Context: an optimization exercise on an open-source flow, tuned for small area. The choices shown serve that exercise and are no tape-out recipe.
At most, simulation tests tie the RTL to the original design; equivalence was not proved.
Not every run is shown, and edits may drop behaviour that the tests do not exercise.
Only the layout flow was run in runs 2 to 9; the RTL was not checked for function there.

File: flow/design.v
module mid_3x3(
	input			clk,
	input			reset_n,
	input			i_line_vaild,
	output			o_data_valid,
	input	[23:0]	i_line3_1,
	input	[23:0]	i_line3_2,
	input	[23:0]	i_line3_3,
	output	[7:0]	o_mid_data
);
reg		data_vaild;
always @(posedge clk or negedge reset_n)
	if(~reset_n)
		data_vaild	<=	1'b0;
	else
		data_vaild	<=	i_line_vaild;
reg		[7:0]	r1_1_d,r1_2_d,r1_3_d;
reg		[7:0]	r2_1_d,r2_2_d,r2_3_d;
reg		[7:0]	r3_1_d,r3_2_d,r3_3_d;
always @(*) begin
	{r1_1_d,r1_2_d,r1_3_d}		=i_line3_1;
	{r2_1_d,r2_2_d,r2_3_d}		=i_line3_2;
	{r3_1_d,r3_2_d,r3_3_d}		=i_line3_3;
end
reg		[7:0]	r1_1,r1_2,r1_3;
reg		[7:0]	r2_1,r2_2,r2_3;
reg		[7:0]	r3_1,r3_2,r3_3;
reg		[7:0]	r1_max,r1_mid,r1_min;
reg		[7:0]	r2_max,r2_mid,r2_min;
reg		[7:0]	r3_max,r3_mid,r3_min;
always @(posedge clk)
	{r1_1,r1_2,r1_3	}	<=	{i_line3_1};
always @(posedge clk)
	{r2_1,r2_2,r2_3	}	<=	{i_line3_2};
always @(posedge clk)
	{r3_1,r3_2,r3_3	}	<=	{i_line3_3};
wire	a_cmp1_12,a_cmp1_13,a_cmp1_23;
wire	a_cmp2_12,a_cmp2_13,a_cmp2_23;
wire	a_cmp3_12,a_cmp3_13,a_cmp3_23;
assign	a_cmp1_12	=	~(r1_1_d	>r1_2_d);
assign	a_cmp1_13	=	~(r1_1_d	>r1_3_d);
assign	a_cmp1_23	=	~(r1_2_d	>r1_3_d);
assign	a_cmp2_12	=	~(r2_1_d	>r2_2_d);
assign	a_cmp2_13	=	~(r2_1_d	>r2_3_d);
assign	a_cmp2_23	=	~(r2_2_d	>r2_3_d);
assign	a_cmp3_12	=	~(r3_1_d	>r3_2_d);
assign	a_cmp3_13	=	~(r3_1_d	>r3_3_d);
assign	a_cmp3_23	=	~(r3_2_d	>r3_3_d);
always @(posedge clk) begin
		case({a_cmp1_12,a_cmp1_13,a_cmp1_23})
			3'b000:	{r1_max,r1_mid,r1_min}	<=	{r1_1_d,r1_2_d,r1_3_d};
			3'b001:	{r1_max,r1_mid,r1_min}	<=	{r1_1_d,r1_3_d,r1_2_d};
			3'b011:	{r1_max,r1_mid,r1_min}	<=	{r1_3_d,r1_1_d,r1_2_d};
			3'b100:	{r1_max,r1_mid,r1_min}	<=	{r1_2_d,r1_1_d,r1_3_d};
			3'b110:	{r1_max,r1_mid,r1_min}	<=	{r1_2_d,r1_3_d,r1_1_d};
			3'b111:	{r1_max,r1_mid,r1_min}	<=	{r1_3_d,r1_2_d,r1_1_d};
			default:
					{r1_max,r1_mid,r1_min}	<=	0	;
		endcase
		case({a_cmp2_12,a_cmp2_13,a_cmp2_23})
			3'b000:	{r2_max,r2_mid,r2_min}	<=	{r2_1_d,r2_2_d,r2_3_d};
			3'b001:	{r2_max,r2_mid,r2_min}	<=	{r2_1_d,r2_3_d,r2_2_d};
			3'b011:	{r2_max,r2_mid,r2_min}	<=	{r2_3_d,r2_1_d,r2_2_d};
			3'b100:	{r2_max,r2_mid,r2_min}	<=	{r2_2_d,r2_1_d,r2_3_d};
			3'b110:	{r2_max,r2_mid,r2_min}	<=	{r2_2_d,r2_3_d,r2_1_d};
			3'b111:	{r2_max,r2_mid,r2_min}	<=	{r2_3_d,r2_2_d,r2_1_d};
			default:
					{r2_max,r2_mid,r2_min}	<=	0	;
		endcase
		case({a_cmp3_12,a_cmp3_13,a_cmp3_23})
			3'b000:	{r3_max,r3_mid,r3_min}	<=	{r3_1_d,r3_2_d,r3_3_d};
			3'b001:	{r3_max,r3_mid,r3_min}	<=	{r3_1_d,r3_3_d,r3_2_d};
			3'b011:	{r3_max,r3_mid,r3_min}	<=	{r3_3_d,r3_1_d,r3_2_d};
			3'b100:	{r3_max,r3_mid,r3_min}	<=	{r3_2_d,r3_1_d,r3_3_d};
			3'b110:	{r3_max,r3_mid,r3_min}	<=	{r3_2_d,r3_3_d,r3_1_d};
			3'b111:	{r3_max,r3_mid,r3_min}	<=	{r3_3_d,r3_2_d,r3_1_d};
			default:
					{r3_max,r3_mid,r3_min}	<=	0	;
		endcase
	end
reg		[7:0]	b1_max,b1_mid,b1_min;
reg		[7:0]	b2_max,b2_mid,b2_min;
reg		[7:0]	b3_max,b3_mid,b3_min;
wire	b_cmp1_12,b_cmp1_13,b_cmp1_23;
wire	b_cmp2_12,b_cmp2_13,b_cmp2_23;
wire	b_cmp3_12,b_cmp3_13,b_cmp3_23;
assign	b_cmp1_12	=	~(r1_max	>r2_max);
assign	b_cmp1_13	=	~(r1_max	>r3_max);
assign	b_cmp1_23	=	~(r2_max	>r3_max);
assign	b_cmp2_12	=	~(r1_mid	>r2_mid);
assign	b_cmp2_13	=	~(r1_mid	>r3_mid);
assign	b_cmp2_23	=	~(r2_mid	>r3_mid);
assign	b_cmp3_12	=	~(r1_min	>r2_min);
assign	b_cmp3_13	=	~(r1_min	>r3_min);
assign	b_cmp3_23	=	~(r2_min	>r3_min);
always @(posedge clk) begin
		case({b_cmp1_12,b_cmp1_13,b_cmp1_23})
			3'b000:	{b1_max,b1_mid,b1_min}	<=	{r1_max,r2_max,r3_max};
			3'b001:	{b1_max,b1_mid,b1_min}	<=	{r1_max,r3_max,r2_max};
			3'b011:	{b1_max,b1_mid,b1_min}	<=	{r3_max,r1_max,r2_max};
			3'b100:	{b1_max,b1_mid,b1_min}	<=	{r2_max,r1_max,r3_max};
			3'b110:	{b1_max,b1_mid,b1_min}	<=	{r2_max,r3_max,r1_max};
			3'b111:	{b1_max,b1_mid,b1_min}	<=	{r3_max,r2_max,r1_max};
			default:
					{b1_max,b1_mid,b1_min}	<=	0	;
		endcase
		case({b_cmp2_12,b_cmp2_13,b_cmp2_23})
			3'b000:	{b2_max,b2_mid,b2_min}	<=	{r1_mid,r2_mid,r3_mid};
			3'b001:	{b2_max,b2_mid,b2_min}	<=	{r1_mid,r3_mid,r2_mid};
			3'b011:	{b2_max,b2_mid,b2_min}	<=	{r3_mid,r1_mid,r2_mid};
			3'b100:	{b2_max,b2_mid,b2_min}	<=	{r2_mid,r1_mid,r3_mid};
			3'b110:	{b2_max,b2_mid,b2_min}	<=	{r2_mid,r3_mid,r1_mid};
			3'b111:	{b2_max,b2_mid,b2_min}	<=	{r3_mid,r2_mid,r1_mid};
			default:
					{b2_max,b2_mid,b2_min}	<=	0	;
		endcase
		case({b_cmp3_12,b_cmp3_13,b_cmp3_23})
			3'b000:	{b3_max,b3_mid,b3_min}	<=	{r1_min,r2_min,r3_min};
			3'b001:	{b3_max,b3_mid,b3_min}	<=	{r1_min,r3_min,r2_min};
			3'b011:	{b3_max,b3_mid,b3_min}	<=	{r3_min,r1_min,r2_min};
			3'b100:	{b3_max,b3_mid,b3_min}	<=	{r2_min,r1_min,r3_min};
			3'b110:	{b3_max,b3_mid,b3_min}	<=	{r2_min,r3_min,r1_min};
			3'b111:	{b3_max,b3_mid,b3_min}	<=	{r3_min,r2_min,r1_min};
			default:
					{b3_max,b3_mid,b3_min}	<=	0	;
		endcase
	end
reg		[7:0]	c1_max,c1_mid,c1_min;
wire	c_cmp1_12,c_cmp1_13,c_cmp1_23;
assign	c_cmp1_12	=	~(b1_min	>b2_mid);
assign	c_cmp1_13	=	~(b1_min	>b3_max);
assign	c_cmp1_23	=	~(b2_mid	>b3_max);
always @(posedge clk) begin
		case({c_cmp1_12,c_cmp1_13,c_cmp1_23})
			3'b000:	{c1_max,c1_mid,c1_min}	<=	{b1_min,b2_mid,b3_max};
			3'b001:	{c1_max,c1_mid,c1_min}	<=	{b1_min,b3_max,b2_mid};
			3'b011:	{c1_max,c1_mid,c1_min}	<=	{b3_max,b1_min,b2_mid};
			3'b100:	{c1_max,c1_mid,c1_min}	<=	{b2_mid,b1_min,b3_max};
			3'b110:	{c1_max,c1_mid,c1_min}	<=	{b2_mid,b3_max,b1_min};
			3'b111:	{c1_max,c1_mid,c1_min}	<=	{b3_max,b2_mid,b1_min};
			default:
					{c1_max,c1_mid,c1_min}	<=	0	;
		endcase
end
reg	[2:0]	data_vaild_r;
always @(posedge clk or negedge reset_n)
	if(~reset_n)
		data_vaild_r	<=	3'b000;
	else
		data_vaild_r	<=	{data_vaild_r[1:0],i_line_vaild};
assign	o_mid_data	=	c1_mid										;
assign	o_data_valid=	data_vaild_r[2]								;
endmodule
module	delta_3x3(
	input			clk,
	input			reset_n,
	input			i_line_vaild,
	output			o_line_valid,
	input	[23:0]	i_line3_1,
	input	[23:0]	i_line3_2,
	input	[23:0]	i_line3_3,
	output	[26:0]	o_line3_1,
	output	[26:0]	o_line3_2,
	output	[26:0]	o_line3_3
);
reg		[7:0]	r1_1,r1_2,r1_3;
reg		[7:0]	r2_1,r2_2,r2_3;
reg		[7:0]	r3_1,r3_2,r3_3;
reg		data_vaild;
always @(posedge clk or negedge reset_n)
	if(~reset_n)
		data_vaild	<=	1'b0;
	else
		data_vaild	<=	i_line_vaild;
always @(posedge clk)
	{r1_1,r1_2,r1_3	}	<=	{i_line3_1};
always @(posedge clk)
	{r2_1,r2_2,r2_3	}	<=	{i_line3_2};
always @(posedge clk)
	{r3_1,r3_2,r3_3	}	<=	{i_line3_3};
reg		[7:0]	r2_2_1,r2_2_2,r2_2_3;
always @(posedge clk)
	{r2_2_1,r2_2_2,r2_2_3}	<=	{3{i_line3_2[15:8]}	};
reg signed	[8:0]	o_dat1,o_dat2,o_dat3,o_dat4,o_dat5,o_dat6,o_dat7,o_dat8,o_dat9;
reg signed	[8:0]	o_dat1_r1,o_dat2_r1,o_dat3_r1,o_dat4_r1,o_dat5_r1,o_dat6_r1,o_dat7_r1,o_dat8_r1,o_dat9_r1;
always @(posedge clk)
	if(data_vaild) begin
		o_dat1	<=	r2_2	-	r1_1;
		o_dat2	<=	r2_2	-	r1_2;
		o_dat3	<=	r2_2_1	-	r1_3;
		o_dat4	<=	r2_2_1	-	r2_1;
		o_dat6	<=	r2_2_2	-	r2_3;
		o_dat7	<=	r2_2_2	-	r3_1;
		o_dat8	<=	r2_2_3	-	r3_2;
		o_dat9	<=	r2_2_3	-	r3_3;
	end
always @(posedge clk)
	{o_dat1_r1,o_dat2_r1,o_dat3_r1,o_dat4_r1,o_dat6_r1,o_dat7_r1,o_dat8_r1,o_dat9_r1}	<=	
	{o_dat1,o_dat2,o_dat3,o_dat4,o_dat6,o_dat7,o_dat8,o_dat9							};
reg	[2:0]	data_vaild_r;
always @(posedge clk or negedge reset_n)
	if(~reset_n)
		data_vaild_r	<=	3'b000;
	else
		data_vaild_r	<=	{data_vaild_r[1:0],i_line_vaild};
reg	[7:0]	r2_2_q0;
reg	[7:0]	r2_2_q1;
reg	[7:0]	r2_2_q2;
always @(posedge clk) begin
	r2_2_q0	<=	r2_2;
	r2_2_q1	<=	r2_2_q0;
	r2_2_q2	<=	r2_2_q1;
end
assign	o_line3_1	=	{o_dat1_r1,	o_dat2_r1,			o_dat3_r1}	;
assign	o_line3_2	=	{o_dat4_r1,	{1'b0,r2_2_q2},		o_dat6_r1}	;
assign	o_line3_3	=	{o_dat7_r1,	o_dat8_r1,			o_dat9_r1}	;
assign	o_line_valid=	data_vaild_r[2]								;
endmodule
module dpc_judge(
	input				clk,
	input				reset_n,
	input	[7:0]		i_dpc_threshold,
	input				i_line_vaild,
	input	[26:0]		i_line3_1,
	input	[26:0]		i_line3_2,
	input	[26:0]		i_line3_3,
	input	[7:0]		i_mid_num,
	output	[7:0]		o_judge_data,
	output				o_judge_vaild
);
reg			[8:0]		r1_0,r2_0,r3_0,r4_0,r5_0,r6_0,r7_0,r8_0,r9_0;
reg			[7:0]		thr1r0;
wire		[7:0]		sig_bit;
wire		comp_en;
always @(posedge clk )
	{r1_0,r2_0,r3_0,r4_0,r5_0,r6_0,r7_0,r8_0,r9_0	}	<=	{i_line3_1,i_line3_2,i_line3_3	};
always @(posedge clk or negedge reset_n)
	if(~reset_n)
		thr1r0	<=	0;
	else
		thr1r0	<=	i_dpc_threshold;
assign	sig_bit	=	{	r1_0[8],r2_0[8],r3_0[8],r4_0[8],
						r6_0[8],r7_0[8],r8_0[8],r9_0[8]	};
assign	comp_en	=	sig_bit	==4'h0 | sig_bit ==4'hf;
reg		comp_en_q;	
reg			[7:0]		r1_1,r2_1,r3_1,r4_1			,r6_1,r7_1,r8_1,r9_1;
reg			[7:0]		thrlr1,thr2r1,thr3r1,thr4r1,	thr6r1,thr7r1,thr8r1,thr9r1;
always @(posedge clk) begin
		{thrlr1,thr2r1,thr3r1,thr4r1,	thr6r1,thr7r1,thr8r1,thr9r1}	<=	{8{	thr1r0}};
		comp_en_q			<=	comp_en;
	end
always @(posedge clk)
	if(	r1_0[8])
		r1_1	<=	~r1_0[7:0]	;
	else
		r1_1	<=	r1_0[7:0]	;
always @(posedge clk)
	if(	r2_0[8])
		r2_1	<=	~r2_0[7:0]	;
	else
		r2_1	<=	r2_0[7:0]	;
always @(posedge clk)
	if(	r3_0[8])
		r3_1	<=	~r3_0[7:0]	;
	else
		r3_1	<=	r3_0[7:0]	;
always @(posedge clk)
	if(	r4_0[8])
		r4_1	<=	~r4_0[7:0]	;
	else
		r4_1	<=	r4_0[7:0]	;
always @(posedge clk)
	if(	r6_0[8])
		r6_1	<=	~r6_0[7:0]	;
	else
		r6_1	<=	r6_0[7:0]	;
always @(posedge clk)
	if(	r7_0[8])
		r7_1	<=	~r7_0[7:0]	;
	else
		r7_1	<=	r7_0[7:0]	;
always @(posedge clk)
	if(	r8_0[8])
		r8_1	<=	~r8_0[7:0]	;
	else
		r8_1	<=	r8_0[7:0]	;
always @(posedge clk)
	if(	r9_0[8])
		r9_1	<=	~r9_0[7:0]	;
	else
		r9_1	<=	r9_0[7:0]	;
wire	[7:0]	flg;
assign			flg[0]		=	r1_1	>	thrlr1;
assign			flg[1]		=	r2_1	>	thr2r1;
assign			flg[2]		=	r3_1	>	thr3r1;
assign			flg[3]		=	r4_1	>	thr4r1;
assign			flg[4]		=	r6_1	>	thr6r1;
assign			flg[5]		=	r7_1	>	thr7r1;
assign			flg[6]		=	r8_1	>	thr8r1;
assign			flg[7]		=	r9_1	>	thr9r1;
reg		[7:0]	new_data;
reg		[7:0]	r5_1;
reg		[7:0]	midr0,midr1	;
reg		[2:0]	vaild_r;
wire	judge_flag;
always @(posedge clk)
	r5_1			<=	r5_0;
always @(posedge clk)
	{midr1,midr0}	<=	{midr0,i_mid_num};
always @(posedge clk)
	vaild_r			<=	{vaild_r[1:0],i_line_vaild};
always @(posedge clk)
	if(judge_flag	==1'b1)
		new_data	<=	midr1;
	else
		new_data	<=	r5_1;
assign	judge_flag		=comp_en_q &(flg ==8'hff);
assign	o_judge_data	=new_data;
assign	o_judge_vaild	=vaild_r[2];
endmodule
module	dpc_5x5(
	input			clk,
	input			reset_n,
	input			bayer_format,
	input	[7:0]	i_dpc_threshold,
	input	[2:0]	i_video_syn,
	input	[7:0]	i_data_r0,
	input	[7:0]	i_data_r1,
	input	[7:0]	i_data_r2,
	input	[7:0]	i_data_r3,
	input	[7:0]	i_data_r4,
	output	[2:0]	o_video_sync,
	output	[7:0]	o_data
);
reg		[7:0]		r1_1,r1_2,r1_3,r1_4,r1_5;
reg		[7:0]		r2_1,r2_2,r2_3,r2_4,r2_5;
reg		[7:0]		r3_1,r3_2,r3_3,r3_4,r3_5;
reg		[7:0]		r4_1,r4_2,r4_3,r4_4,r4_5;
reg		[7:0]		r5_1,r5_2,r5_3,r5_4,r5_5;
always @(posedge clk or negedge reset_n)
	if(~reset_n)
		{r1_1,r1_2,r1_3,r1_4,r1_5	}	<=	0;
	else
		{r1_1,r1_2,r1_3,r1_4,r1_5	}	<=	{r1_2,r1_3,r1_4,r1_5,i_data_r0	};
always @(posedge clk or negedge reset_n)
	if(~reset_n)
		{r2_1,r2_2,r2_3,r2_4,r2_5	}	<=	0;
	else
		{r2_1,r2_2,r2_3,r2_4,r2_5	}	<=	{r2_2,r2_3,r2_4,r2_5,i_data_r1	};
always @(posedge clk or negedge reset_n)
	if(~reset_n)
		{r3_1,r3_2,r3_3,r3_4,r3_5	}	<=	0;
	else
		{r3_1,r3_2,r3_3,r3_4,r3_5	}	<=	{r3_2,r3_3,r3_4,r3_5,i_data_r2	};
always @(posedge clk or negedge reset_n)
	if(~reset_n)
		{r4_1,r4_2,r4_3,r4_4,r4_5	}	<=	0;
	else
		{r4_1,r4_2,r4_3,r4_4,r4_5	}	<=	{r4_2,r4_3,r4_4,r4_5,i_data_r3	};
always @(posedge clk or negedge reset_n)
	if(~reset_n)
		{r5_1,r5_2,r5_3,r5_4,r5_5	}	<=	0;
	else
		{r5_1,r5_2,r5_3,r5_4,r5_5	}	<=	{r5_2,r5_3,r5_4,r5_5,i_data_r4	};
reg		[11:0]		syn_v,syn_h,syn_d;
always @(posedge clk or negedge reset_n)
	if(~reset_n) begin
		syn_v	<=	0;
		syn_h	<=	0;
		syn_d	<=	0;
	end else begin
		syn_v	<=	{syn_v[10:0],	i_video_syn[2]};
		syn_d	<=	{syn_d[10:0],	i_video_syn[1]};
		syn_h	<=	{syn_h[10:0],	i_video_syn[0]};
	end
wire	syn_d_pos	=	(syn_d[4:3]	==	2'b01);
wire	syn_v_neg	=	(syn_v[4:3]	==	2'b10);
reg					odd_pixel,odd_line;
reg		[7:0]		r1_1r0,r1_3r0,r1_5r0;
reg		[7:0]		r3_1r0,r3_3r0,r3_5r0;
reg		[7:0]		r5_1r0,r5_3r0,r5_5r0;
always @(posedge clk or negedge reset_n)
	if(~reset_n)
		odd_pixel	<=	1'b0;
	else if(syn_d_pos)
		odd_pixel	<=	~bayer_format;
	else if(syn_d[4])
		odd_pixel	<=	~odd_pixel;
always @(posedge clk or negedge reset_n)
	if(~reset_n)
		odd_line	<=	1'b0;
	else if(syn_v_neg)
		odd_line	<=	1'b0;
	else if(syn_d_pos)
		odd_line	<=	~odd_line;
always @(posedge clk)
	if(odd_pixel	==	odd_line) begin
		{r1_1r0,r1_3r0,r1_5r0}	<=	{r1_1,r1_3,r1_5};
		{r3_1r0,r3_3r0,r3_5r0}	<=	{r3_1,r3_3,r3_5};
		{r5_1r0,r5_3r0,r5_5r0}	<=	{r5_1,r5_3,r5_5};
	end else begin
		{r1_3r0}				<=	{r1_3};
		{r1_1r0,r1_5r0}			<=	{r2_2,r2_4};
		{r3_1r0,r3_3r0,r3_5r0}	<=	{r3_1,r3_3,r3_5};
		{r5_1r0,r5_5r0}			<=	{r4_2,r4_4};
		{r5_3r0}				<=	{r5_3};
	end
wire	signed 	[8:0]		dlt1,dlt2,dlt3,dlt4,dlt5,dlt6,dlt7,dlt8,dlt9	;
wire			[7:0]		mid_num;
delta_3x3 u_delta_3x3(
	.clk				(clk					),
	.reset_n			(reset_n				),
	.i_line_vaild		(syn_d[5]				),
	.i_line3_1			({r1_1r0,r1_3r0,r1_5r0}	),
	.i_line3_2			({r3_1r0,r3_3r0,r3_5r0}	),
	.i_line3_3			({r5_1r0,r5_3r0,r5_5r0}	),
	.o_line3_1			({dlt1,dlt2,dlt3}		),
	.o_line3_2			({dlt4,dlt5,dlt6}		),
	.o_line3_3			({dlt7,dlt8,dlt9}		)
);
mid_3x3	u_mid_3x3(
	.clk				(clk					),
	.reset_n			(reset_n				),
	.i_line_vaild		(syn_d[5]				),
	.i_line3_1			({r1_1r0,r1_3r0,r1_5r0}	),
	.i_line3_2			({r3_1r0,r3_3r0,r3_5r0}	),
	.i_line3_3			({r5_1r0,r5_3r0,r5_5r0}	),
	.o_mid_data			(mid_num				)
);
dpc_judge	u_dpc_judge(
	.clk				(clk					),
	.reset_n			(reset_n				),
	.i_dpc_threshold	(i_dpc_threshold		),
	.i_line_vaild		(syn_d[8]				),
	.i_line3_1			({dlt1,dlt2,dlt3}		),
	.i_line3_2			({dlt4,dlt5,dlt6}		),
	.i_line3_3			({dlt7,dlt8,dlt9}		),
	.i_mid_num			(mid_num				),
	.o_judge_data		(o_data					),
	.o_judge_vaild		(						)
);
assign		o_video_sync	=	{syn_v[11],		syn_d[11],		syn_h[11]};
endmodule
File: flow/run.sh
#!/bin/bash
# synth_recipe.tcl (not shown) runs the flow's synth.tcl, then flattens the netlist and writes it again
# the make line also repeats each setting of config.mk as NAME=value (left out here)
make -C /OpenROAD-flow-scripts/flow DESIGN_CONFIG=/design/flow/config.mk WORK_HOME=/design/flow/orfs CLKGATE_MAP_FILE= SYNTH_SCRIPT=/design/flow/synth_recipe.tcl finish
File: flow/config.mk
export PLATFORM = sky130hd
export DESIGN_NAME = dpc_5x5
export DESIGN_NICKNAME = dpc_5x5
export VERILOG_FILES = /design/flow/design.v
export SDC_FILE = /design/flow/constraint.sdc
export NUM_CORES = 4
export LEC_CHECK = 0
export CAP_MARGIN = 20
export CORE_MARGIN = 2
export CORE_UTILIZATION = 40
export SLEW_MARGIN = 20
File: flow/constraint.sdc
create_clock -name core_clock -period 3.5 [get_ports {clk}]
set_input_delay 0.7000 -clock core_clock [delete_from_list [all_inputs] [get_ports {clk}]]
set_output_delay 0.7000 -clock core_clock [all_outputs]
set_load 0.01 [all_outputs]
==> run_1/clock_nets.png <==
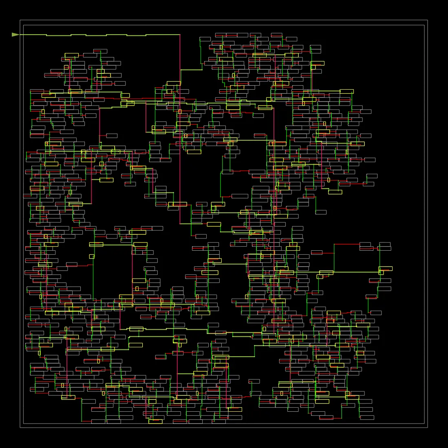
CLK BUF: 119
Worst Skew: 0.0240 ns
Seq Cell Count: 831

==> run_1/pinout.png <==
Drawn at 1.5 px/um. Pins as bars across the die edge, other pins in grey.
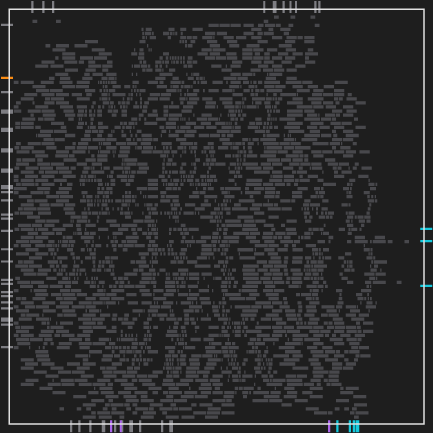
[`o_video_sync`] purple | pins: 3 | direction: output | edge: bottom
[`i_dpc_threshold`] cyan | pins: 8 | direction: input | edge: 5 bottom, 3 right
[`reset_n`] orange | pins: 1 | direction: input | edge: left

==> run_1/port_trees.png <==
Drawn at 1.5 px/um.
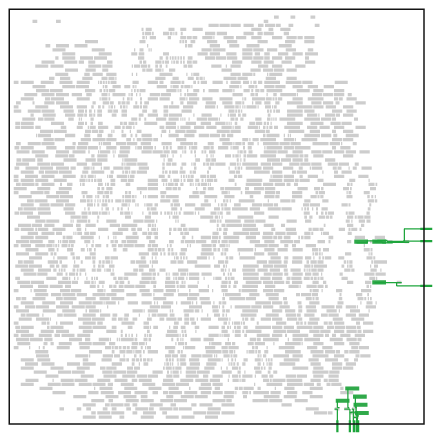
[`i_dpc_threshold`] green | direction: input | edge: 5 bottom, 3 right | end cells: 8 | buffers: 8 | wire: 223 um

==> results.ini, run 1 <==
[synthesis]
ys_seq_elements=831
yosysTopAreaCellShare_pct=35.9
synth_edf_count=72
synth_area_leaders=dfxtp_1, dfrtp_1, ha_1
ys.flop_type=dfxtp_1
synth_xor_area_share_pct=3.18
syn_avg_cell_area_sq_um=12.9
ys.warnings.count=4
ys_async_sr_fraction_pct=27.7
syn-num-nets=2644
synth.distinct_cells=66
synth.yosys.seq_area_share_pct=62.8
yosysMostFrequentCell=dfxtp_1
synth_compound_area_share_pct=10.3
synth_common_cells=dfxtp_1, ha_1, inv_1, dfrtp_1, a21oi_1
synth_adder_area_share_pct=13.1
synthMuxAreaShare_pct=1.88
yosys.area_share.simple_pct=4.93
yosysTopAreaCell=dfxtp_1
synth_cells=2286
synth_top_family_by_area=adder cells
synth_area_sq_um=29500

[grt]
grt_overflow=0
antenna_found_initial=0
grt_pass1_vias=17750
met2_usage_pct=27.7
grt_busiest_layer=met2
grt_use_met1_pct=20.9
grt_use_met3_pct=3.19
grt_usage_pct=16.5
grt_pass1_wl_um=96500
grt_max_degree=86

[clock_tree]
cts_tree=done
h-tree-depth=3
cts-root-buf=clkbuf_16
clockBufferDepth=3
cts_num_sinks=831
cts.hold.buffers_added=0
clk_pin_slew_ns=0.06
post-cts-setup-buffers=0
clock_latency_ns=0.63
ctsResizeCount=0
numCtsBuffers=83

[final_layout]
drive_gt1_share_pct=8.33
buffer_area_share_pct=2.15
seqAreaFraction_pct=54.4
clk_share_pct=8.11
multi_input_cells=1163
final_common_cell=dfxtp_1
area_dominant_class=flip-flops and latches
nFillCells=6350
multi_input_area_sq_um=9850
final_cell_mix=dfxtp_1, ha_1, inv_1
regArea_sq_um=18500
areaGrowthSynthToFinish_pct=15.5
multi_input_area_share_pct=28.9
buffers_excl_clock=72
utilization_pct=46.7
fin_area_sq_um=34000
final_cell_count_no_fill=3444
top_regs=syn_d: 12 flops, syn_h: 12 flops, syn_v: 12 flops
nets=2775
inverters_excl_clock=266
antennaDiodeCount=0

[critical_path]
cp_common_cell=inv_1
crit_arrival_ns=3.28
cp.required_ns=3.97
path_class=reg2reg
critPathMaxFanout=8
cp_num_cells=9
cp-endpoint=u_mid_3x3.r2_max[5]
crit_path_max_incr_delay_ns=0.53
r2r-end=u_mid_3x3.r2_max[5]
timing.rr.start=r3_5r0[1]
critPathLaunch=r3_5r0[1]
ff2ff_path_depth=9
slowest_stage=dfxtp_1
cp-start-kind=flop
critPathTopFamily=compound AO/OA/AOI/OAI gates
crit_chain=inv_1, ha_1, nor2b_1, o211ai_1, a21oi_1, o21bai_1, nor2_1, a222oi_1, inv_1
reg2reg_slack_ns=0.69
end_kind=flop
cp_num_buf_inv=2

[sta]
max_freq_mhz=356
finalSetupViolCount=0
setup_ws_ns=0.691
setup_tns_ns=0
drv_slew=0
fin_crit_ns=2.81
hold-worst-slack_ns=0.0438
fin_crit_sh_pct=80.3
worst_slew_pin_slew_ns=0.695
max-slew-margin-rel_pct=53.4
rsz0062_at_grt=false
hold_viol=0

[detailed_routing]
drc=0
wl_met3_um=3350
viasPerCell=4.91
vias=16893
drt_iter0_drc=1210
routedWlPerCell_um=17.7
routed.top_layer=met4
drt_wl_total_um=60800
drt-pass1-iter-count=9
wl_met2_um=29200
drtAntennaViolNets=0
wl_met1_um=26200

[floorplan]
core_area_sq_um=73000
tapCellCount=959
die_y_um=275
die_area_sq_um=75900
start_util_pct=40.4
row_count=99
die_w_um=275
pin_count=65

[hold_path]
hold_path_class=in2async

[place]
dp_cells=3291
dp_hpwl_um=45800
preCtsSetupSlack_ns=0.731
gp_congestion=0.863
dpl_cell_area_sq_um=31300
io_buffers=64

[run_status]
status=timing/DRC/antenna clean

[job]
maxCapViolCount=0

==> run_1/top_view.png <==
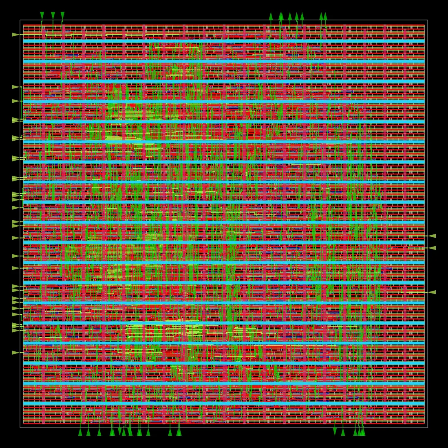

==> run 2: a larger rewrite; changed files in full <==
==> flow/design.v <==
module dpc_5x5(
	input			clk,
	input			reset_n,
	input			bayer_format,
	input	[7:0]	i_dpc_threshold,
	input	[2:0]	i_video_syn,
	input	[7:0]	i_data_r0,
	input	[7:0]	i_data_r1,
	input	[7:0]	i_data_r2,
	input	[7:0]	i_data_r3,
	input	[7:0]	i_data_r4,
	output	[2:0]	o_video_sync,
	output	[7:0]	o_data
);
reg		[11:0]	syn_v, syn_h, syn_d;
always @(posedge clk or negedge reset_n)
	if (~reset_n) begin
		syn_v <= 0;
		syn_h <= 0;
		syn_d <= 0;
	end else begin
		syn_v <= {syn_v[10:0], i_video_syn[2]};
		syn_d <= {syn_d[10:0], i_video_syn[1]};
		syn_h <= {syn_h[10:0], i_video_syn[0]};
	end
assign o_video_sync = {syn_v[11], syn_d[11], syn_h[11]};
wire	de_rise = syn_d[2] & ~syn_d[3];
wire	vs_fall = syn_v[3] & ~syn_v[2];
reg		odd_pixel;
reg		odd_line;
always @(posedge clk)
	if (de_rise)
		odd_pixel <= ~bayer_format;
	else if (syn_d[3])
		odd_pixel <= ~odd_pixel;
always @(posedge clk or negedge reset_n)
	if (~reset_n)
		odd_line <= 1'b0;
	else if (vs_fall)
		odd_line <= 1'b0;
	else if (de_rise)
		odd_line <= ~odd_line;
wire	g1 = odd_pixel ^ odd_line;		 
reg		[39:0]	s1, s2, s3, s4, s5, s6;
wire	[39:0]	s0 = {i_data_r4, i_data_r3, i_data_r2, i_data_r1, i_data_r0};
always @(posedge clk) begin
	s1 <= s0;
	s2 <= s1;
	s3 <= s2;
	s4 <= s3;
	s5 <= s4;
	s6 <= s5;
end
function [63:0] nbrs;		 
	input			g;
	input	[39:0]	c1, c2, c3, c4, c5;
	reg		[7:0]	n1, n2, n3, n4, n6, n7, n8, n9;
	begin
		n1 = g ? c2[8*(1) +: 8] : c1[8*(0) +: 8];
		n2 = c3[8*(0) +: 8];
		n3 = g ? c4[8*(1) +: 8] : c5[8*(0) +: 8];
		n4 = c1[8*(2) +: 8];
		n6 = c5[8*(2) +: 8];
		n7 = g ? c2[8*(3) +: 8] : c1[8*(4) +: 8];
		n8 = c3[8*(4) +: 8];
		n9 = g ? c4[8*(3) +: 8] : c5[8*(4) +: 8];
		nbrs = {n9, n8, n7, n6, n4, n3, n2, n1};
	end
endfunction
wire	[63:0]	w1 = nbrs(g1, s4, s3, s2, s1, s0);
wire	[7:0]	c_1 = s2[8*(2) +: 8];
wire	[7:0]	thr = i_dpc_threshold;
wire	[8:0]	u = {1'b0, c_1} - {1'b0, thr};			 
wire	[8:0]	v = {1'b0, c_1} + {1'b0, thr} + 9'd1;	 
reg		[7:0]	pos;		 
reg		[3:0]	neg;		 
integer	i;
always @(*) begin
	for (i = 0; i < 8; i = i + 1)
		pos[i] = ~u[8] & (u[7:0] > w1[8*i +: 8]);
	for (i = 0; i < 4; i = i + 1)
		neg[i] = ~v[8] & (w1[8*(i+4) +: 8] > v[7:0]);
end
wire	dec_a = &pos;
wire	dec_b = (&pos[3:0]) & (&neg);
function [16:0] mstep;		 
	input	[7:0]	t;
	input	[7:0]	a;
	input	[7:0]	x;
	reg		[7:0]	e;
	reg				m;
	integer			k;
	reg		[3:0]	cnt;
	begin
		e = (t & x) | (~t & a);
		cnt = 0;
		for (k = 0; k < 8; k = k + 1)
			cnt = cnt + e[k];
		m = (cnt >= 4);
		mstep = {m, t & ~(x ^ {8{m}}), e};
	end
endfunction
function [7:0] bitcol;
	input	[63:0]	w;
	input	integer	b;
	integer			k;
	begin
		for (k = 0; k < 8; k = k + 1)
			bitcol[k] = w[8*k + b];
	end
endfunction
reg		[7:0]	t1, a1;
reg		[7:6]	m1;
reg				a_1, b_1, g2;
reg		[16:0]	st7, st6;
always @(*) begin
	st7 = mstep(8'hff, 8'h00, bitcol(w1, 7));
	st6 = mstep(st7[15:8], st7[7:0], bitcol(w1, 6));
end
always @(posedge clk) begin
	t1  <= st6[15:8];
	a1  <= st6[7:0];
	m1  <= {st7[16], st6[16]};
	a_1 <= dec_a;
	b_1 <= dec_b;
	g2  <= g1;
end
wire	[63:0]	w2 = nbrs(g2, s5, s4, s3, s2, s1);
reg		[7:0]	t2, a2;
reg		[7:3]	m2;
reg				a_2, b_2, g3;
reg		[16:0]	st5, st4, st3;
always @(*) begin
	st5 = mstep(t1, a1, bitcol(w2, 5));
	st4 = mstep(st5[15:8], st5[7:0], bitcol(w2, 4));
	st3 = mstep(st4[15:8], st4[7:0], bitcol(w2, 3));
end
always @(posedge clk) begin
	t2  <= st3[15:8];
	a2  <= st3[7:0];
	m2  <= {m1, st5[16], st4[16], st3[16]};
	a_2 <= a_1;
	b_2 <= b_1;
	g3  <= g2;
end
wire	[63:0]	w3 = nbrs(g3, s6, s5, s4, s3, s2);
wire	[7:0]	c_3 = s4[8*(2) +: 8];		 
wire	[7:0]	p_3 = s5[8*(2) +: 8];		 
reg		[16:0]	st2, st1, st0;
always @(*) begin
	st2 = mstep(t2, a2, bitcol(w3, 2));
	st1 = mstep(st2[15:8], st2[7:0], bitcol(w3, 1));
	st0 = mstep(st1[15:8], st1[7:0], bitcol(w3, 0));
end
wire	[7:0]	med = {m2, st2[16], st1[16], st0[16]};
reg		[7:0]	d0, d1, d2, d3, d4, d5;
always @(posedge clk) begin
	d0 <= a_2 ? med : (b_2 ? c_3 : p_3);
	d1 <= d0;
	d2 <= d1;
	d3 <= d2;
	d4 <= d3;
	d5 <= d4;
end
assign o_data = d5;
endmodule
==> run_2/top_view.png <==
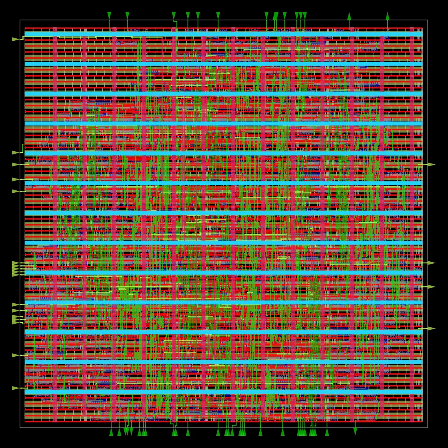
post-route cell area: 18900 sq um
final core utilization: 58.0%
Die Footprint: 34600 sq um

==> run_2/m3.png <==
Drawn at 3 px/um. Cells faint in the background.
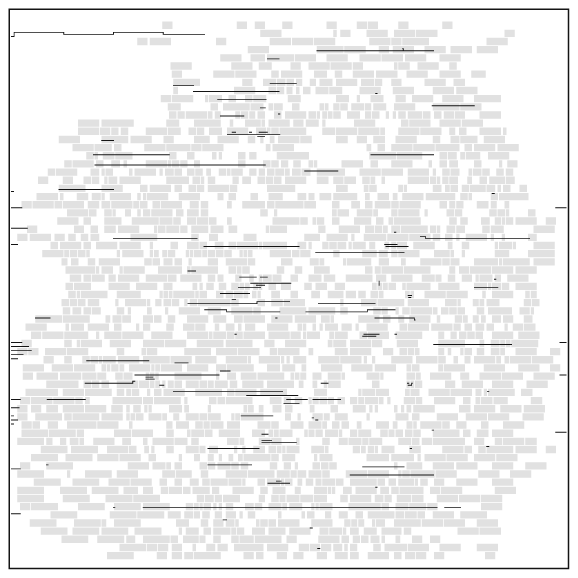
share of all routed wire: 3.4%
nets with wire on the layer: 75

==> results.ini, run 2 <==
[run_status]
status=finished with violations  ; was timing/DRC/antenna clean
so_faults=negative setup slack

[clock_tree]
cts_tree=done  ; unchanged
cts.hold.buffers_added=0  ; unchanged
cts_num_sinks=322  ; was 831
cts-root-buf=clkbuf_16  ; unchanged
clock_latency_ns=0.52  ; was 0.63 ns
h-tree-depth=2  ; was 3
clk_pin_slew_ns=0.06  ; about the same
clockBufferDepth=3  ; unchanged
ctsResizeCount=115  ; was 0
numCtsBuffers=35  ; was 83
post-cts-setup-buffers=27  ; was 0

[sta]
fin_crit_sh_pct=235  ; was 80.3%
max_freq_mhz=122  ; was 356 MHz
rsz0062_at_grt=true  ; was false
setup_ws_ns=-4.71  ; was 0.691 ns
finalSetupViolCount=31  ; was 0
setup_tns_ns=-88.02  ; was 0 ns
fin_crit_ns=8.21  ; was 2.81 ns
hold_viol=0  ; unchanged
worst_slew_pin_slew_ns=0.889  ; was 0.695 ns
hold-worst-slack_ns=0.324  ; was 0.0438 ns
skew_ns=0.0168  ; was 0.0240 ns
drv_slew=0  ; unchanged
max-slew-margin-rel_pct=40.6  ; was 53.4%

[place]
gp_congestion=0.875  ; was 0.863
dpl_cell_area_sq_um=16600  ; was 31300 sq um
io_buffers=64  ; unchanged
dp_hpwl_um=26500  ; was 45800 um
preCtsSetupSlack_ns=-4.89  ; was 0.731 ns
dp_cells=1927  ; was 3291

[floorplan]
die_y_um=186  ; was 275 um
row_count=66  ; was 99
pin_count=65  ; unchanged
start_util_pct=40.7  ; was 40.4%
tapCellCount=442  ; was 959
core_area_sq_um=32500  ; was 73000 sq um
die_w_um=186  ; was 275 um

[final_layout]
nets=1763  ; was 2775
antennaDiodeCount=1  ; was 0
final_common_cell=dfxtp_1  ; unchanged
areaGrowthSynthToFinish_pct=42.5  ; was 15.5%
final_cell_mix=dfxtp_1, buf_4, ha_1  ; was dfxtp_1, ha_1, inv_1
buffers_excl_clock=361  ; was 72
buffer_area_share_pct=15.9  ; was 2.15%
final_cell_count_no_fill=2023  ; was 3444
numSequentialCells=322  ; was 831
regArea_sq_um=6650  ; was 18500 sq um
nFillCells=2835  ; was 6350
area_dominant_class=multi-input gates  ; was flip-flops and latches
clk_share_pct=6.56  ; was 8.11%
inverters_excl_clock=107  ; was 266
clock_buffers=43  ; was 119
multi_input_cells=728  ; was 1163
multi_input_area_sq_um=7010  ; was 9850 sq um
top_regs=s1: 40 flops, s2: 40 flops, s3: 40 flops  ; was syn_d: 12 flops, syn_h: 12 flops, syn_v: 12 flops
drive_gt1_share_pct=35.1  ; was 8.33%
seqAreaFraction_pct=35.2  ; was 54.4%
multi_input_area_share_pct=37.1  ; was 28.9%

[detailed_routing]
drt_wl_total_um=33900  ; was 60800 um
wl_met2_um=16200  ; was 29200 um
vias=9669  ; was 16893
routedWlPerCell_um=16.7  ; was 17.7 um
routed.top_layer=met4  ; unchanged
drtAntennaViolNets=0  ; unchanged
wl_met1_um=15300  ; was 26200 um
drt_iter0_drc=408  ; was 1210
drc=0  ; unchanged
drt-pass1-iter-count=7  ; was 9
wl_met3_um=1160  ; was 3350 um
viasPerCell=4.78  ; was 4.91

[critical_path]
cp.required_ns=3.90  ; was 3.97 ns
critPathTopFamily=adder cells  ; was compound AO/OA/AOI/OAI gates
timing.rr.start=g2  ; was r3_5r0[1]
critPathMaxFanout=5  ; was 8
reg2reg_slack_ns=-4.71  ; was 0.69 ns
cp_common_cell=fa_1  ; was inv_1
cp_num_buf_inv=3  ; was 2
ff2ff_path_depth=33  ; was 9
path_class=reg2reg  ; unchanged
cp-start-kind=flop  ; unchanged
end_kind=flop  ; unchanged
critPathLaunch=g2  ; was r3_5r0[1]
r2r-end=t2[5]  ; was u_mid_3x3.r2_max[5]
cp_num_cells=33  ; was 9
cp-endpoint=t2[5]  ; was u_mid_3x3.r2_max[5]
crit_path_max_incr_delay_ns=0.56  ; was 0.53 ns
slowest_stage=fa_1  ; was dfxtp_1
crit_arrival_ns=8.61  ; was 3.28 ns

[synthesis]
synthMuxAreaShare_pct=5.80  ; was 1.88%
synth_common_cells=dfxtp_1, ha_1, inv_1, a21oi_1, mux2i_1  ; was dfxtp_1, ha_1, inv_1, dfrtp_1, a21oi_1
synth_area_sq_um=13200  ; was 29500 sq um
ys.warnings.count=1  ; was 4
yosys.area_share.simple_pct=8.82  ; was 4.93%
yosysTopAreaCellShare_pct=42.9  ; was 35.9%
synth_xor_area_share_pct=3.10  ; was 3.18%
synth_compound_area_share_pct=11.3  ; was 10.3%
syn_avg_cell_area_sq_um=11.2  ; was 12.9 sq um
yosysMostFrequentCell=dfxtp_1  ; unchanged
synth.distinct_cells=80  ; was 66
ys.flop_type=dfxtp_1  ; unchanged
synth_edf_count=1  ; was 72
synth_cells=1180  ; was 2286
syn-num-nets=1388  ; was 2644
ys_async_sr_fraction_pct=11.5  ; was 27.7%
synth_top_family_by_area=adder cells  ; unchanged
yosysTopAreaCell=dfxtp_1  ; unchanged
ys_seq_elements=322  ; was 831
synth_adder_area_share_pct=16.7  ; was 13.1%
synth.yosys.seq_area_share_pct=50.2  ; was 62.8%
synth_area_leaders=dfxtp_1, ha_1, dfrtp_1  ; was dfxtp_1, dfrtp_1, ha_1

[grt]
grt_overflow=0  ; unchanged
grt_use_met1_pct=26.2  ; was 20.9%
grt_pass1_wl_um=53900  ; was 96500 um
grt_use_met3_pct=3.21  ; was 3.19%
grt_max_degree=38  ; was 86
grt_usage_pct=20.4  ; was 16.5%
grt_busiest_layer=met2  ; unchanged
grt_pass1_vias=10067  ; was 17750
met2_usage_pct=34.4  ; was 27.7%
antenna_found_initial=2  ; was 0

[hold_path]
min-delay-start=d1[7]
worstHoldPathCells=0
hold_path_end=d2[7]
hold_path_class=reg2reg  ; was in2async

[job]
maxCapViolCount=0  ; unchanged

==> run_2/route_heat.png <==
Drawn at 2 px/um. 37 x 37 tiles, from white (low) to dark blue (high), scaled to the fullest tile. Values are wire area over tile area, all layers added.
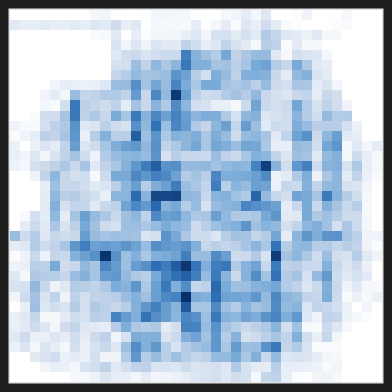
fullest tile: 0.57
tiles over half the peak: 14%
emptiest ninth of the die: top left

==> run_2/clock_nets.png <==
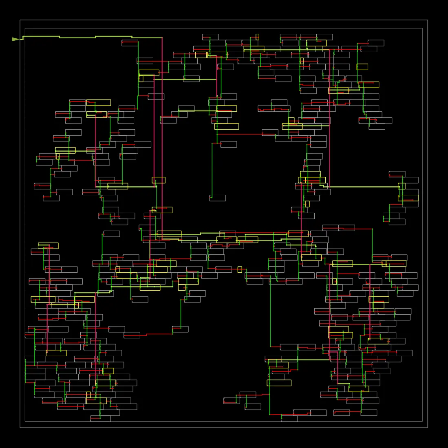

==> inputs of run 3 (changes only) <==
--- a/flow/design.v
+++ b/flow/design.v
@@ -83,21 +83,28 @@
 end
 wire	dec_a = &pos;
 wire	dec_b = (&pos[3:0]) & (&neg);
+function [3:0] sort4;		 
+	input	[3:0]	x;
+	begin
+		sort4[0] = |x;
+		sort4[3] = &x;
+		sort4[1] = (x[0] & x[1]) | (x[2] & x[3]) | ((x[0] | x[1]) & (x[2] | x[3]));
+		sort4[2] = (x[0] & x[1] & (x[2] | x[3])) | (x[2] & x[3] & (x[0] | x[1]));
+	end
+endfunction
 function [16:0] mstep;		 
-	input	[7:0]	t;
-	input	[7:0]	a;
+	input	[7:0]	hi;
+	input	[7:0]	lo;
 	input	[7:0]	x;
 	reg		[7:0]	e;
+	reg		[3:0]	p, q;
 	reg				m;
-	integer			k;
-	reg		[3:0]	cnt;
 	begin
-		e = (t & x) | (~t & a);
-		cnt = 0;
-		for (k = 0; k < 8; k = k + 1)
-			cnt = cnt + e[k];
-		m = (cnt >= 4);
-		mstep = {m, t & ~(x ^ {8{m}}), e};
+		e = hi | (x & ~lo);
+		p = sort4(e[3:0]);
+		q = sort4(e[7:4]);
+		m = p[3] | q[3] | (p[0] & q[2]) | (p[1] & q[1]) | (p[2] & q[0]);
+		mstep = {m, hi | (e & {8{~m}}), lo | (~e & {8{m}})};
 	end
 endfunction
 function [7:0] bitcol;
@@ -112,9 +119,10 @@
 reg		[7:0]	t1, a1;
 reg		[7:6]	m1;
 reg				a_1, b_1, g2;
+reg		[5:0]	n1_2, n7_2;		 
 reg		[16:0]	st7, st6;
 always @(*) begin
-	st7 = mstep(8'hff, 8'h00, bitcol(w1, 7));
+	st7 = mstep(8'h00, 8'h00, bitcol(w1, 7));
 	st6 = mstep(st7[15:8], st7[7:0], bitcol(w1, 6));
 end
 always @(posedge clk) begin
@@ -124,11 +132,15 @@
 	a_1 <= dec_a;
 	b_1 <= dec_b;
 	g2  <= g1;
+	n1_2 <= w1[5:0];
+	n7_2 <= w1[45:40];
 end
-wire	[63:0]	w2 = nbrs(g2, s5, s4, s3, s2, s1);
+wire	[63:0]	w2x = nbrs(g2, s5, s4, s3, s2, s1);
+wire	[63:0]	w2 = {w2x[63:48], 2'b0, n7_2, w2x[39:8], 2'b0, n1_2};
 reg		[7:0]	t2, a2;
 reg		[7:3]	m2;
 reg				a_2, b_2, g3;
+reg		[2:0]	n1_3, n7_3;
 reg		[16:0]	st5, st4, st3;
 always @(*) begin
 	st5 = mstep(t1, a1, bitcol(w2, 5));
@@ -142,8 +154,11 @@
 	a_2 <= a_1;
 	b_2 <= b_1;
 	g3  <= g2;
+	n1_3 <= n1_2[2:0];
+	n7_3 <= n7_2[2:0];
 end
-wire	[63:0]	w3 = nbrs(g3, s6, s5, s4, s3, s2);
+wire	[63:0]	w3x = nbrs(g3, s6, s5, s4, s3, s2);
+wire	[63:0]	w3 = {w3x[63:48], 5'b0, n7_3, w3x[39:8], 5'b0, n1_3};
 wire	[7:0]	c_3 = s4[8*(2) +: 8];		 
 wire	[7:0]	p_3 = s5[8*(2) +: 8];		 
 reg		[16:0]	st2, st1, st0;
--- a/flow/config.mk
+++ b/flow/config.mk
@@ -5,6 +5,7 @@
 export SDC_FILE = /design/flow/constraint.sdc
 export NUM_CORES = 4
 export LEC_CHECK = 0
+export ABC_AREA = 1
 export CAP_MARGIN = 20
 export CORE_MARGIN = 2
 export CORE_UTILIZATION = 40
==> run_3/clock_nets.png <==
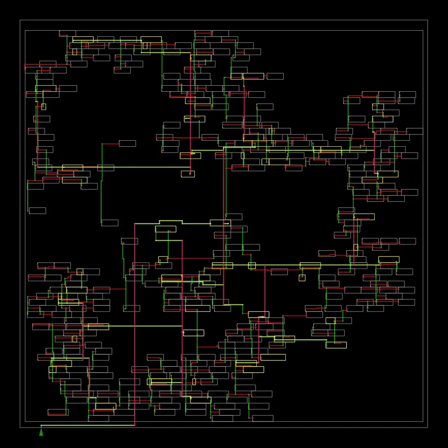
Seq Cell Count: 304
Worst Skew: 0.0333 ns
TritonCTS Sinks: 304

==> run_3/top_view.png <==
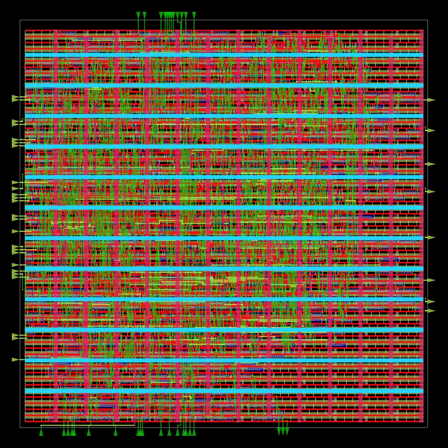
die width: 181 um
Die Span Y: 181 um
post-route cell area: 17400 sq um
Post-Route WL: 34200 um

==> run_3/m3.png <==
Drawn at 3 px/um. Cells faint in the background.
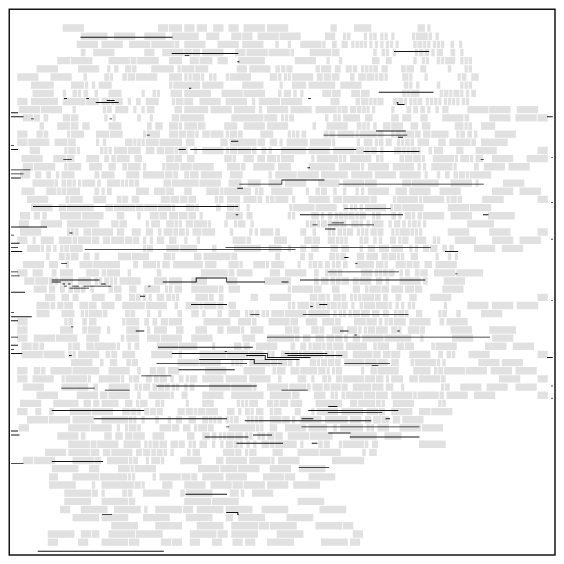
nets with wire on the layer: 98
longest straight run: 74.1 um

==> results.ini, run 3 <==
[run_status]
status=timing/DRC/antenna clean  ; was finished with violations

[critical_path]
crit_path_max_incr_delay_ns=0.42  ; was 0.56 ns
timing.rr.start=g2  ; unchanged
crit_arrival_ns=3.78  ; was 8.61 ns
cp_num_buf_inv=5  ; was 3
cp-start-kind=flop  ; unchanged
r2r-end=t2[5]  ; unchanged
cp.required_ns=3.87  ; was 3.90 ns
cp_num_cells=31  ; was 33
critPathMaxFanout=6  ; was 5
cp_common_cell=nand2_2  ; was fa_1
critPathTopFamily=simple AND/OR/NAND/NOR gates  ; was adder cells
path_class=reg2reg  ; unchanged
slowest_stage=dfxtp_4  ; was fa_1
end_kind=flop  ; unchanged
ff2ff_path_depth=31  ; was 33
critPathLaunch=g2  ; unchanged
reg2reg_slack_ns=0.1  ; was -4.71 ns

[final_layout]
buffer_area_share_pct=12.0  ; was 15.9%
clock_buffers=42  ; was 43
antennaDiodeCount=1  ; unchanged
utilization_pct=56.3  ; was 58.0%
seqAreaFraction_pct=36.3  ; was 35.2%
drive_gt1_share_pct=30.2  ; was 35.1%
nets=1893  ; was 1763
multi_input_area_sq_um=6400  ; was 7010 sq um
regArea_sq_um=6300  ; was 6650 sq um
multi_input_cells=903  ; was 728
final_cell_count_no_fill=2147  ; was 2023
final_common_cell=dfxtp_1  ; unchanged
nFillCells=2698  ; was 2835
final_cell_mix=dfxtp_1, nand2_1, inv_1  ; was dfxtp_1, buf_4, ha_1
clk_share_pct=6.74  ; was 6.56%
buffers_excl_clock=249  ; was 361
area_dominant_class=multi-input gates  ; unchanged
areaGrowthSynthToFinish_pct=37.9  ; was 42.5%
multi_input_area_share_pct=36.9  ; was 37.1%
inverters_excl_clock=233  ; was 107
top_regs=s1: 40 flops, s2: 40 flops, s3: 40 flops  ; unchanged

[synthesis]
synth_area_leaders=dfxtp_1, ha_1, nand2_1  ; was dfxtp_1, ha_1, dfrtp_1
ys.warnings.count=1  ; unchanged
synth_xor_area_share_pct=0.834  ; was 3.10%
synth_edf_count=1  ; unchanged
yosysTopAreaCell=dfxtp_1  ; unchanged
synth_cells=1447  ; was 1180
synth_area_sq_um=12600  ; was 13200 sq um
synth_top_family_by_area=simple AND/OR/NAND/NOR gates  ; was adder cells
synth_compound_area_share_pct=11.3  ; about the same
yosysTopAreaCellShare_pct=42.3  ; was 42.9%
synthMuxAreaShare_pct=0.556  ; was 5.80%
synth_adder_area_share_pct=11.4  ; was 16.7%
synth_common_cells=nand2_1, dfxtp_1, inv_1, ha_1, a21oi_1  ; was dfxtp_1, ha_1, inv_1, a21oi_1, mux2i_1
synth.yosys.seq_area_share_pct=49.9  ; was 50.2%
ys.flop_type=dfxtp_1  ; unchanged
ys_seq_elements=304  ; was 322
yosys.area_share.simple_pct=18.4  ; was 8.82%
yosysMostFrequentCell=nand2_1  ; was dfxtp_1
syn_avg_cell_area_sq_um=8.70  ; was 11.2 sq um
ys_async_sr_fraction_pct=12.2  ; was 11.5%

[clock_tree]
clk_pin_slew_ns=0.06  ; about the same
numCtsBuffers=34  ; was 35
clock_latency_ns=0.52  ; about the same
ctsResizeCount=24  ; was 115
h-tree-depth=2  ; unchanged
clockBufferDepth=3  ; unchanged
post-cts-setup-buffers=4  ; was 27
cts_tree=done  ; unchanged
cts.hold.buffers_added=0  ; unchanged
cts-root-buf=clkbuf_16  ; unchanged

[sta]
rsz0062_at_grt=true  ; unchanged
hold-worst-slack_ns=0.319  ; was 0.324 ns
setup_tns_ns=0  ; was -88.02 ns
fin_crit_sh_pct=97.2  ; was 235%
drv_slew=0  ; unchanged
hold_viol=0  ; unchanged
finalSetupViolCount=0  ; was 31
setup_ws_ns=0.0974  ; was -4.71 ns
fin_crit_ns=3.40  ; was 8.21 ns
max_freq_mhz=294  ; was 122 MHz

[detailed_routing]
drc=0  ; unchanged
wl_met2_um=16500  ; was 16200 um
drtAntennaViolNets=0  ; unchanged
routed.top_layer=met4  ; unchanged
viasPerCell=4.83  ; was 4.78
wl_met3_um=1610  ; was 1160 um
vias=10373  ; was 9669
wl_met1_um=15000  ; was 15300 um
drt_iter0_drc=501  ; was 408
routedWlPerCell_um=15.9  ; was 16.7 um

[place]
dp_cells=2037  ; was 1927
preCtsSetupSlack_ns=-0.675  ; was -4.89 ns
dpl_cell_area_sq_um=14700  ; was 16600 sq um
io_buffers=64  ; unchanged
dp_hpwl_um=25600  ; was 26500 um

[hold_path]
worstHoldPathCells=0  ; unchanged
min-delay-start=s3[6]  ; was d1[7]
hold_path_end=s4[6]  ; was d2[7]
hold_path_class=reg2reg  ; unchanged

[grt]
grt_max_degree=32  ; was 38
grt_pass1_vias=9907  ; was 10067
antenna_found_initial=3  ; was 2
grt_overflow=0  ; unchanged
grt_busiest_layer=met2  ; unchanged
met2_usage_pct=34.7  ; was 34.4%
grt_pass1_wl_um=51000  ; was 53900 um
grt_use_met3_pct=2.93  ; was 3.21%
grt_use_met1_pct=25.3  ; was 26.2%
grt_usage_pct=19.9  ; was 20.4%

[job]
maxCapViolCount=0  ; unchanged

[floorplan]
row_count=64  ; was 66
start_util_pct=40.9  ; was 40.7%
tapCellCount=396  ; was 442
pin_count=65  ; unchanged
core_area_sq_um=30800  ; was 32500 sq um
die_area_sq_um=32900  ; was 34600 sq um

==> run_3/route_heat.png <==
Drawn at 2 px/um. 36 x 36 tiles, from white (low) to dark blue (high), scaled to the fullest tile. Values are wire area over tile area, all layers added.
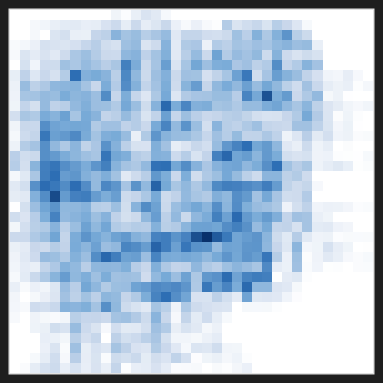

==> inputs of run 4 (changes only) <==
--- a/flow/config.mk
+++ b/flow/config.mk
@@ -5,7 +5,6 @@
 export SDC_FILE = /design/flow/constraint.sdc
 export NUM_CORES = 4
 export LEC_CHECK = 0
-export ABC_AREA = 1
 export CAP_MARGIN = 20
 export CORE_MARGIN = 2
 export CORE_UTILIZATION = 40
==> run_4/route_heat.png <==
Drawn at 2 px/um. 37 x 37 tiles, from white (low) to dark blue (high), scaled to the fullest tile. Values are wire area over tile area, all layers added.
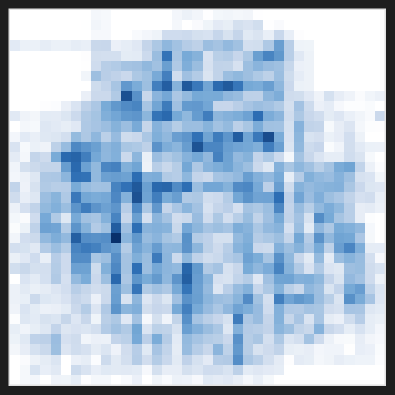
mean over tiles: 0.18
nearly empty tiles: 15%
tiles over half the peak: 15%

==> run_4/clock_nets.png <==
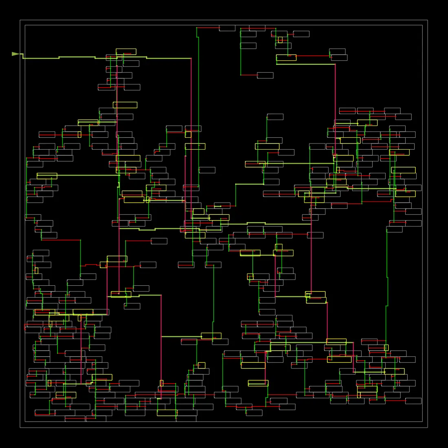
CLK BUF: 47
clock latency (worst-skew pair): 0.52 ns
Worst Skew: 0.0146 ns
Num CTS Buffers: 34

==> results.ini, run 4 <==
[synthesis]
syn-num-nets=1508  ; was 1615
yosysTopAreaCellShare_pct=39.6  ; was 42.3%
yosysMostFrequentCell=dfxtp_1  ; was nand2_1
ys_seq_elements=304  ; unchanged
synthMuxAreaShare_pct=4.00  ; was 0.556%
syn_avg_cell_area_sq_um=10.0  ; was 8.70 sq um
synth_area_leaders=dfxtp_1, ha_1, dfrtp_1  ; was dfxtp_1, ha_1, nand2_1
ys.flop_type=dfxtp_1  ; unchanged
synth_cells=1340  ; was 1447
synth_top_family_by_area=compound AO/OA/AOI/OAI gates  ; was simple AND/OR/NAND/NOR gates
synth_common_cells=dfxtp_1, ha_1, nor2_1, inv_1, a21oi_1  ; was nand2_1, dfxtp_1, inv_1, ha_1, a21oi_1
synth.distinct_cells=100  ; was 54
yosysTopAreaCell=dfxtp_1  ; unchanged
synth_area_sq_um=13400  ; was 12600 sq um
ys.warnings.count=1  ; unchanged
synth_compound_area_share_pct=18.8  ; was 11.3%
synth_xor_area_share_pct=0.968  ; was 0.834%
synth_edf_count=1  ; unchanged
synth_adder_area_share_pct=12.5  ; was 11.4%
synth.yosys.seq_area_share_pct=46.7  ; was 49.9%
yosys.area_share.simple_pct=13.0  ; was 18.4%
ys_async_sr_fraction_pct=12.2  ; unchanged

[detailed_routing]
drt_wl_total_um=40600  ; was 34200 um
drt-pass1-iter-count=5  ; unchanged
routedWlPerCell_um=18.3  ; was 15.9 um
wl_met1_um=17500  ; was 15000 um
routed.top_layer=met4  ; unchanged
drc=0  ; unchanged
drtAntennaViolNets=0  ; unchanged
vias=11624  ; was 10373
drt_iter0_drc=643  ; was 501
wl_met2_um=19900  ; was 16500 um
viasPerCell=5.23  ; was 4.83
wl_met3_um=1810  ; was 1610 um

[critical_path]
end_kind=flop  ; unchanged
crit_chain=mux2_4, a21oi_4, maj3_2, a2bb2oi_2, o221ai_4, buf_6, nor2_4, inv_2, o31a_1, maj3_2, a2bb2oi_2, o221ai_2, buf_12, o31a_1, nor4b_4, a221oi_2, nor3_4, o21ai_4, buf_6, o211ai_1, nand2b_1
ff2ff_path_depth=21  ; was 31
r2r-end=a2[4]  ; was t2[5]
crit_arrival_ns=4.96  ; was 3.78 ns
reg2reg_slack_ns=-1.06  ; was 0.1 ns
cp.required_ns=3.90  ; was 3.87 ns
cp-start-kind=flop  ; unchanged
cp_num_cells=21  ; was 31
slowest_stage=maj3_2  ; was dfxtp_4
path_class=reg2reg  ; unchanged
crit_path_max_incr_delay_ns=0.35  ; was 0.42 ns
timing.rr.start=g2  ; unchanged
critPathMaxFanout=12  ; was 6
critPathTopFamily=compound AO/OA/AOI/OAI gates  ; was simple AND/OR/NAND/NOR gates
cp-endpoint=a2[4]  ; was t2[5]
cp_num_buf_inv=4  ; was 5
critPathLaunch=g2  ; unchanged

[floorplan]
row_count=67  ; was 64
tapCellCount=448  ; was 396
core_area_sq_um=33300  ; was 30800 sq um
die_y_um=187  ; was 181 um
pin_count=65  ; unchanged
die_area_sq_um=35100  ; was 32900 sq um
start_util_pct=40.4  ; was 40.9%
die_w_um=187  ; was 181 um

[clock_tree]
cts_num_sinks=304  ; unchanged
ctsResizeCount=113  ; was 24
post-cts-setup-buffers=35  ; was 4
cts-root-buf=clkbuf_16  ; unchanged
cts.hold.buffers_added=0  ; unchanged
clk_pin_slew_ns=0.06  ; about the same
clockBufferDepth=3  ; unchanged
h-tree-depth=2  ; unchanged
cts_tree=done  ; unchanged

[final_layout]
multi_input_area_sq_um=7770  ; was 6400 sq um
final_common_cell=buf_4  ; was dfxtp_1
multi_input_cells=913  ; was 903
area_dominant_class=multi-input gates  ; unchanged
final_cell_mix=buf_4, dfxtp_1, ha_1  ; was dfxtp_1, nand2_1, inv_1
seqAreaFraction_pct=32.3  ; was 36.3%
nFillCells=2869  ; was 2698
final_cell_count_no_fill=2223  ; was 2147
antennaDiodeCount=0  ; was 1
drive_gt1_share_pct=34.6  ; was 30.2%
fin_area_sq_um=19500  ; was 17400 sq um
top_regs=s1: 40 flops, s2: 40 flops, s3: 40 flops  ; unchanged
regArea_sq_um=6290  ; was 6300 sq um
multi_input_area_share_pct=39.8  ; was 36.9%
numSequentialCells=304  ; unchanged
utilization_pct=58.6  ; was 56.3%
buffer_area_share_pct=16.9  ; was 12.0%
inverters_excl_clock=97  ; was 233
nets=1918  ; was 1893
areaGrowthSynthToFinish_pct=45.1  ; was 37.9%
clk_share_pct=6.25  ; was 6.74%
buffers_excl_clock=400  ; was 249

[sta]
finalSetupViolCount=37  ; was 0
fin_crit_sh_pct=130  ; was 97.2%
setup_ws_ns=-1.06  ; was 0.0974 ns
drv_slew=0  ; unchanged
rsz0062_at_grt=true  ; unchanged
setup_tns_ns=-26.30  ; was 0 ns
worst_slew_pin_slew_ns=0.920  ; was 0.815 ns
hold-worst-slack_ns=0.251  ; was 0.319 ns
max_freq_mhz=219  ; was 294 MHz
fin_crit_ns=4.56  ; was 3.40 ns
hold_viol=0  ; unchanged
max-slew-margin-rel_pct=38.6  ; was 45.1%

[grt]
grt_pass1_vias=11612  ; was 9907
grt_pass1_wl_um=62600  ; was 51000 um
met2_usage_pct=40.1  ; was 34.7%
antenna_found_initial=0  ; was 3
grt_use_met1_pct=28.2  ; was 25.3%
grt_use_met3_pct=3.56  ; was 2.93%
grt_usage_pct=22.8  ; was 19.9%
grt_max_degree=38  ; was 32
grt_overflow=0  ; unchanged
grt_busiest_layer=met2  ; unchanged

[place]
gp_congestion=0.898  ; was 0.938
preCtsSetupSlack_ns=-1.30  ; was -0.675 ns
io_buffers=64  ; unchanged
dpl_cell_area_sq_um=16900  ; was 14700 sq um
dp_cells=2115  ; was 2037
dp_hpwl_um=30300  ; was 25600 um

[job]
maxCapViolCount=0  ; unchanged

[run_status]
so_faults=negative setup slack
status=finished with violations  ; was timing/DRC/antenna clean

[hold_path]
hold_path_class=in2async  ; was reg2reg

==> run_4/port_trees.png <==
Drawn at 2 px/um.
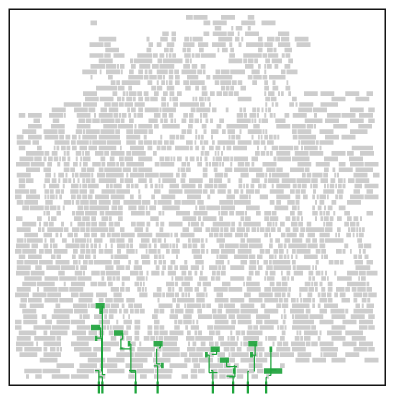
[`i_dpc_threshold`] green | direction: input | edge: bottom | end cells: 16 | buffers: 14 | wire: 238 um

==> run_4/pinout.png <==
Drawn at 2 px/um. Pins as bars across the die edge, other pins in grey.
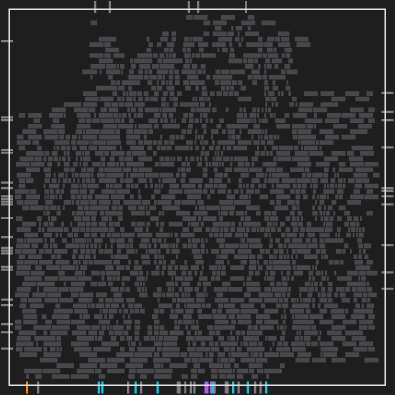

--- run 5 (changed files replaced; the others as in run 4) ---
==> flow/design.v <==
module dpc_5x5(
	input			clk,
	input			reset_n,
	input			bayer_format,
	input	[7:0]	i_dpc_threshold,
	input	[2:0]	i_video_syn,
	input	[7:0]	i_data_r0,
	input	[7:0]	i_data_r1,
	input	[7:0]	i_data_r2,
	input	[7:0]	i_data_r3,
	input	[7:0]	i_data_r4,
	output	[2:0]	o_video_sync,
	output	[7:0]	o_data
);
reg		[11:0]	syn_v, syn_h, syn_d;
always @(posedge clk or negedge reset_n)
	if (~reset_n) begin
		syn_v <= 0;
		syn_h <= 0;
		syn_d <= 0;
	end else begin
		syn_v <= {syn_v[10:0], i_video_syn[2]};
		syn_d <= {syn_d[10:0], i_video_syn[1]};
		syn_h <= {syn_h[10:0], i_video_syn[0]};
	end
assign o_video_sync = {syn_v[11], syn_d[11], syn_h[11]};
wire	de_rise = syn_d[2] & ~syn_d[3];
wire	vs_fall = syn_v[3] & ~syn_v[2];
reg		odd_pixel;
reg		odd_line;
always @(posedge clk)
	if (de_rise)
		odd_pixel <= ~bayer_format;
	else if (syn_d[3])
		odd_pixel <= ~odd_pixel;
always @(posedge clk or negedge reset_n)
	if (~reset_n)
		odd_line <= 1'b0;
	else if (vs_fall)
		odd_line <= 1'b0;
	else if (de_rise)
		odd_line <= ~odd_line;
wire	g1 = odd_pixel ^ odd_line;		 
wire	[39:0]	s0 = {i_data_r4, i_data_r3, i_data_r2, i_data_r1, i_data_r0};
reg		[39:0]	s1, s2, s3, s4, s5, s6;
always @(posedge clk) begin
	s1 <= s0;
	s2 <= s1;
	s3 <= s2;
	s4 <= s3;
	s5 <= s4;
	s6 <= s5;
end
function [63:0] nbrs;
	input			g;
	input	[39:0]	c1, c2, c3, c4, c5;
	reg		[7:0]	n1, n2, n3, n4, n6, n7, n8, n9;
	begin
		n1 = g ? c2[8*(1) +: 8] : c1[8*(0) +: 8];
		n2 = c3[8*(0) +: 8];
		n3 = g ? c4[8*(1) +: 8] : c5[8*(0) +: 8];
		n4 = c1[8*(2) +: 8];
		n6 = c5[8*(2) +: 8];
		n7 = g ? c2[8*(3) +: 8] : c1[8*(4) +: 8];
		n8 = c3[8*(4) +: 8];
		n9 = g ? c4[8*(3) +: 8] : c5[8*(4) +: 8];
		nbrs = {n9, n8, n7, n6, n4, n3, n2, n1};
	end
endfunction
function [7:0] bitcol;
	input	[63:0]	x;
	input	integer	b;
	integer			k;
	begin
		for (k = 0; k < 8; k = k + 1)
			bitcol[k] = x[8*k + b];
	end
endfunction
function gt8;
	input	[7:0]	a;
	input	[7:0]	b;
	integer			k;
	begin
		gt8 = 1'b0;
		for (k = 0; k < 8; k = k + 1)
			gt8 = (a[k] & ~b[k]) | ((a[k] | ~b[k]) & gt8);
	end
endfunction
function [8:0] add8;
	input	[7:0]	a;
	input	[7:0]	b;
	input			ci;
	integer			k;
	reg				cy;
	begin
		cy = ci;
		for (k = 0; k < 8; k = k + 1) begin
			add8[k] = a[k] ^ b[k] ^ cy;
			cy = (a[k] & b[k]) | (a[k] & cy) | (b[k] & cy);
		end
		add8[8] = cy;
	end
endfunction
function [3:0] sort4;		 
	input	[3:0]	x;
	begin
		sort4[0] = |x;
		sort4[3] = &x;
		sort4[1] = (x[0] & x[1]) | (x[2] & x[3]) | ((x[0] | x[1]) & (x[2] | x[3]));
		sort4[2] = (x[0] & x[1] & (x[2] | x[3])) | (x[2] & x[3] & (x[0] | x[1]));
	end
endfunction
function th4;				 
	input	[7:0]	e;
	reg		[3:0]	p, q;
	begin
		p = sort4(e[3:0]);
		q = sort4(e[7:4]);
		th4 = p[3] | q[3] | (p[0] & q[2]) | (p[1] & q[1]) | (p[2] & q[0]);
	end
endfunction
function [16:0] mstep;		 
	input	[7:0]	hi;
	input	[7:0]	lo;
	input	[7:0]	x;
	reg		[7:0]	e;
	reg				m;
	begin
		e = hi | (x & ~lo);
		m = th4(e);
		mstep = {m, hi | (e & {8{~m}}), lo | (~e & {8{m}})};
	end
endfunction
function [17:0] mstep2;	 
	input	[7:0]	hi;
	input	[7:0]	lo;
	input	[7:0]	x1;
	input	[7:0]	x0;
	reg		[7:0]	e, e0, e1, hia, loa;
	reg				m, ma, mb, mn;
	begin
		e = hi | (x1 & ~lo);
		m = th4(e);
		e0 = e | (x0 & ~lo);
		e1 = hi | (x0 & e);
		ma = th4(e0);
		mb = th4(e1);
		mn = m ? mb : ma;
		hia = hi | (e & {8{~m}});
		loa = lo | (~e & {8{m}});
		e = m ? e1 : e0;
		mstep2 = {m, mn, hia | (e & {8{~mn}}), loa | (~e & {8{mn}})};
	end
endfunction
wire	[63:0]	w1 = nbrs(g1, s4, s3, s2, s1, s0);
wire	[7:0]	c_1 = s2[8*(2) +: 8];
wire	[7:0]	thr = i_dpc_threshold;
wire	[8:0]	u_c = add8(c_1, ~thr, 1'b1);	 
wire	[8:0]	v = add8(c_1, thr, 1'b1);		 
reg		[7:0]	pos;		 
reg		[3:0]	neg;		 
integer	i;
always @(*) begin
	for (i = 0; i < 8; i = i + 1)
		pos[i] = u_c[8] & gt8(u_c[7:0], w1[8*i +: 8]);
	for (i = 0; i < 4; i = i + 1)
		neg[i] = ~v[8] & gt8(w1[8*(i+4) +: 8], v[7:0]);
end
wire	dec_a = &pos;
wire	dec_b = (&pos[3:0]) & (&neg);
wire	[16:0]	q1_7 = mstep(8'h00, 8'h00, bitcol(w1, 7));
wire	[16:0]	q1_6 = mstep(q1_7[15:8], q1_7[7:0], bitcol(w1, 6));
reg		[7:0]	hi2, lo2;
reg		[7:6]	m2;
reg				a_2, b_2, g2;
reg		[5:0]	n1_2, n7_2;
always @(posedge clk) begin
	hi2 <= q1_6[15:8];
	lo2 <= q1_6[7:0];
	m2 <= {q1_7[16], q1_6[16]};
	a_2 <= dec_a;
	b_2 <= dec_b;
	g2 <= g1;
	n1_2 <= w1[5:0];
	n7_2 <= w1[45:40];
end
wire	[63:0]	w2x = nbrs(g2, s5, s4, s3, s2, s1);
wire	[63:0]	w2 = {w2x[63:48], 2'b0, n7_2, w2x[39:8], 2'b0, n1_2};
wire	[16:0]	q2_5 = mstep(hi2, lo2, bitcol(w2, 5));
wire	[16:0]	q2_4 = mstep(q2_5[15:8], q2_5[7:0], bitcol(w2, 4));
wire	[16:0]	q2_3 = mstep(q2_4[15:8], q2_4[7:0], bitcol(w2, 3));
reg		[7:0]	hi3, lo3;
reg		[7:3]	m3;
reg				a_3, b_3, g3;
reg		[2:0]	n1_3, n7_3;
always @(posedge clk) begin
	hi3 <= q2_3[15:8];
	lo3 <= q2_3[7:0];
	m3 <= {m2, q2_5[16], q2_4[16], q2_3[16]};
	a_3 <= a_2;
	b_3 <= b_2;
	g3 <= g2;
	n1_3 <= n1_2[2:0];
	n7_3 <= n7_2[2:0];
end
wire	[63:0]	w3x = nbrs(g3, s6, s5, s4, s3, s2);
wire	[63:0]	w3 = {w3x[63:48], 5'b0, n7_3, w3x[39:8], 5'b0, n1_3};
wire	[16:0]	q3_2 = mstep(hi3, lo3, bitcol(w3, 2));
wire	[16:0]	q3_1 = mstep(q3_2[15:8], q3_2[7:0], bitcol(w3, 1));
wire	[16:0]	q3_0 = mstep(q3_1[15:8], q3_1[7:0], bitcol(w3, 0));
wire	[7:0]	med = {m3, q3_2[16], q3_1[16], q3_0[16]};
wire	[7:0]	c_f = s4[8*(2) +: 8];		 
wire	[7:0]	p_f = s5[8*(2) +: 8];		 
reg		[7:0]	d0, d1, d2, d3, d4, d5;
always @(posedge clk) begin
	d0 <= a_3 ? med : (b_3 ? c_f : p_f);
	d1 <= d0;
	d2 <= d1;
	d3 <= d2;
	d4 <= d3;
	d5 <= d4;
end
assign o_data = d5;
endmodule
==> flow/config.mk <==
export PLATFORM = sky130hd
export DESIGN_NAME = dpc_5x5
export DESIGN_NICKNAME = dpc_5x5
export VERILOG_FILES = /design/flow/design.v
export SDC_FILE = /design/flow/constraint.sdc
export NUM_CORES = 4
export LEC_CHECK = 0
export ABC_AREA = 1
export CAP_MARGIN = 20
export CORE_MARGIN = 2
export CORE_UTILIZATION = 40
export SLEW_MARGIN = 20
==> run_5/pinout.png <==
Drawn at 3 px/um. Pins as bars across the die edge, other pins in grey.
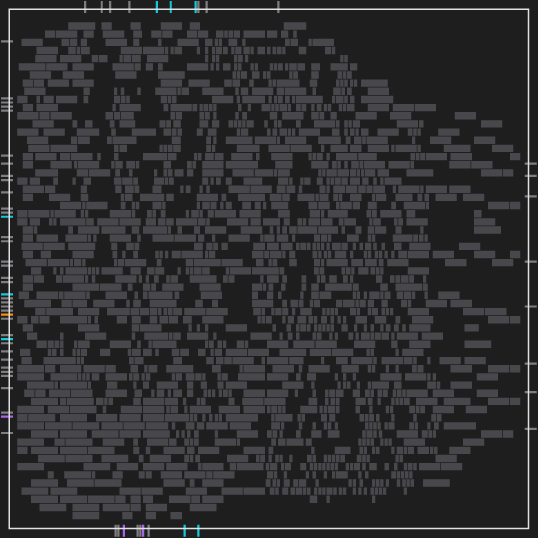
[`reset_n`] orange | pins: 1 | direction: input | edge: left
[`i_dpc_threshold`] cyan | pins: 8 | direction: input | edge: 3 left, 3 top, 2 bottom
[`o_video_sync`] purple | pins: 3 | direction: output | edge: 2 bottom, 1 left

==> run_5/clock_nets.png <==
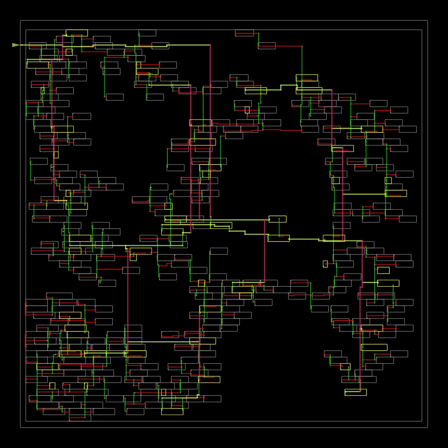
Num CTS Buffers: 31
Worst Skew: 0.0231 ns
CLK BUF: 38
clock latency (worst-skew pair): 0.57 ns

==> run_5/route_heat.png <==
Drawn at 2 px/um. 35 x 35 tiles, from white (low) to dark blue (high), scaled to the fullest tile. Values are wire area over tile area, all layers added.
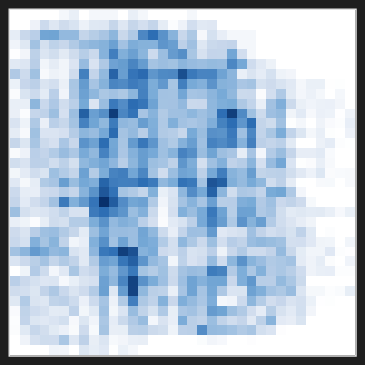
nearly empty tiles: 18%
densest ninth of the die: middle
tiles over half the peak: 16%
fullest tile: 0.55

==> results.ini, run 5 <==
[detailed_routing]
drtAntennaViolNets=0  ; unchanged
drc=0  ; unchanged
drt_wl_total_um=28200  ; was 40600 um
vias=8980  ; was 11624
drt_iter0_drc=629  ; was 643
routedWlPerCell_um=14.9  ; was 18.3 um
viasPerCell=4.75  ; was 5.23
wl_met2_um=12800  ; was 19900 um

[final_layout]
final_cell_count_no_fill=1892  ; was 2223
nFillCells=2557  ; was 2869
clk_share_pct=7.49  ; was 6.25%
areaGrowthSynthToFinish_pct=31.4  ; was 45.1%
utilization_pct=53.6  ; was 58.6%
buffers_excl_clock=167  ; was 400
final_cell_mix=nand2_1, dfxtp_1, inv_1  ; was buf_4, dfxtp_1, ha_1
antennaDiodeCount=0  ; unchanged
area_dominant_class=flip-flops and latches  ; was multi-input gates
final_common_cell=nand2_1  ; was buf_4
fin_area_sq_um=14900  ; was 19500 sq um

[synthesis]
syn-num-nets=1370  ; was 1508
ys.warnings.count=1  ; unchanged
synth.distinct_cells=46  ; was 100
ys_seq_elements=304  ; unchanged
synth_common_cells=nand2_1, dfxtp_1, inv_1, o21ai_0, nor2_1  ; was dfxtp_1, ha_1, nor2_1, inv_1, a21oi_1
synth_xor_area_share_pct=0  ; was 0.968%
synth.yosys.seq_area_share_pct=55.2  ; was 46.7%
ys.flop_type=dfxtp_1  ; unchanged
yosysTopAreaCellShare_pct=46.8  ; was 39.6%
ys_async_sr_fraction_pct=12.2  ; unchanged
synth_adder_area_share_pct=3.21  ; was 12.5%

[sta]
setup_ws_ns=-0.652  ; was -1.06 ns
drv_slew=0  ; unchanged
hold_viol=0  ; unchanged
worst_slew_pin_slew_ns=0.582  ; was 0.920 ns
fin_crit_ns=4.15  ; was 4.56 ns
finalSetupViolCount=2  ; was 37
fin_crit_sh_pct=119  ; was 130%

[critical_path]
timing.rr.start=s2[16]  ; was g2
critPathTopFamily=adder cells  ; was compound AO/OA/AOI/OAI gates
crit_chain=inv_2, ha_4, inv_2, fa_2, fa_2, fa_2, fa_2, fa_2, fa_2, fa_2, inv_4, o21ai_2, nand4_1, a21oi_1, o21ai_1, nor4_1  ; was mux2_4, a21oi_4, maj3_2, a2bb2oi_2, o221ai_4, buf_6, nor2_4, inv_2, o31a_1, maj3_2, a2bb2oi_2, o221ai_2, buf_12, o31a_1, nor4b_4, a221oi_2, nor3_4, o21ai_4, buf_6, o211ai_1, nand2b_1
cp-start-kind=flop  ; unchanged
critPathLaunch=s2[16]  ; was g2
crit_arrival_ns=4.61  ; was 4.96 ns
ff2ff_path_depth=16  ; was 21
crit_path_max_incr_delay_ns=0.57  ; was 0.35 ns

[grt]
grt_usage_pct=18.3  ; was 22.8%
grt_pass1_vias=8564  ; was 11612
met2_usage_pct=29.9  ; was 40.1%
grt_pass1_wl_um=43900  ; was 62600 um
grt_use_met3_pct=2.44  ; was 3.56%
antenna_found_initial=1  ; was 0
grt_max_degree=38  ; unchanged

[place]
dp_hpwl_um=21400  ; was 30300 um
io_buffers=64  ; unchanged
dp_cells=1811  ; was 2115
dpl_cell_area_sq_um=13100  ; was 16900 sq um

[clock_tree]
post-cts-setup-buffers=4  ; was 35
h-tree-depth=1  ; was 2
cts_num_sinks=304  ; unchanged

[floorplan]
start_util_pct=40.8  ; was 40.4%
die_area_sq_um=29800  ; was 35100 sq um

[hold_path]
worstHoldPathCells=0

[run_status]
status=finished with violations  ; unchanged
so_faults=negative setup slack  ; unchanged

==> run_5/m3.png <==
Drawn at 3 px/um. Cells faint in the background.
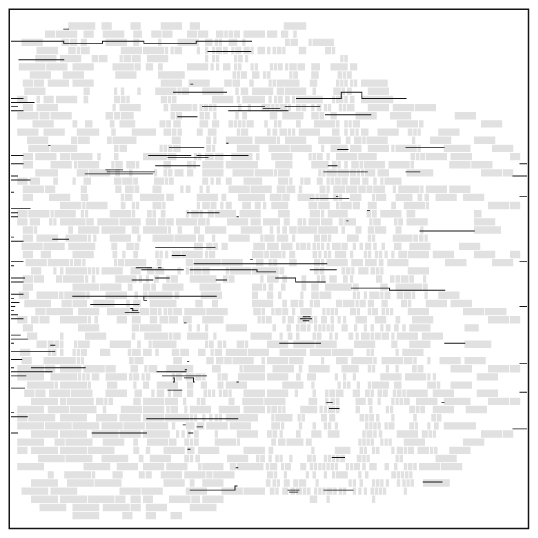

==> inputs of run 6 (changes only) <==
--- a/flow/design.v
+++ b/flow/design.v
@@ -154,7 +154,9 @@
 endfunction
 wire	[63:0]	w1 = nbrs(g1, s4, s3, s2, s1, s0);
 wire	[7:0]	c_1 = s2[8*(2) +: 8];
-wire	[7:0]	thr = i_dpc_threshold;
+reg		[7:0]	thr;
+always @(posedge clk)
+	thr <= i_dpc_threshold;
 wire	[8:0]	u_c = add8(c_1, ~thr, 1'b1);	 
 wire	[8:0]	v = add8(c_1, thr, 1'b1);		 
 reg		[7:0]	pos;		 
==> run_6/m3.png <==
Drawn at 3 px/um. Cells faint in the background.
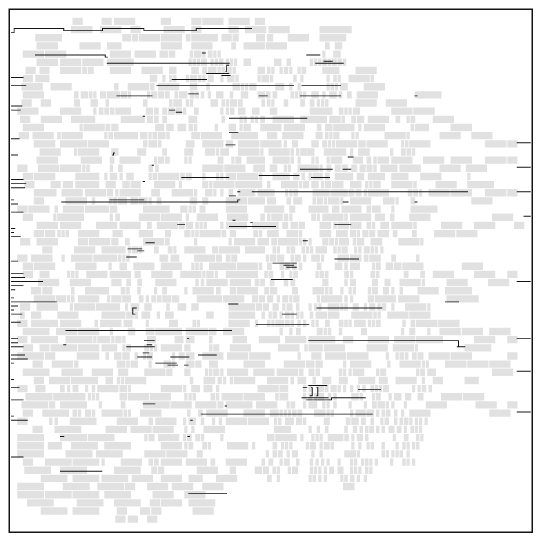
wire length on this layer: 1090 um
main direction: horizontal
nets with wire on the layer: 107
share of all routed wire: 4.0%
longest straight run: 71.8 um

==> run_6/port_trees.png <==
Drawn at 3 px/um.
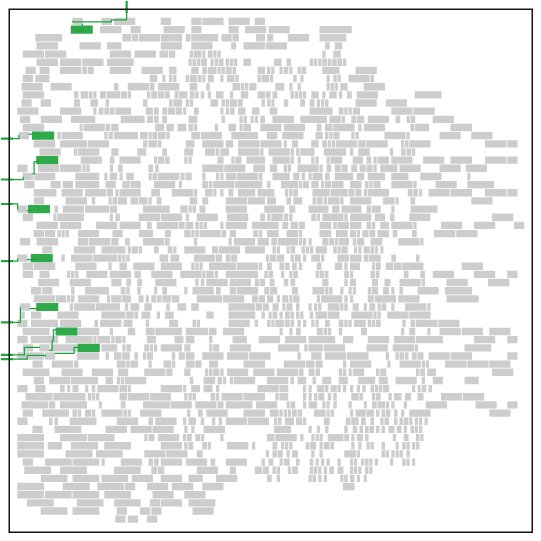
[`i_dpc_threshold`] green | direction: input | edge: 7 left, 1 top | end cells: 8 | buffers: 8 | wire: 113 um

==> run_6/route_heat.png <==
Drawn at 2 px/um. 35 x 35 tiles, from white (low) to dark blue (high), scaled to the fullest tile. Values are wire area over tile area, all layers added.
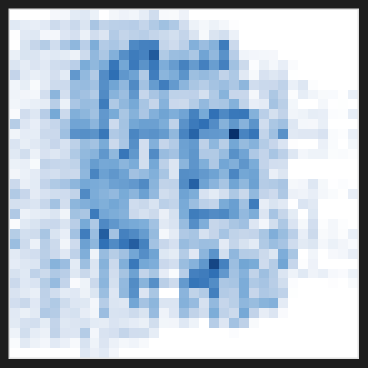
mean over tiles: 0.14
tiles over half the peak: 14%
nearly empty tiles: 21%
densest ninth of the die: middle
fullest tile: 0.58

==> results.ini, run 6 <==
[run_status]
status=finished with violations  ; unchanged
so_faults=negative setup slack  ; unchanged

[final_layout]
numSequentialCells=312  ; was 304
utilization_pct=52.1  ; was 53.6%
multi_input_area_sq_um=4790  ; was 4800 sq um
area_dominant_class=flip-flops and latches  ; unchanged
final_cell_mix=dfxtp_1, nand2_1, inv_1  ; was nand2_1, dfxtp_1, inv_1
nFillCells=2709  ; was 2557
nets=1546  ; was 1559
multi_input_cells=776  ; was 775
buffer_area_share_pct=8.59  ; was 9.71%
drive_gt1_share_pct=23.9  ; was 26.3%
regArea_sq_um=6450  ; was 6300 sq um
areaGrowthSynthToFinish_pct=28.9  ; was 31.4%

[grt]
grt_usage_pct=17.2  ; was 18.3%
grt_pass1_vias=8260  ; was 8564
grt_busiest_layer=met2  ; unchanged
grt_pass1_wl_um=41700  ; was 43900 um

[clock_tree]
cts_num_sinks=312  ; was 304
post-cts-setup-buffers=0  ; was 4
cts-root-buf=clkbuf_16  ; unchanged
h-tree-depth=1  ; unchanged
ctsResizeCount=2  ; was 12
clk_pin_slew_ns=0.06  ; about the same
cts.hold.buffers_added=0  ; unchanged

[detailed_routing]
routed.top_layer=met4  ; unchanged
routedWlPerCell_um=14.5  ; was 14.9 um
viasPerCell=4.74  ; was 4.75

[place]
dp_cells=1806  ; was 1811
dpl_cell_area_sq_um=13100  ; about the same
gp_congestion=0.894  ; was 0.937
preCtsSetupSlack_ns=-0.606  ; was -1.51 ns

[synthesis]
synth_area_sq_um=11500  ; was 11400 sq um
synth.distinct_cells=46  ; unchanged
ys.flop_type=dfxtp_1  ; unchanged
yosysTopAreaCellShare_pct=47.6  ; was 46.8%
synth_xor_area_share_pct=0  ; unchanged
yosysMostFrequentCell=nand2_1  ; unchanged
synthMuxAreaShare_pct=0.434  ; was 0.440%
ys_seq_elements=312  ; was 304
syn-num-nets=1378  ; was 1370
synth_cells=1308  ; was 1300
yosys.area_share.simple_pct=19.4  ; was 19.7%
ys.warnings.count=1  ; unchanged
ys_async_sr_fraction_pct=11.9  ; was 12.2%

[critical_path]
path_class=reg2reg  ; unchanged
critPathTopFamily=adder cells  ; unchanged
crit_chain=inv_2, ha_2, inv_1, fa_2, fa_2, fa_2, fa_2, fa_2, fa_2, fa_2, inv_4, o21ai_2, nand4_1, a21oi_2, o21ai_2, nor4_1  ; was inv_2, ha_4, inv_2, fa_2, fa_2, fa_2, fa_2, fa_2, fa_2, fa_2, inv_4, o21ai_2, nand4_1, a21oi_1, o21ai_1, nor4_1
crit_arrival_ns=4.53  ; was 4.61 ns
crit_path_max_incr_delay_ns=0.58  ; was 0.57 ns
end_kind=flop  ; unchanged
slowest_stage=fa_2  ; unchanged
cp-start-kind=flop  ; unchanged
reg2reg_slack_ns=-0.57  ; was -0.65 ns
timing.rr.start=s2[16]  ; unchanged

[floorplan]
tapCellCount=384  ; was 378
die_area_sq_um=30200  ; was 29800 sq um
pin_count=65  ; unchanged
die_w_um=174  ; was 173 um
start_util_pct=40.4  ; was 40.8%
row_count=62  ; was 61
die_y_um=174  ; was 173 um

[sta]
finalSetupViolCount=2  ; unchanged
worst_slew_pin_slew_ns=0.766  ; was 0.582 ns
setup_ws_ns=-0.567  ; was -0.652 ns
hold-worst-slack_ns=0.224  ; was 0.322 ns
skew_ns=0.0145  ; was 0.0231 ns
fin_crit_sh_pct=116  ; was 119%

[hold_path]
hold_path_class=in2async  ; was reg2reg

==> run_6/pinout.png <==
Drawn at 3 px/um. Pins as bars across the die edge, other pins in grey.
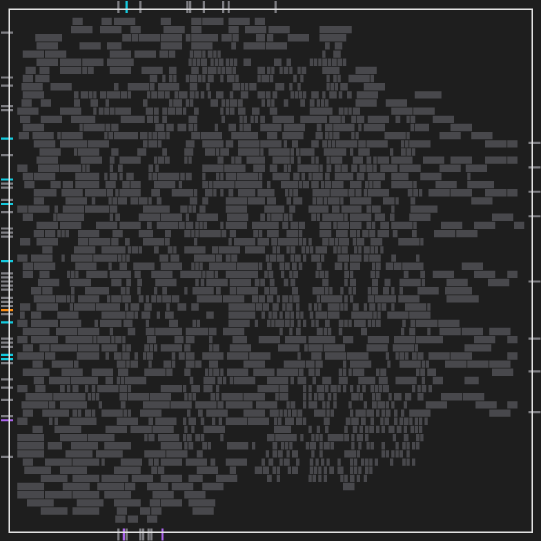

==> inputs of run 7 (changes only) <==
--- a/flow/design.v
+++ b/flow/design.v
@@ -153,12 +153,14 @@
 	end
 endfunction
 wire	[63:0]	w1 = nbrs(g1, s4, s3, s2, s1, s0);
-wire	[7:0]	c_1 = s2[8*(2) +: 8];
 reg		[7:0]	thr;
 always @(posedge clk)
 	thr <= i_dpc_threshold;
-wire	[8:0]	u_c = add8(c_1, ~thr, 1'b1);	 
-wire	[8:0]	v = add8(c_1, thr, 1'b1);		 
+reg		[8:0]	u_c, v;
+always @(posedge clk) begin
+	u_c <= add8(s1[8*(2) +: 8], ~thr, 1'b1);
+	v   <= add8(s1[8*(2) +: 8], thr, 1'b1);
+end
 reg		[7:0]	pos;		 
 reg		[3:0]	neg;		 
 integer	i;
--- a/flow/config.mk
+++ b/flow/config.mk
@@ -9,4 +9,6 @@
 export CAP_MARGIN = 20
 export CORE_MARGIN = 2
 export CORE_UTILIZATION = 40
+export CTS_BUF_LIST = sky130_fd_sc_hd__clkbuf_8
+export GPL_TIMING_DRIVEN = 0
 export SLEW_MARGIN = 20
==> run_7/pinout.png <==
Drawn at 3 px/um. Pins as bars across the die edge, other pins in grey.
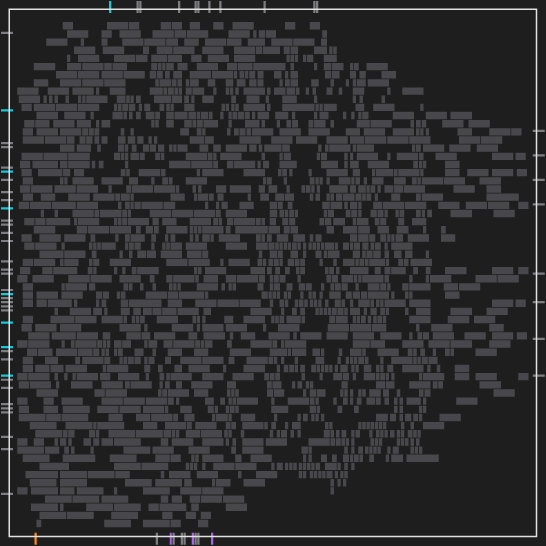
[`reset_n`] orange | pins: 1 | direction: input | edge: bottom
[`o_video_sync`] purple | pins: 3 | direction: output | edge: bottom
[`i_dpc_threshold`] cyan | pins: 8 | direction: input | edge: 7 left, 1 top
all pins by edge: 36 left, 11 top, 10 bottom, 8 right

==> run_7/top_view.png <==
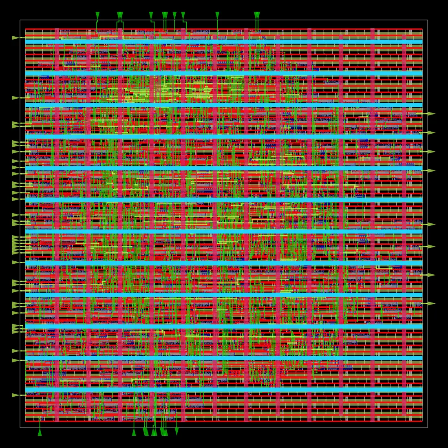
Core Rows: 62
Post-Layout Cell Count: 1914
Die Span Y: 175 um

==> results.ini, run 7 <==
[sta]
hold-worst-slack_ns=0.0113  ; was 0.224 ns
setup_tns_ns=-0.147  ; was -1.06 ns
setup_ws_ns=-0.0333  ; was -0.567 ns
worst_slew_pin_slew_ns=0.739  ; was 0.766 ns
max_freq_mhz=283  ; was 246 MHz
hold_viol=0  ; unchanged
max-slew-margin-rel_pct=50.2  ; was 49.0%
finalSetupViolCount=9  ; was 2
drv_slew=0  ; unchanged

[clock_tree]
cts.hold.buffers_added=0  ; unchanged
h-tree-depth=2  ; was 1
clk_pin_slew_ns=0.06  ; about the same
numCtsBuffers=53  ; was 30
cts_tree=done  ; unchanged
ctsResizeCount=38  ; was 2

[synthesis]
ys_async_sr_fraction_pct=11.2  ; was 11.9%
synthMuxAreaShare_pct=0.693  ; was 0.434%
synth_adder_area_share_pct=3.03  ; was 3.17%
synth_compound_area_share_pct=12.6  ; was 13.4%
ys_seq_elements=330  ; was 312
synth_xor_area_share_pct=0  ; unchanged
synth_area_sq_um=11700  ; was 11500 sq um
synth_common_cells=nand2_1, dfxtp_1, inv_1, o21ai_0, nor2_1  ; unchanged
yosysTopAreaCellShare_pct=49.8  ; was 47.6%
synth_area_leaders=dfxtp_1, nand2_1, dfrtp_1  ; unchanged
synth_top_family_by_area=simple AND/OR/NAND/NOR gates  ; unchanged
ys.warnings.count=1  ; unchanged
synth.distinct_cells=47  ; was 46
yosysTopAreaCell=dfxtp_1  ; unchanged
syn-num-nets=1390  ; was 1378
yosysMostFrequentCell=nand2_1  ; unchanged

[critical_path]
ff2ff_path_depth=32  ; was 16
critPathLaunch=s1[21]  ; was s2[16]
path_class=reg2reg  ; unchanged
critPathMaxFanout=7  ; was 5
crit_arrival_ns=3.97  ; was 4.53 ns
r2r-end=hi3[1]  ; was a_2
timing.rr.start=s1[21]  ; was s2[16]
cp.required_ns=3.94  ; was 3.96 ns
cp_num_cells=32  ; was 16

[run_status]
so_faults=negative setup slack  ; unchanged
status=finished with violations  ; unchanged

[final_layout]
buffers_excl_clock=118  ; was 146
buffer_area_share_pct=7.14  ; was 8.59%
multi_input_area_sq_um=4750  ; was 4790 sq um
regArea_sq_um=6810  ; was 6450 sq um
nets=1556  ; was 1546
final_cell_mix=dfxtp_1, nand2_1, inv_1  ; unchanged
utilization_pct=52.8  ; was 52.1%
nFillCells=2598  ; was 2709
antennaDiodeCount=0  ; unchanged
numSequentialCells=330  ; was 312
clk_share_pct=8.47  ; was 7.17%
seqAreaFraction_pct=44.8  ; was 43.4%
inverters_excl_clock=208  ; was 210
fin_area_sq_um=15200  ; was 14900 sq um

[detailed_routing]
routedWlPerCell_um=14.6  ; was 14.5 um
drt_wl_total_um=27900  ; was 27400 um
wl_met2_um=12300  ; about the same
drtAntennaViolNets=0  ; unchanged
wl_met3_um=1740  ; was 1090 um
wl_met1_um=13400  ; was 13500 um
viasPerCell=4.81  ; was 4.74
drt-pass1-iter-count=5  ; unchanged
drc=0  ; unchanged
routed.top_layer=met4  ; unchanged
drt_iter0_drc=607  ; was 633

[place]
preCtsSetupSlack_ns=-0.784  ; was -0.606 ns
dpl_cell_area_sq_um=12900  ; was 13100 sq um
io_buffers=64  ; unchanged

[grt]
grt_usage_pct=17.5  ; was 17.2%
grt_overflow=0  ; unchanged
met2_usage_pct=26.8  ; was 27.7%
grt_busiest_layer=met2  ; unchanged
grt_pass1_vias=8482  ; was 8260
grt_pass1_wl_um=42600  ; was 41700 um
grt_use_met3_pct=3.40  ; was 2.43%

[floorplan]
die_area_sq_um=30700  ; was 30200 sq um
start_util_pct=40.8  ; was 40.4%
pin_count=65  ; unchanged
core_area_sq_um=28800  ; was 28500 sq um

[job]
maxCapViolCount=0  ; unchanged

==> run_7/m3.png <==
Drawn at 3 px/um. Cells faint in the background.
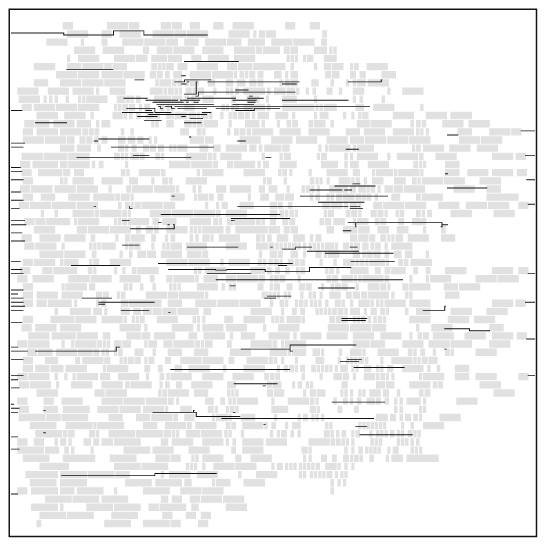
share of all routed wire: 6.2%
wire length on this layer: 1740 um
main direction: horizontal
longest straight run: 64.9 um
nets with wire on the layer: 127

==> run_7/port_trees.png <==
Drawn at 3 px/um.
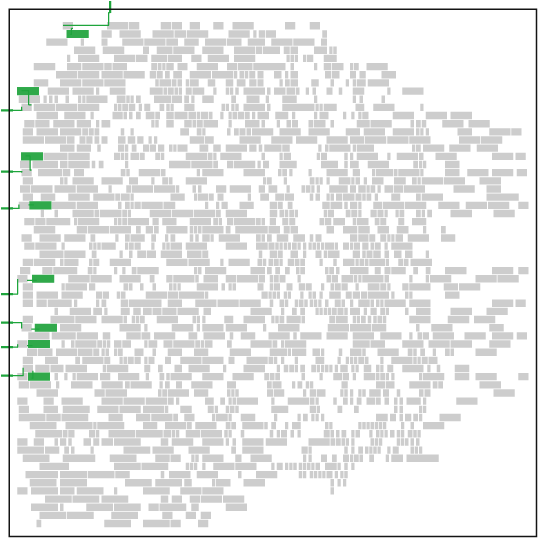

==> inputs of run 8 (changes only) <==
--- a/flow/design.v
+++ b/flow/design.v
@@ -156,11 +156,8 @@
 reg		[7:0]	thr;
 always @(posedge clk)
 	thr <= i_dpc_threshold;
-reg		[8:0]	u_c, v;
-always @(posedge clk) begin
-	u_c <= add8(s1[8*(2) +: 8], ~thr, 1'b1);
-	v   <= add8(s1[8*(2) +: 8], thr, 1'b1);
-end
+wire	[8:0]	u_c = {1'b0, s2[8*(2) +: 8]} + {1'b0, ~thr} + 9'd1;
+wire	[8:0]	v = {1'b0, s2[8*(2) +: 8]} + {1'b0, thr} + 9'd1;
 reg		[7:0]	pos;		 
 reg		[3:0]	neg;		 
 integer	i;
--- a/flow/config.mk
+++ b/flow/config.mk
@@ -9,6 +9,6 @@
 export CAP_MARGIN = 20
 export CORE_MARGIN = 2
 export CORE_UTILIZATION = 40
-export CTS_BUF_LIST = sky130_fd_sc_hd__clkbuf_8
-export GPL_TIMING_DRIVEN = 0
+export CTS_CLUSTER_DIAMETER = 100
+export CTS_CLUSTER_SIZE = 30
 export SLEW_MARGIN = 20
==> run_8/port_trees.png <==
Drawn at 3 px/um.
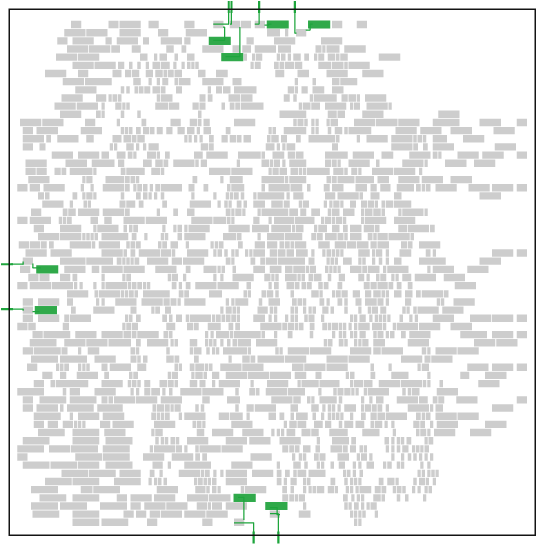
[`i_dpc_threshold`] green | direction: input | edge: 4 top, 2 bottom, 2 left | end cells: 8 | buffers: 8 | wire: 107 um

==> run_8/m3.png <==
Drawn at 3 px/um. Cells faint in the background.
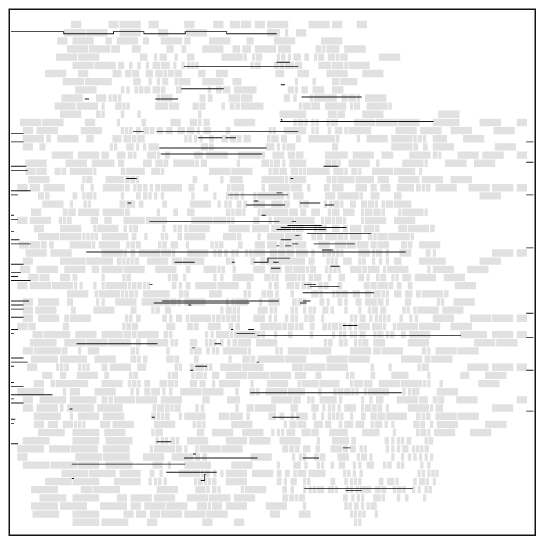
wire length on this layer: 1230 um
share of all routed wire: 4.2%
main direction: horizontal
nets with wire on the layer: 97

==> results.ini, run 8 <==
[sta]
setup_ws_ns=0.140  ; was -0.0333 ns
rsz0062_at_grt=true  ; unchanged
max_freq_mhz=298  ; was 283 MHz
hold-worst-slack_ns=0.322  ; was 0.0113 ns

[detailed_routing]
viasPerCell=4.78  ; was 4.81
drtAntennaViolNets=0  ; unchanged
drt-pass1-iter-count=5  ; unchanged
routed.top_layer=met4  ; unchanged

[clock_tree]
post-cts-setup-buffers=0  ; was 4
clk_pin_slew_ns=0.11  ; was 0.06 ns
h-tree-depth=1  ; was 2
clock_latency_ns=0.51  ; was 0.59 ns
cts-root-buf=clkbuf_16  ; was clkbuf_8
cts_tree=done  ; unchanged

[synthesis]
yosys.area_share.simple_pct=21.5  ; was 18.3%
syn_avg_cell_area_sq_um=8.40  ; was 8.89 sq um
ys.warnings.count=1  ; unchanged
synth_area_leaders=dfxtp_1, nand2_1, dfrtp_1  ; unchanged
synth.distinct_cells=51  ; was 47
synth_compound_area_share_pct=13.0  ; was 12.6%
ys_async_sr_fraction_pct=11.9  ; was 11.2%
yosysTopAreaCell=dfxtp_1  ; unchanged
synth_adder_area_share_pct=2.57  ; was 3.03%
yosysTopAreaCellShare_pct=47.0  ; was 49.8%
synth_cells=1390  ; was 1320
yosysMostFrequentCell=nand2_1  ; unchanged

[critical_path]
timing.rr.start=g2  ; was s1[21]
crit_path_max_incr_delay_ns=0.39  ; about the same
r2r-end=hi3[1]  ; unchanged
slowest_stage=dfxtp_4  ; unchanged
crit_arrival_ns=3.76  ; was 3.97 ns
reg2reg_slack_ns=0.14  ; was -0.03 ns
critPathMaxFanout=8  ; was 7
critPathTopFamily=simple AND/OR/NAND/NOR gates  ; unchanged
cp-endpoint=hi3[1]  ; unchanged
cp-start-kind=flop  ; unchanged

[final_layout]
clock_buffers=19  ; was 69
multi_input_area_share_pct=35.2  ; was 31.2%
buffer_area_share_pct=9.68  ; was 7.14%
buffers_excl_clock=159  ; was 118
inverters_excl_clock=202  ; was 208
nets=1629  ; was 1556
final_cell_count_no_fill=1946  ; was 1914
seqAreaFraction_pct=43.8  ; was 44.8%

[grt]
grt_usage_pct=18.1  ; was 17.5%
grt_max_degree=38  ; was 24
grt_use_met1_pct=26.3  ; was 25.1%
grt_pass1_wl_um=43800  ; was 42600 um
grt_use_met3_pct=2.11  ; was 3.40%

[place]
preCtsSetupSlack_ns=-0.213  ; was -0.784 ns
gp_congestion=0.919  ; was 0.923
dpl_cell_area_sq_um=13300  ; was 12900 sq um
dp_cells=1892  ; was 1769

[run_status]
status=timing/DRC/antenna clean  ; was finished with violations

[floorplan]
die_w_um=175  ; about the same

[hold_path]
hold_path_class=reg2reg  ; was in2async

==> run_8/pinout.png <==
Drawn at 3 px/um. Pins as bars across the die edge, other pins in grey.
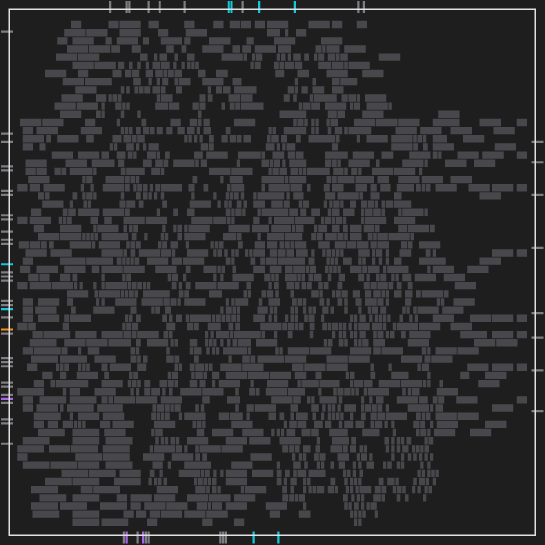
[`o_video_sync`] purple | pins: 3 | direction: output | edge: 2 bottom, 1 left
[`i_dpc_threshold`] cyan | pins: 8 | direction: input | edge: 4 top, 2 bottom, 2 left
[`reset_n`] orange | pins: 1 | direction: input | edge: left

==> run_8/clock_nets.png <==
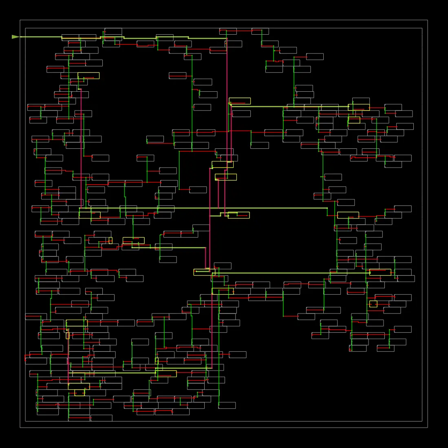

==> inputs of run 9 (changes only) <==
--- a/flow/design.v
+++ b/flow/design.v
@@ -153,11 +153,10 @@
 	end
 endfunction
 wire	[63:0]	w1 = nbrs(g1, s4, s3, s2, s1, s0);
-reg		[7:0]	thr;
-always @(posedge clk)
-	thr <= i_dpc_threshold;
-wire	[8:0]	u_c = {1'b0, s2[8*(2) +: 8]} + {1'b0, ~thr} + 9'd1;
-wire	[8:0]	v = {1'b0, s2[8*(2) +: 8]} + {1'b0, thr} + 9'd1;
+wire	[7:0]	c_1 = s2[8*(2) +: 8];
+wire	[7:0]	thr = i_dpc_threshold;
+wire	[8:0]	u_c = add8(c_1, ~thr, 1'b1);	 
+wire	[8:0]	v = add8(c_1, thr, 1'b1);		 
 reg		[7:0]	pos;		 
 reg		[3:0]	neg;		 
 integer	i;
@@ -169,16 +168,15 @@
 end
 wire	dec_a = &pos;
 wire	dec_b = (&pos[3:0]) & (&neg);
-wire	[16:0]	q1_7 = mstep(8'h00, 8'h00, bitcol(w1, 7));
-wire	[16:0]	q1_6 = mstep(q1_7[15:8], q1_7[7:0], bitcol(w1, 6));
+wire	[17:0]	q1_7 = mstep2(8'h00, 8'h00, bitcol(w1, 7), bitcol(w1, 6));
 reg		[7:0]	hi2, lo2;
 reg		[7:6]	m2;
 reg				a_2, b_2, g2;
 reg		[5:0]	n1_2, n7_2;
 always @(posedge clk) begin
-	hi2 <= q1_6[15:8];
-	lo2 <= q1_6[7:0];
-	m2 <= {q1_7[16], q1_6[16]};
+	hi2 <= q1_7[15:8];
+	lo2 <= q1_7[7:0];
+	m2 <= {q1_7[17], q1_7[16]};
 	a_2 <= dec_a;
 	b_2 <= dec_b;
 	g2 <= g1;
@@ -187,29 +185,26 @@
 end
 wire	[63:0]	w2x = nbrs(g2, s5, s4, s3, s2, s1);
 wire	[63:0]	w2 = {w2x[63:48], 2'b0, n7_2, w2x[39:8], 2'b0, n1_2};
-wire	[16:0]	q2_5 = mstep(hi2, lo2, bitcol(w2, 5));
-wire	[16:0]	q2_4 = mstep(q2_5[15:8], q2_5[7:0], bitcol(w2, 4));
-wire	[16:0]	q2_3 = mstep(q2_4[15:8], q2_4[7:0], bitcol(w2, 3));
+wire	[17:0]	q2_5 = mstep2(hi2, lo2, bitcol(w2, 5), bitcol(w2, 4));
+wire	[17:0]	q2_3 = mstep2(q2_5[15:8], q2_5[7:0], bitcol(w2, 3), bitcol(w2, 2));
 reg		[7:0]	hi3, lo3;
-reg		[7:3]	m3;
+reg		[7:2]	m3;
 reg				a_3, b_3, g3;
-reg		[2:0]	n1_3, n7_3;
+reg		[1:0]	n1_3, n7_3;
 always @(posedge clk) begin
 	hi3 <= q2_3[15:8];
 	lo3 <= q2_3[7:0];
-	m3 <= {m2, q2_5[16], q2_4[16], q2_3[16]};
+	m3 <= {m2, q2_5[17], q2_5[16], q2_3[17], q2_3[16]};
 	a_3 <= a_2;
 	b_3 <= b_2;
 	g3 <= g2;
-	n1_3 <= n1_2[2:0];
-	n7_3 <= n7_2[2:0];
+	n1_3 <= n1_2[1:0];
+	n7_3 <= n7_2[1:0];
 end
 wire	[63:0]	w3x = nbrs(g3, s6, s5, s4, s3, s2);
-wire	[63:0]	w3 = {w3x[63:48], 5'b0, n7_3, w3x[39:8], 5'b0, n1_3};
-wire	[16:0]	q3_2 = mstep(hi3, lo3, bitcol(w3, 2));
-wire	[16:0]	q3_1 = mstep(q3_2[15:8], q3_2[7:0], bitcol(w3, 1));
-wire	[16:0]	q3_0 = mstep(q3_1[15:8], q3_1[7:0], bitcol(w3, 0));
-wire	[7:0]	med = {m3, q3_2[16], q3_1[16], q3_0[16]};
+wire	[63:0]	w3 = {w3x[63:48], 6'b0, n7_3, w3x[39:8], 6'b0, n1_3};
+wire	[17:0]	q3_1 = mstep2(hi3, lo3, bitcol(w3, 1), bitcol(w3, 0));
+wire	[7:0]	med = {m3, q3_1[17], q3_1[16]};
 wire	[7:0]	c_f = s4[8*(2) +: 8];		 
 wire	[7:0]	p_f = s5[8*(2) +: 8];		 
 reg		[7:0]	d0, d1, d2, d3, d4, d5;
--- a/flow/config.mk
+++ b/flow/config.mk
@@ -9,6 +9,4 @@
 export CAP_MARGIN = 20
 export CORE_MARGIN = 2
 export CORE_UTILIZATION = 40
-export CTS_CLUSTER_DIAMETER = 100
-export CTS_CLUSTER_SIZE = 30
 export SLEW_MARGIN = 20
==> run_9/clock_nets.png <==
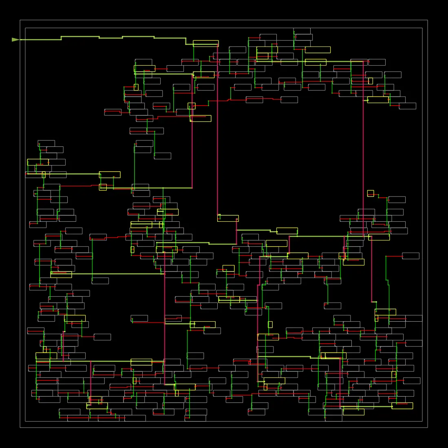
CLK BUF: 42
Worst Skew: 0.0123 ns
Num CTS Buffers: 30

==> run_9/pinout.png <==
Drawn at 3 px/um. Pins as bars across the die edge, other pins in grey.
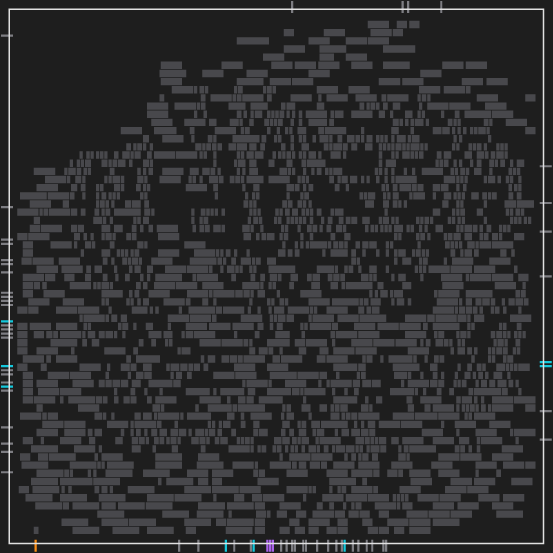
[`reset_n`] orange | pins: 1 | direction: input | edge: bottom
[`o_video_sync`] purple | pins: 3 | direction: output | edge: bottom
[`i_dpc_threshold`] cyan | pins: 8 | direction: input | edge: 3 bottom, 3 left, 2 right

==> results.ini, run 9 <==
[run_status]
status=finished with violations  ; was timing/DRC/antenna clean
so_faults=negative setup slack

[synthesis]
synth_area_leaders=dfxtp_1, nand2_1, dfrtp_1  ; unchanged
syn-num-nets=1527  ; was 1462
yosysMostFrequentCell=nand2_1  ; unchanged
yosysTopAreaCell=dfxtp_1  ; unchanged
synth_top_family_by_area=simple AND/OR/NAND/NOR gates  ; unchanged
synth_xor_area_share_pct=0  ; was 0.150%
synthMuxAreaShare_pct=0.415  ; was 0.343%
synth_compound_area_share_pct=15.4  ; was 13.0%
syn_avg_cell_area_sq_um=8.27  ; was 8.40 sq um
synth_area_sq_um=12000  ; was 11700 sq um
synth_common_cells=nand2_1, dfxtp_1, inv_1, o21ai_0  ; was nand2_1, dfxtp_1, inv_1, o21ai_0, nor2_1
ys.flop_type=dfxtp_1  ; unchanged
synth.yosys.seq_area_share_pct=51.8  ; was 55.2%
ys.warnings.count=1  ; unchanged
ys_async_sr_fraction_pct=12.3  ; was 11.9%
synth_edf_count=1  ; unchanged
yosysTopAreaCellShare_pct=43.9  ; was 47.0%
synth_adder_area_share_pct=2.78  ; was 2.57%

[sta]
finalSetupViolCount=2  ; was 0
hold_viol=0  ; unchanged
fin_crit_sh_pct=113  ; was 96.0%
max_freq_mhz=253  ; was 298 MHz
drv_slew=0  ; unchanged
max-slew-margin-rel_pct=48.0  ; was 57.0%
hold-worst-slack_ns=0.227  ; was 0.322 ns
setup_ws_ns=-0.449  ; was 0.140 ns
fin_crit_ns=3.95  ; was 3.36 ns
worst_slew_pin_slew_ns=0.780  ; was 0.638 ns
setup_tns_ns=-0.895  ; was 0 ns

[critical_path]
cp_common_cell=fa_2  ; was nand2_2
cp-start-kind=input pin  ; was flop
cp-endpoint=a_2  ; was hi3[1]
crit_path_max_incr_delay_ns=0.61  ; was 0.39 ns
crit_chain=clkdlybuf4s15_2, ha_4, inv_2, fa_2, fa_2, fa_2, fa_2, inv_2, fa_2, inv_2, fa_2, fa_2, clkinv_4, o22ai_2, o2111ai_2, nor2_1, nand2_1, nor2_1
end_kind=flop  ; unchanged
path_class=in2reg  ; was reg2reg
critPathLaunch=i_dpc_threshold[0]  ; was g2
cp_num_cells=18  ; was 29
cp.required_ns=4.00  ; was 3.90 ns
critPathMaxFanout=5  ; was 8
critPathTopFamily=adder cells  ; was simple AND/OR/NAND/NOR gates
cp_num_buf_inv=5  ; was 3
slowest_stage=fa_2  ; was dfxtp_4
reg2reg_slack_ns=-0.44  ; was 0.14 ns
crit_arrival_ns=4.45  ; was 3.76 ns

[clock_tree]
ctsResizeCount=13  ; was 5
h-tree-depth=1  ; unchanged
cts_num_sinks=302  ; was 312
cts.hold.buffers_added=0  ; unchanged
clockBufferDepth=3  ; unchanged
cts-root-buf=clkbuf_16  ; unchanged
clock_latency_ns=0.56  ; was 0.51 ns
clk_pin_slew_ns=0.06  ; was 0.11 ns
post-cts-setup-buffers=2  ; was 0

[detailed_routing]
wl_met2_um=15200  ; was 13000 um
drt_iter0_drc=764  ; was 538
routed.top_layer=met4  ; unchanged
routedWlPerCell_um=16.1  ; was 14.9 um
viasPerCell=4.91  ; was 4.78
vias=10057  ; was 9308
drtAntennaViolNets=0  ; unchanged
drt-pass1-iter-count=5  ; unchanged
wl_met1_um=14900  ; was 14300 um

[final_layout]
multi_input_area_sq_um=4990  ; was 5200 sq um
antennaDiodeCount=0  ; unchanged
final_cell_mix=nand2_1, dfxtp_1, inv_1  ; unchanged
buffers_excl_clock=163  ; was 159
clk_share_pct=6.48  ; was 2.85%
final_common_cell=nand2_1  ; unchanged
multi_input_area_share_pct=33.3  ; was 35.2%
buffer_area_share_pct=9.38  ; was 9.68%
seqAreaFraction_pct=41.7  ; was 43.8%
nets=1706  ; was 1629
inverters_excl_clock=230  ; was 202
areaGrowthSynthToFinish_pct=24.3  ; was 26.4%
utilization_pct=50.5  ; was 51.4%
multi_input_cells=909  ; was 868
regArea_sq_um=6240  ; was 6460 sq um
fin_area_sq_um=15000  ; was 14800 sq um
area_dominant_class=flip-flops and latches  ; unchanged

[floorplan]
core_area_sq_um=29600  ; was 28700 sq um
die_y_um=178  ; was 175 um
pin_count=65  ; unchanged
die_w_um=178  ; was 175 um
start_util_pct=40.6  ; was 40.7%
tapCellCount=390  ; was 384
die_area_sq_um=31500  ; was 30600 sq um

[place]
dp_hpwl_um=25600  ; was 21700 um
dpl_cell_area_sq_um=13800  ; was 13300 sq um
gp_congestion=0.916  ; was 0.919
preCtsSetupSlack_ns=-1.49  ; was -0.213 ns
io_buffers=64  ; unchanged

[grt]
grt_use_met3_pct=2.74  ; was 2.11%
grt_pass1_wl_um=51100  ; was 43800 um
antenna_found_initial=0  ; was 1
grt_pass1_vias=9526  ; was 8562
grt_overflow=0  ; unchanged
met2_usage_pct=34.8  ; was 29.0%
grt_max_degree=38  ; unchanged
grt_use_met1_pct=28.0  ; was 26.3%
grt_busiest_layer=met2  ; unchanged

[job]
maxCapViolCount=0  ; unchanged

==> run_9/port_trees.png <==
Drawn at 3 px/um.
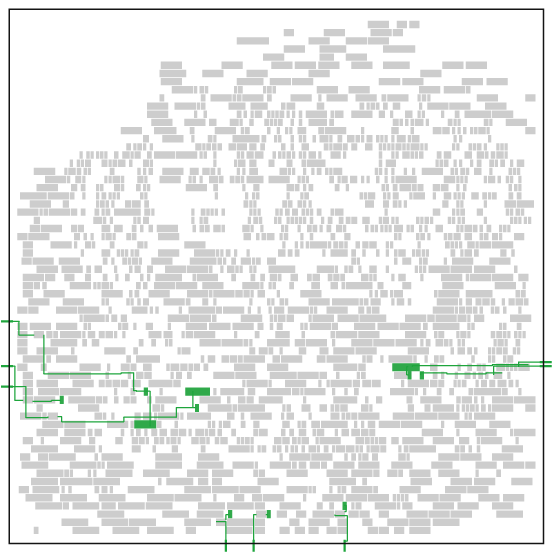
[`i_dpc_threshold`] green | direction: input | edge: 3 bottom, 3 left, 2 right | end cells: 11 | buffers: 8 | wire: 325 um


==> notes/layouts.md <==
Pictures saved along the way, in no particular order.

Wires at chosen ports, followed through buffers.
picture 1
Drawn at 2 px/um.
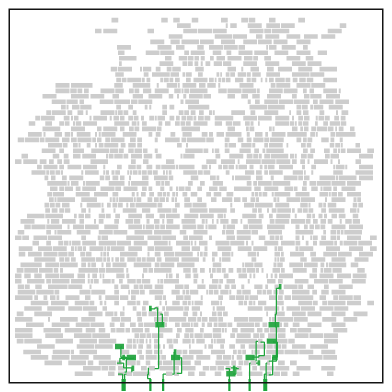
picture 2
Drawn at 3 px/um.
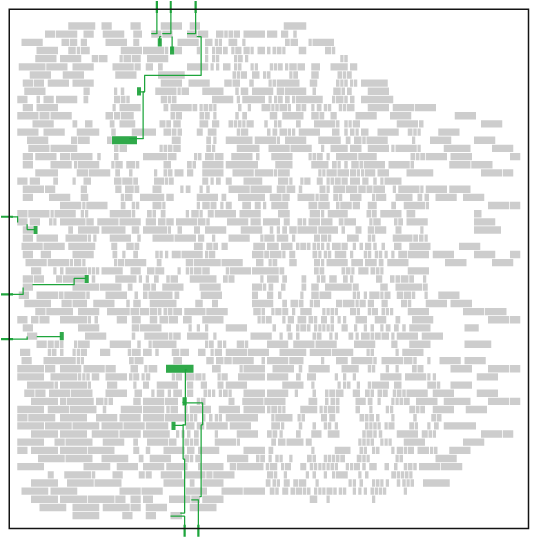
picture 3
Drawn at 2 px/um.
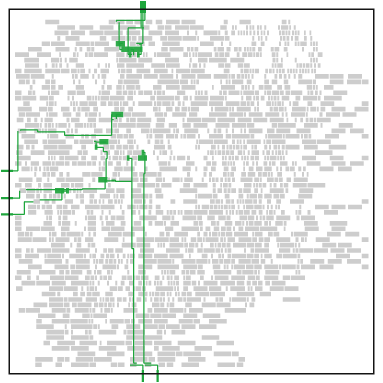
Picture 2 comes from run 5.
Picture 1 comes from run 2.
Picture 3 comes from run 3.

Key to picture 2:
[`i_dpc_threshold`] green | direction: input | edge: 3 left, 3 top, 2 bottom | end cells: 10 | buffers: 8 | wire: 259 um


==> gallery <==
M3 wires.
panel A
Drawn at 3 px/um. Cells faint in the background.
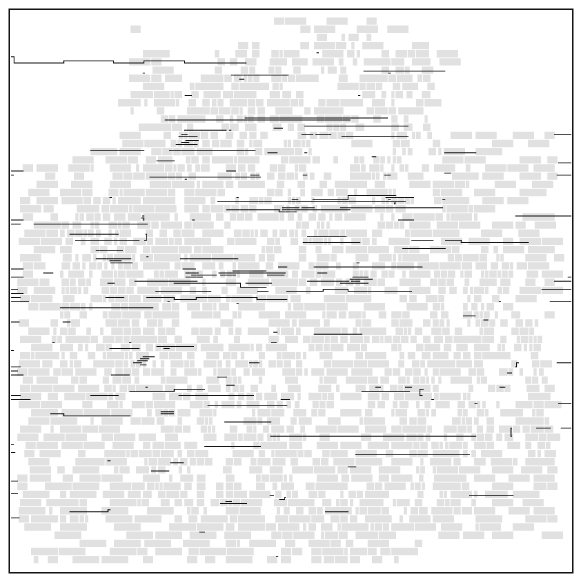
panel B
Drawn at 3 px/um. Cells faint in the background.
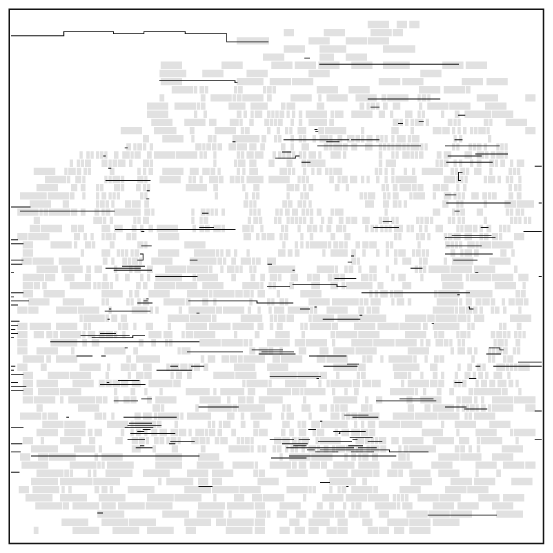
panel C
Drawn at 2 px/um. Cells faint in the background.
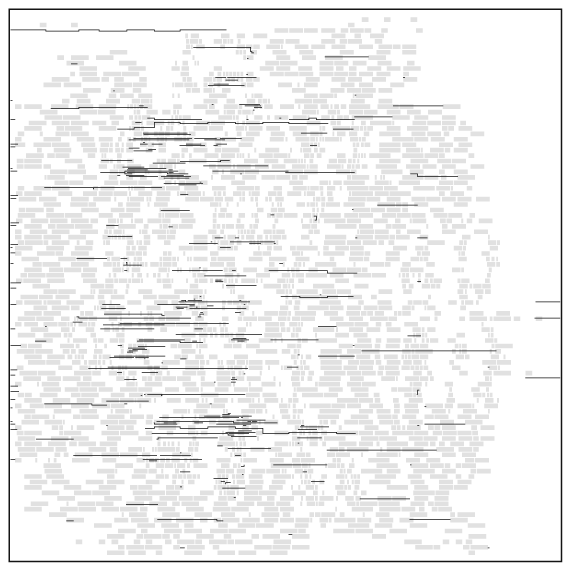
Panel A is run 4.
Panel C is run 1.
Panel B is run 9.

Key to panel C:
share of all routed wire: 5.5%
longest straight run: 79.6 um

==> re-timing with driven ports <==
No port has a modelled driver above. Below, the same layouts with a new extraction and two added sets of constraints.
Step 1 assumes that a clkbuf_16 drives the clock port and a buf_2 every other input.
Step 2 times the ports against the registers' clock, not the clock port: input delays grow and output delays shrink by t, the midpoint of the rising clock arrivals with the driver on.
a / b / c = no drivers / after step 1 / after step 2; a / b = the first two.
run | shift t [ns] | setup WS [ns] | hold slack, ns | pins driven straight from the clock port
run 1 | 0.674 | 0.691 / 0.691 / 0.691 | 0.044 / 0.040 / 0.322 | 1
run 2 | 0.558 | -4.711 / -4.711 / -4.711 | 0.324 / 0.324 / 0.324 | 1
run 3 | 0.555 | 0.097 / 0.097 / -0.399 | 0.319 / 0.319 / 0.319 | 1
run 4 | 0.565 | -1.060 / -1.060 / -1.060 | 0.251 / 0.224 / 0.319 | 1
run 5 | 0.609 | -0.652 / -0.652 / -1.230 | 0.322 / 0.322 / 0.322 | 1
run 6 | 0.595 | -0.567 / -0.567 / -0.567 | 0.224 / 0.201 / 0.324 | 1
run 7 | 0.624 | -0.033 / -0.033 / -0.255 | 0.011 / -0.016 / 0.299 | 1
run 8 | 0.553 | 0.140 / 0.140 / -0.161 | 0.322 / 0.322 / 0.322 | 1
run 9 | 0.601 | -0.449 / -0.444 / -1.029 | 0.227 / 0.200 / 0.321 | 1
With both steps, setup timing fails in run 3 and run 8, where it was met with ideal ports. The setup slack of run 9, which loses most, moves by +0.005 ns with the drivers and by -0.580 ns with both steps.
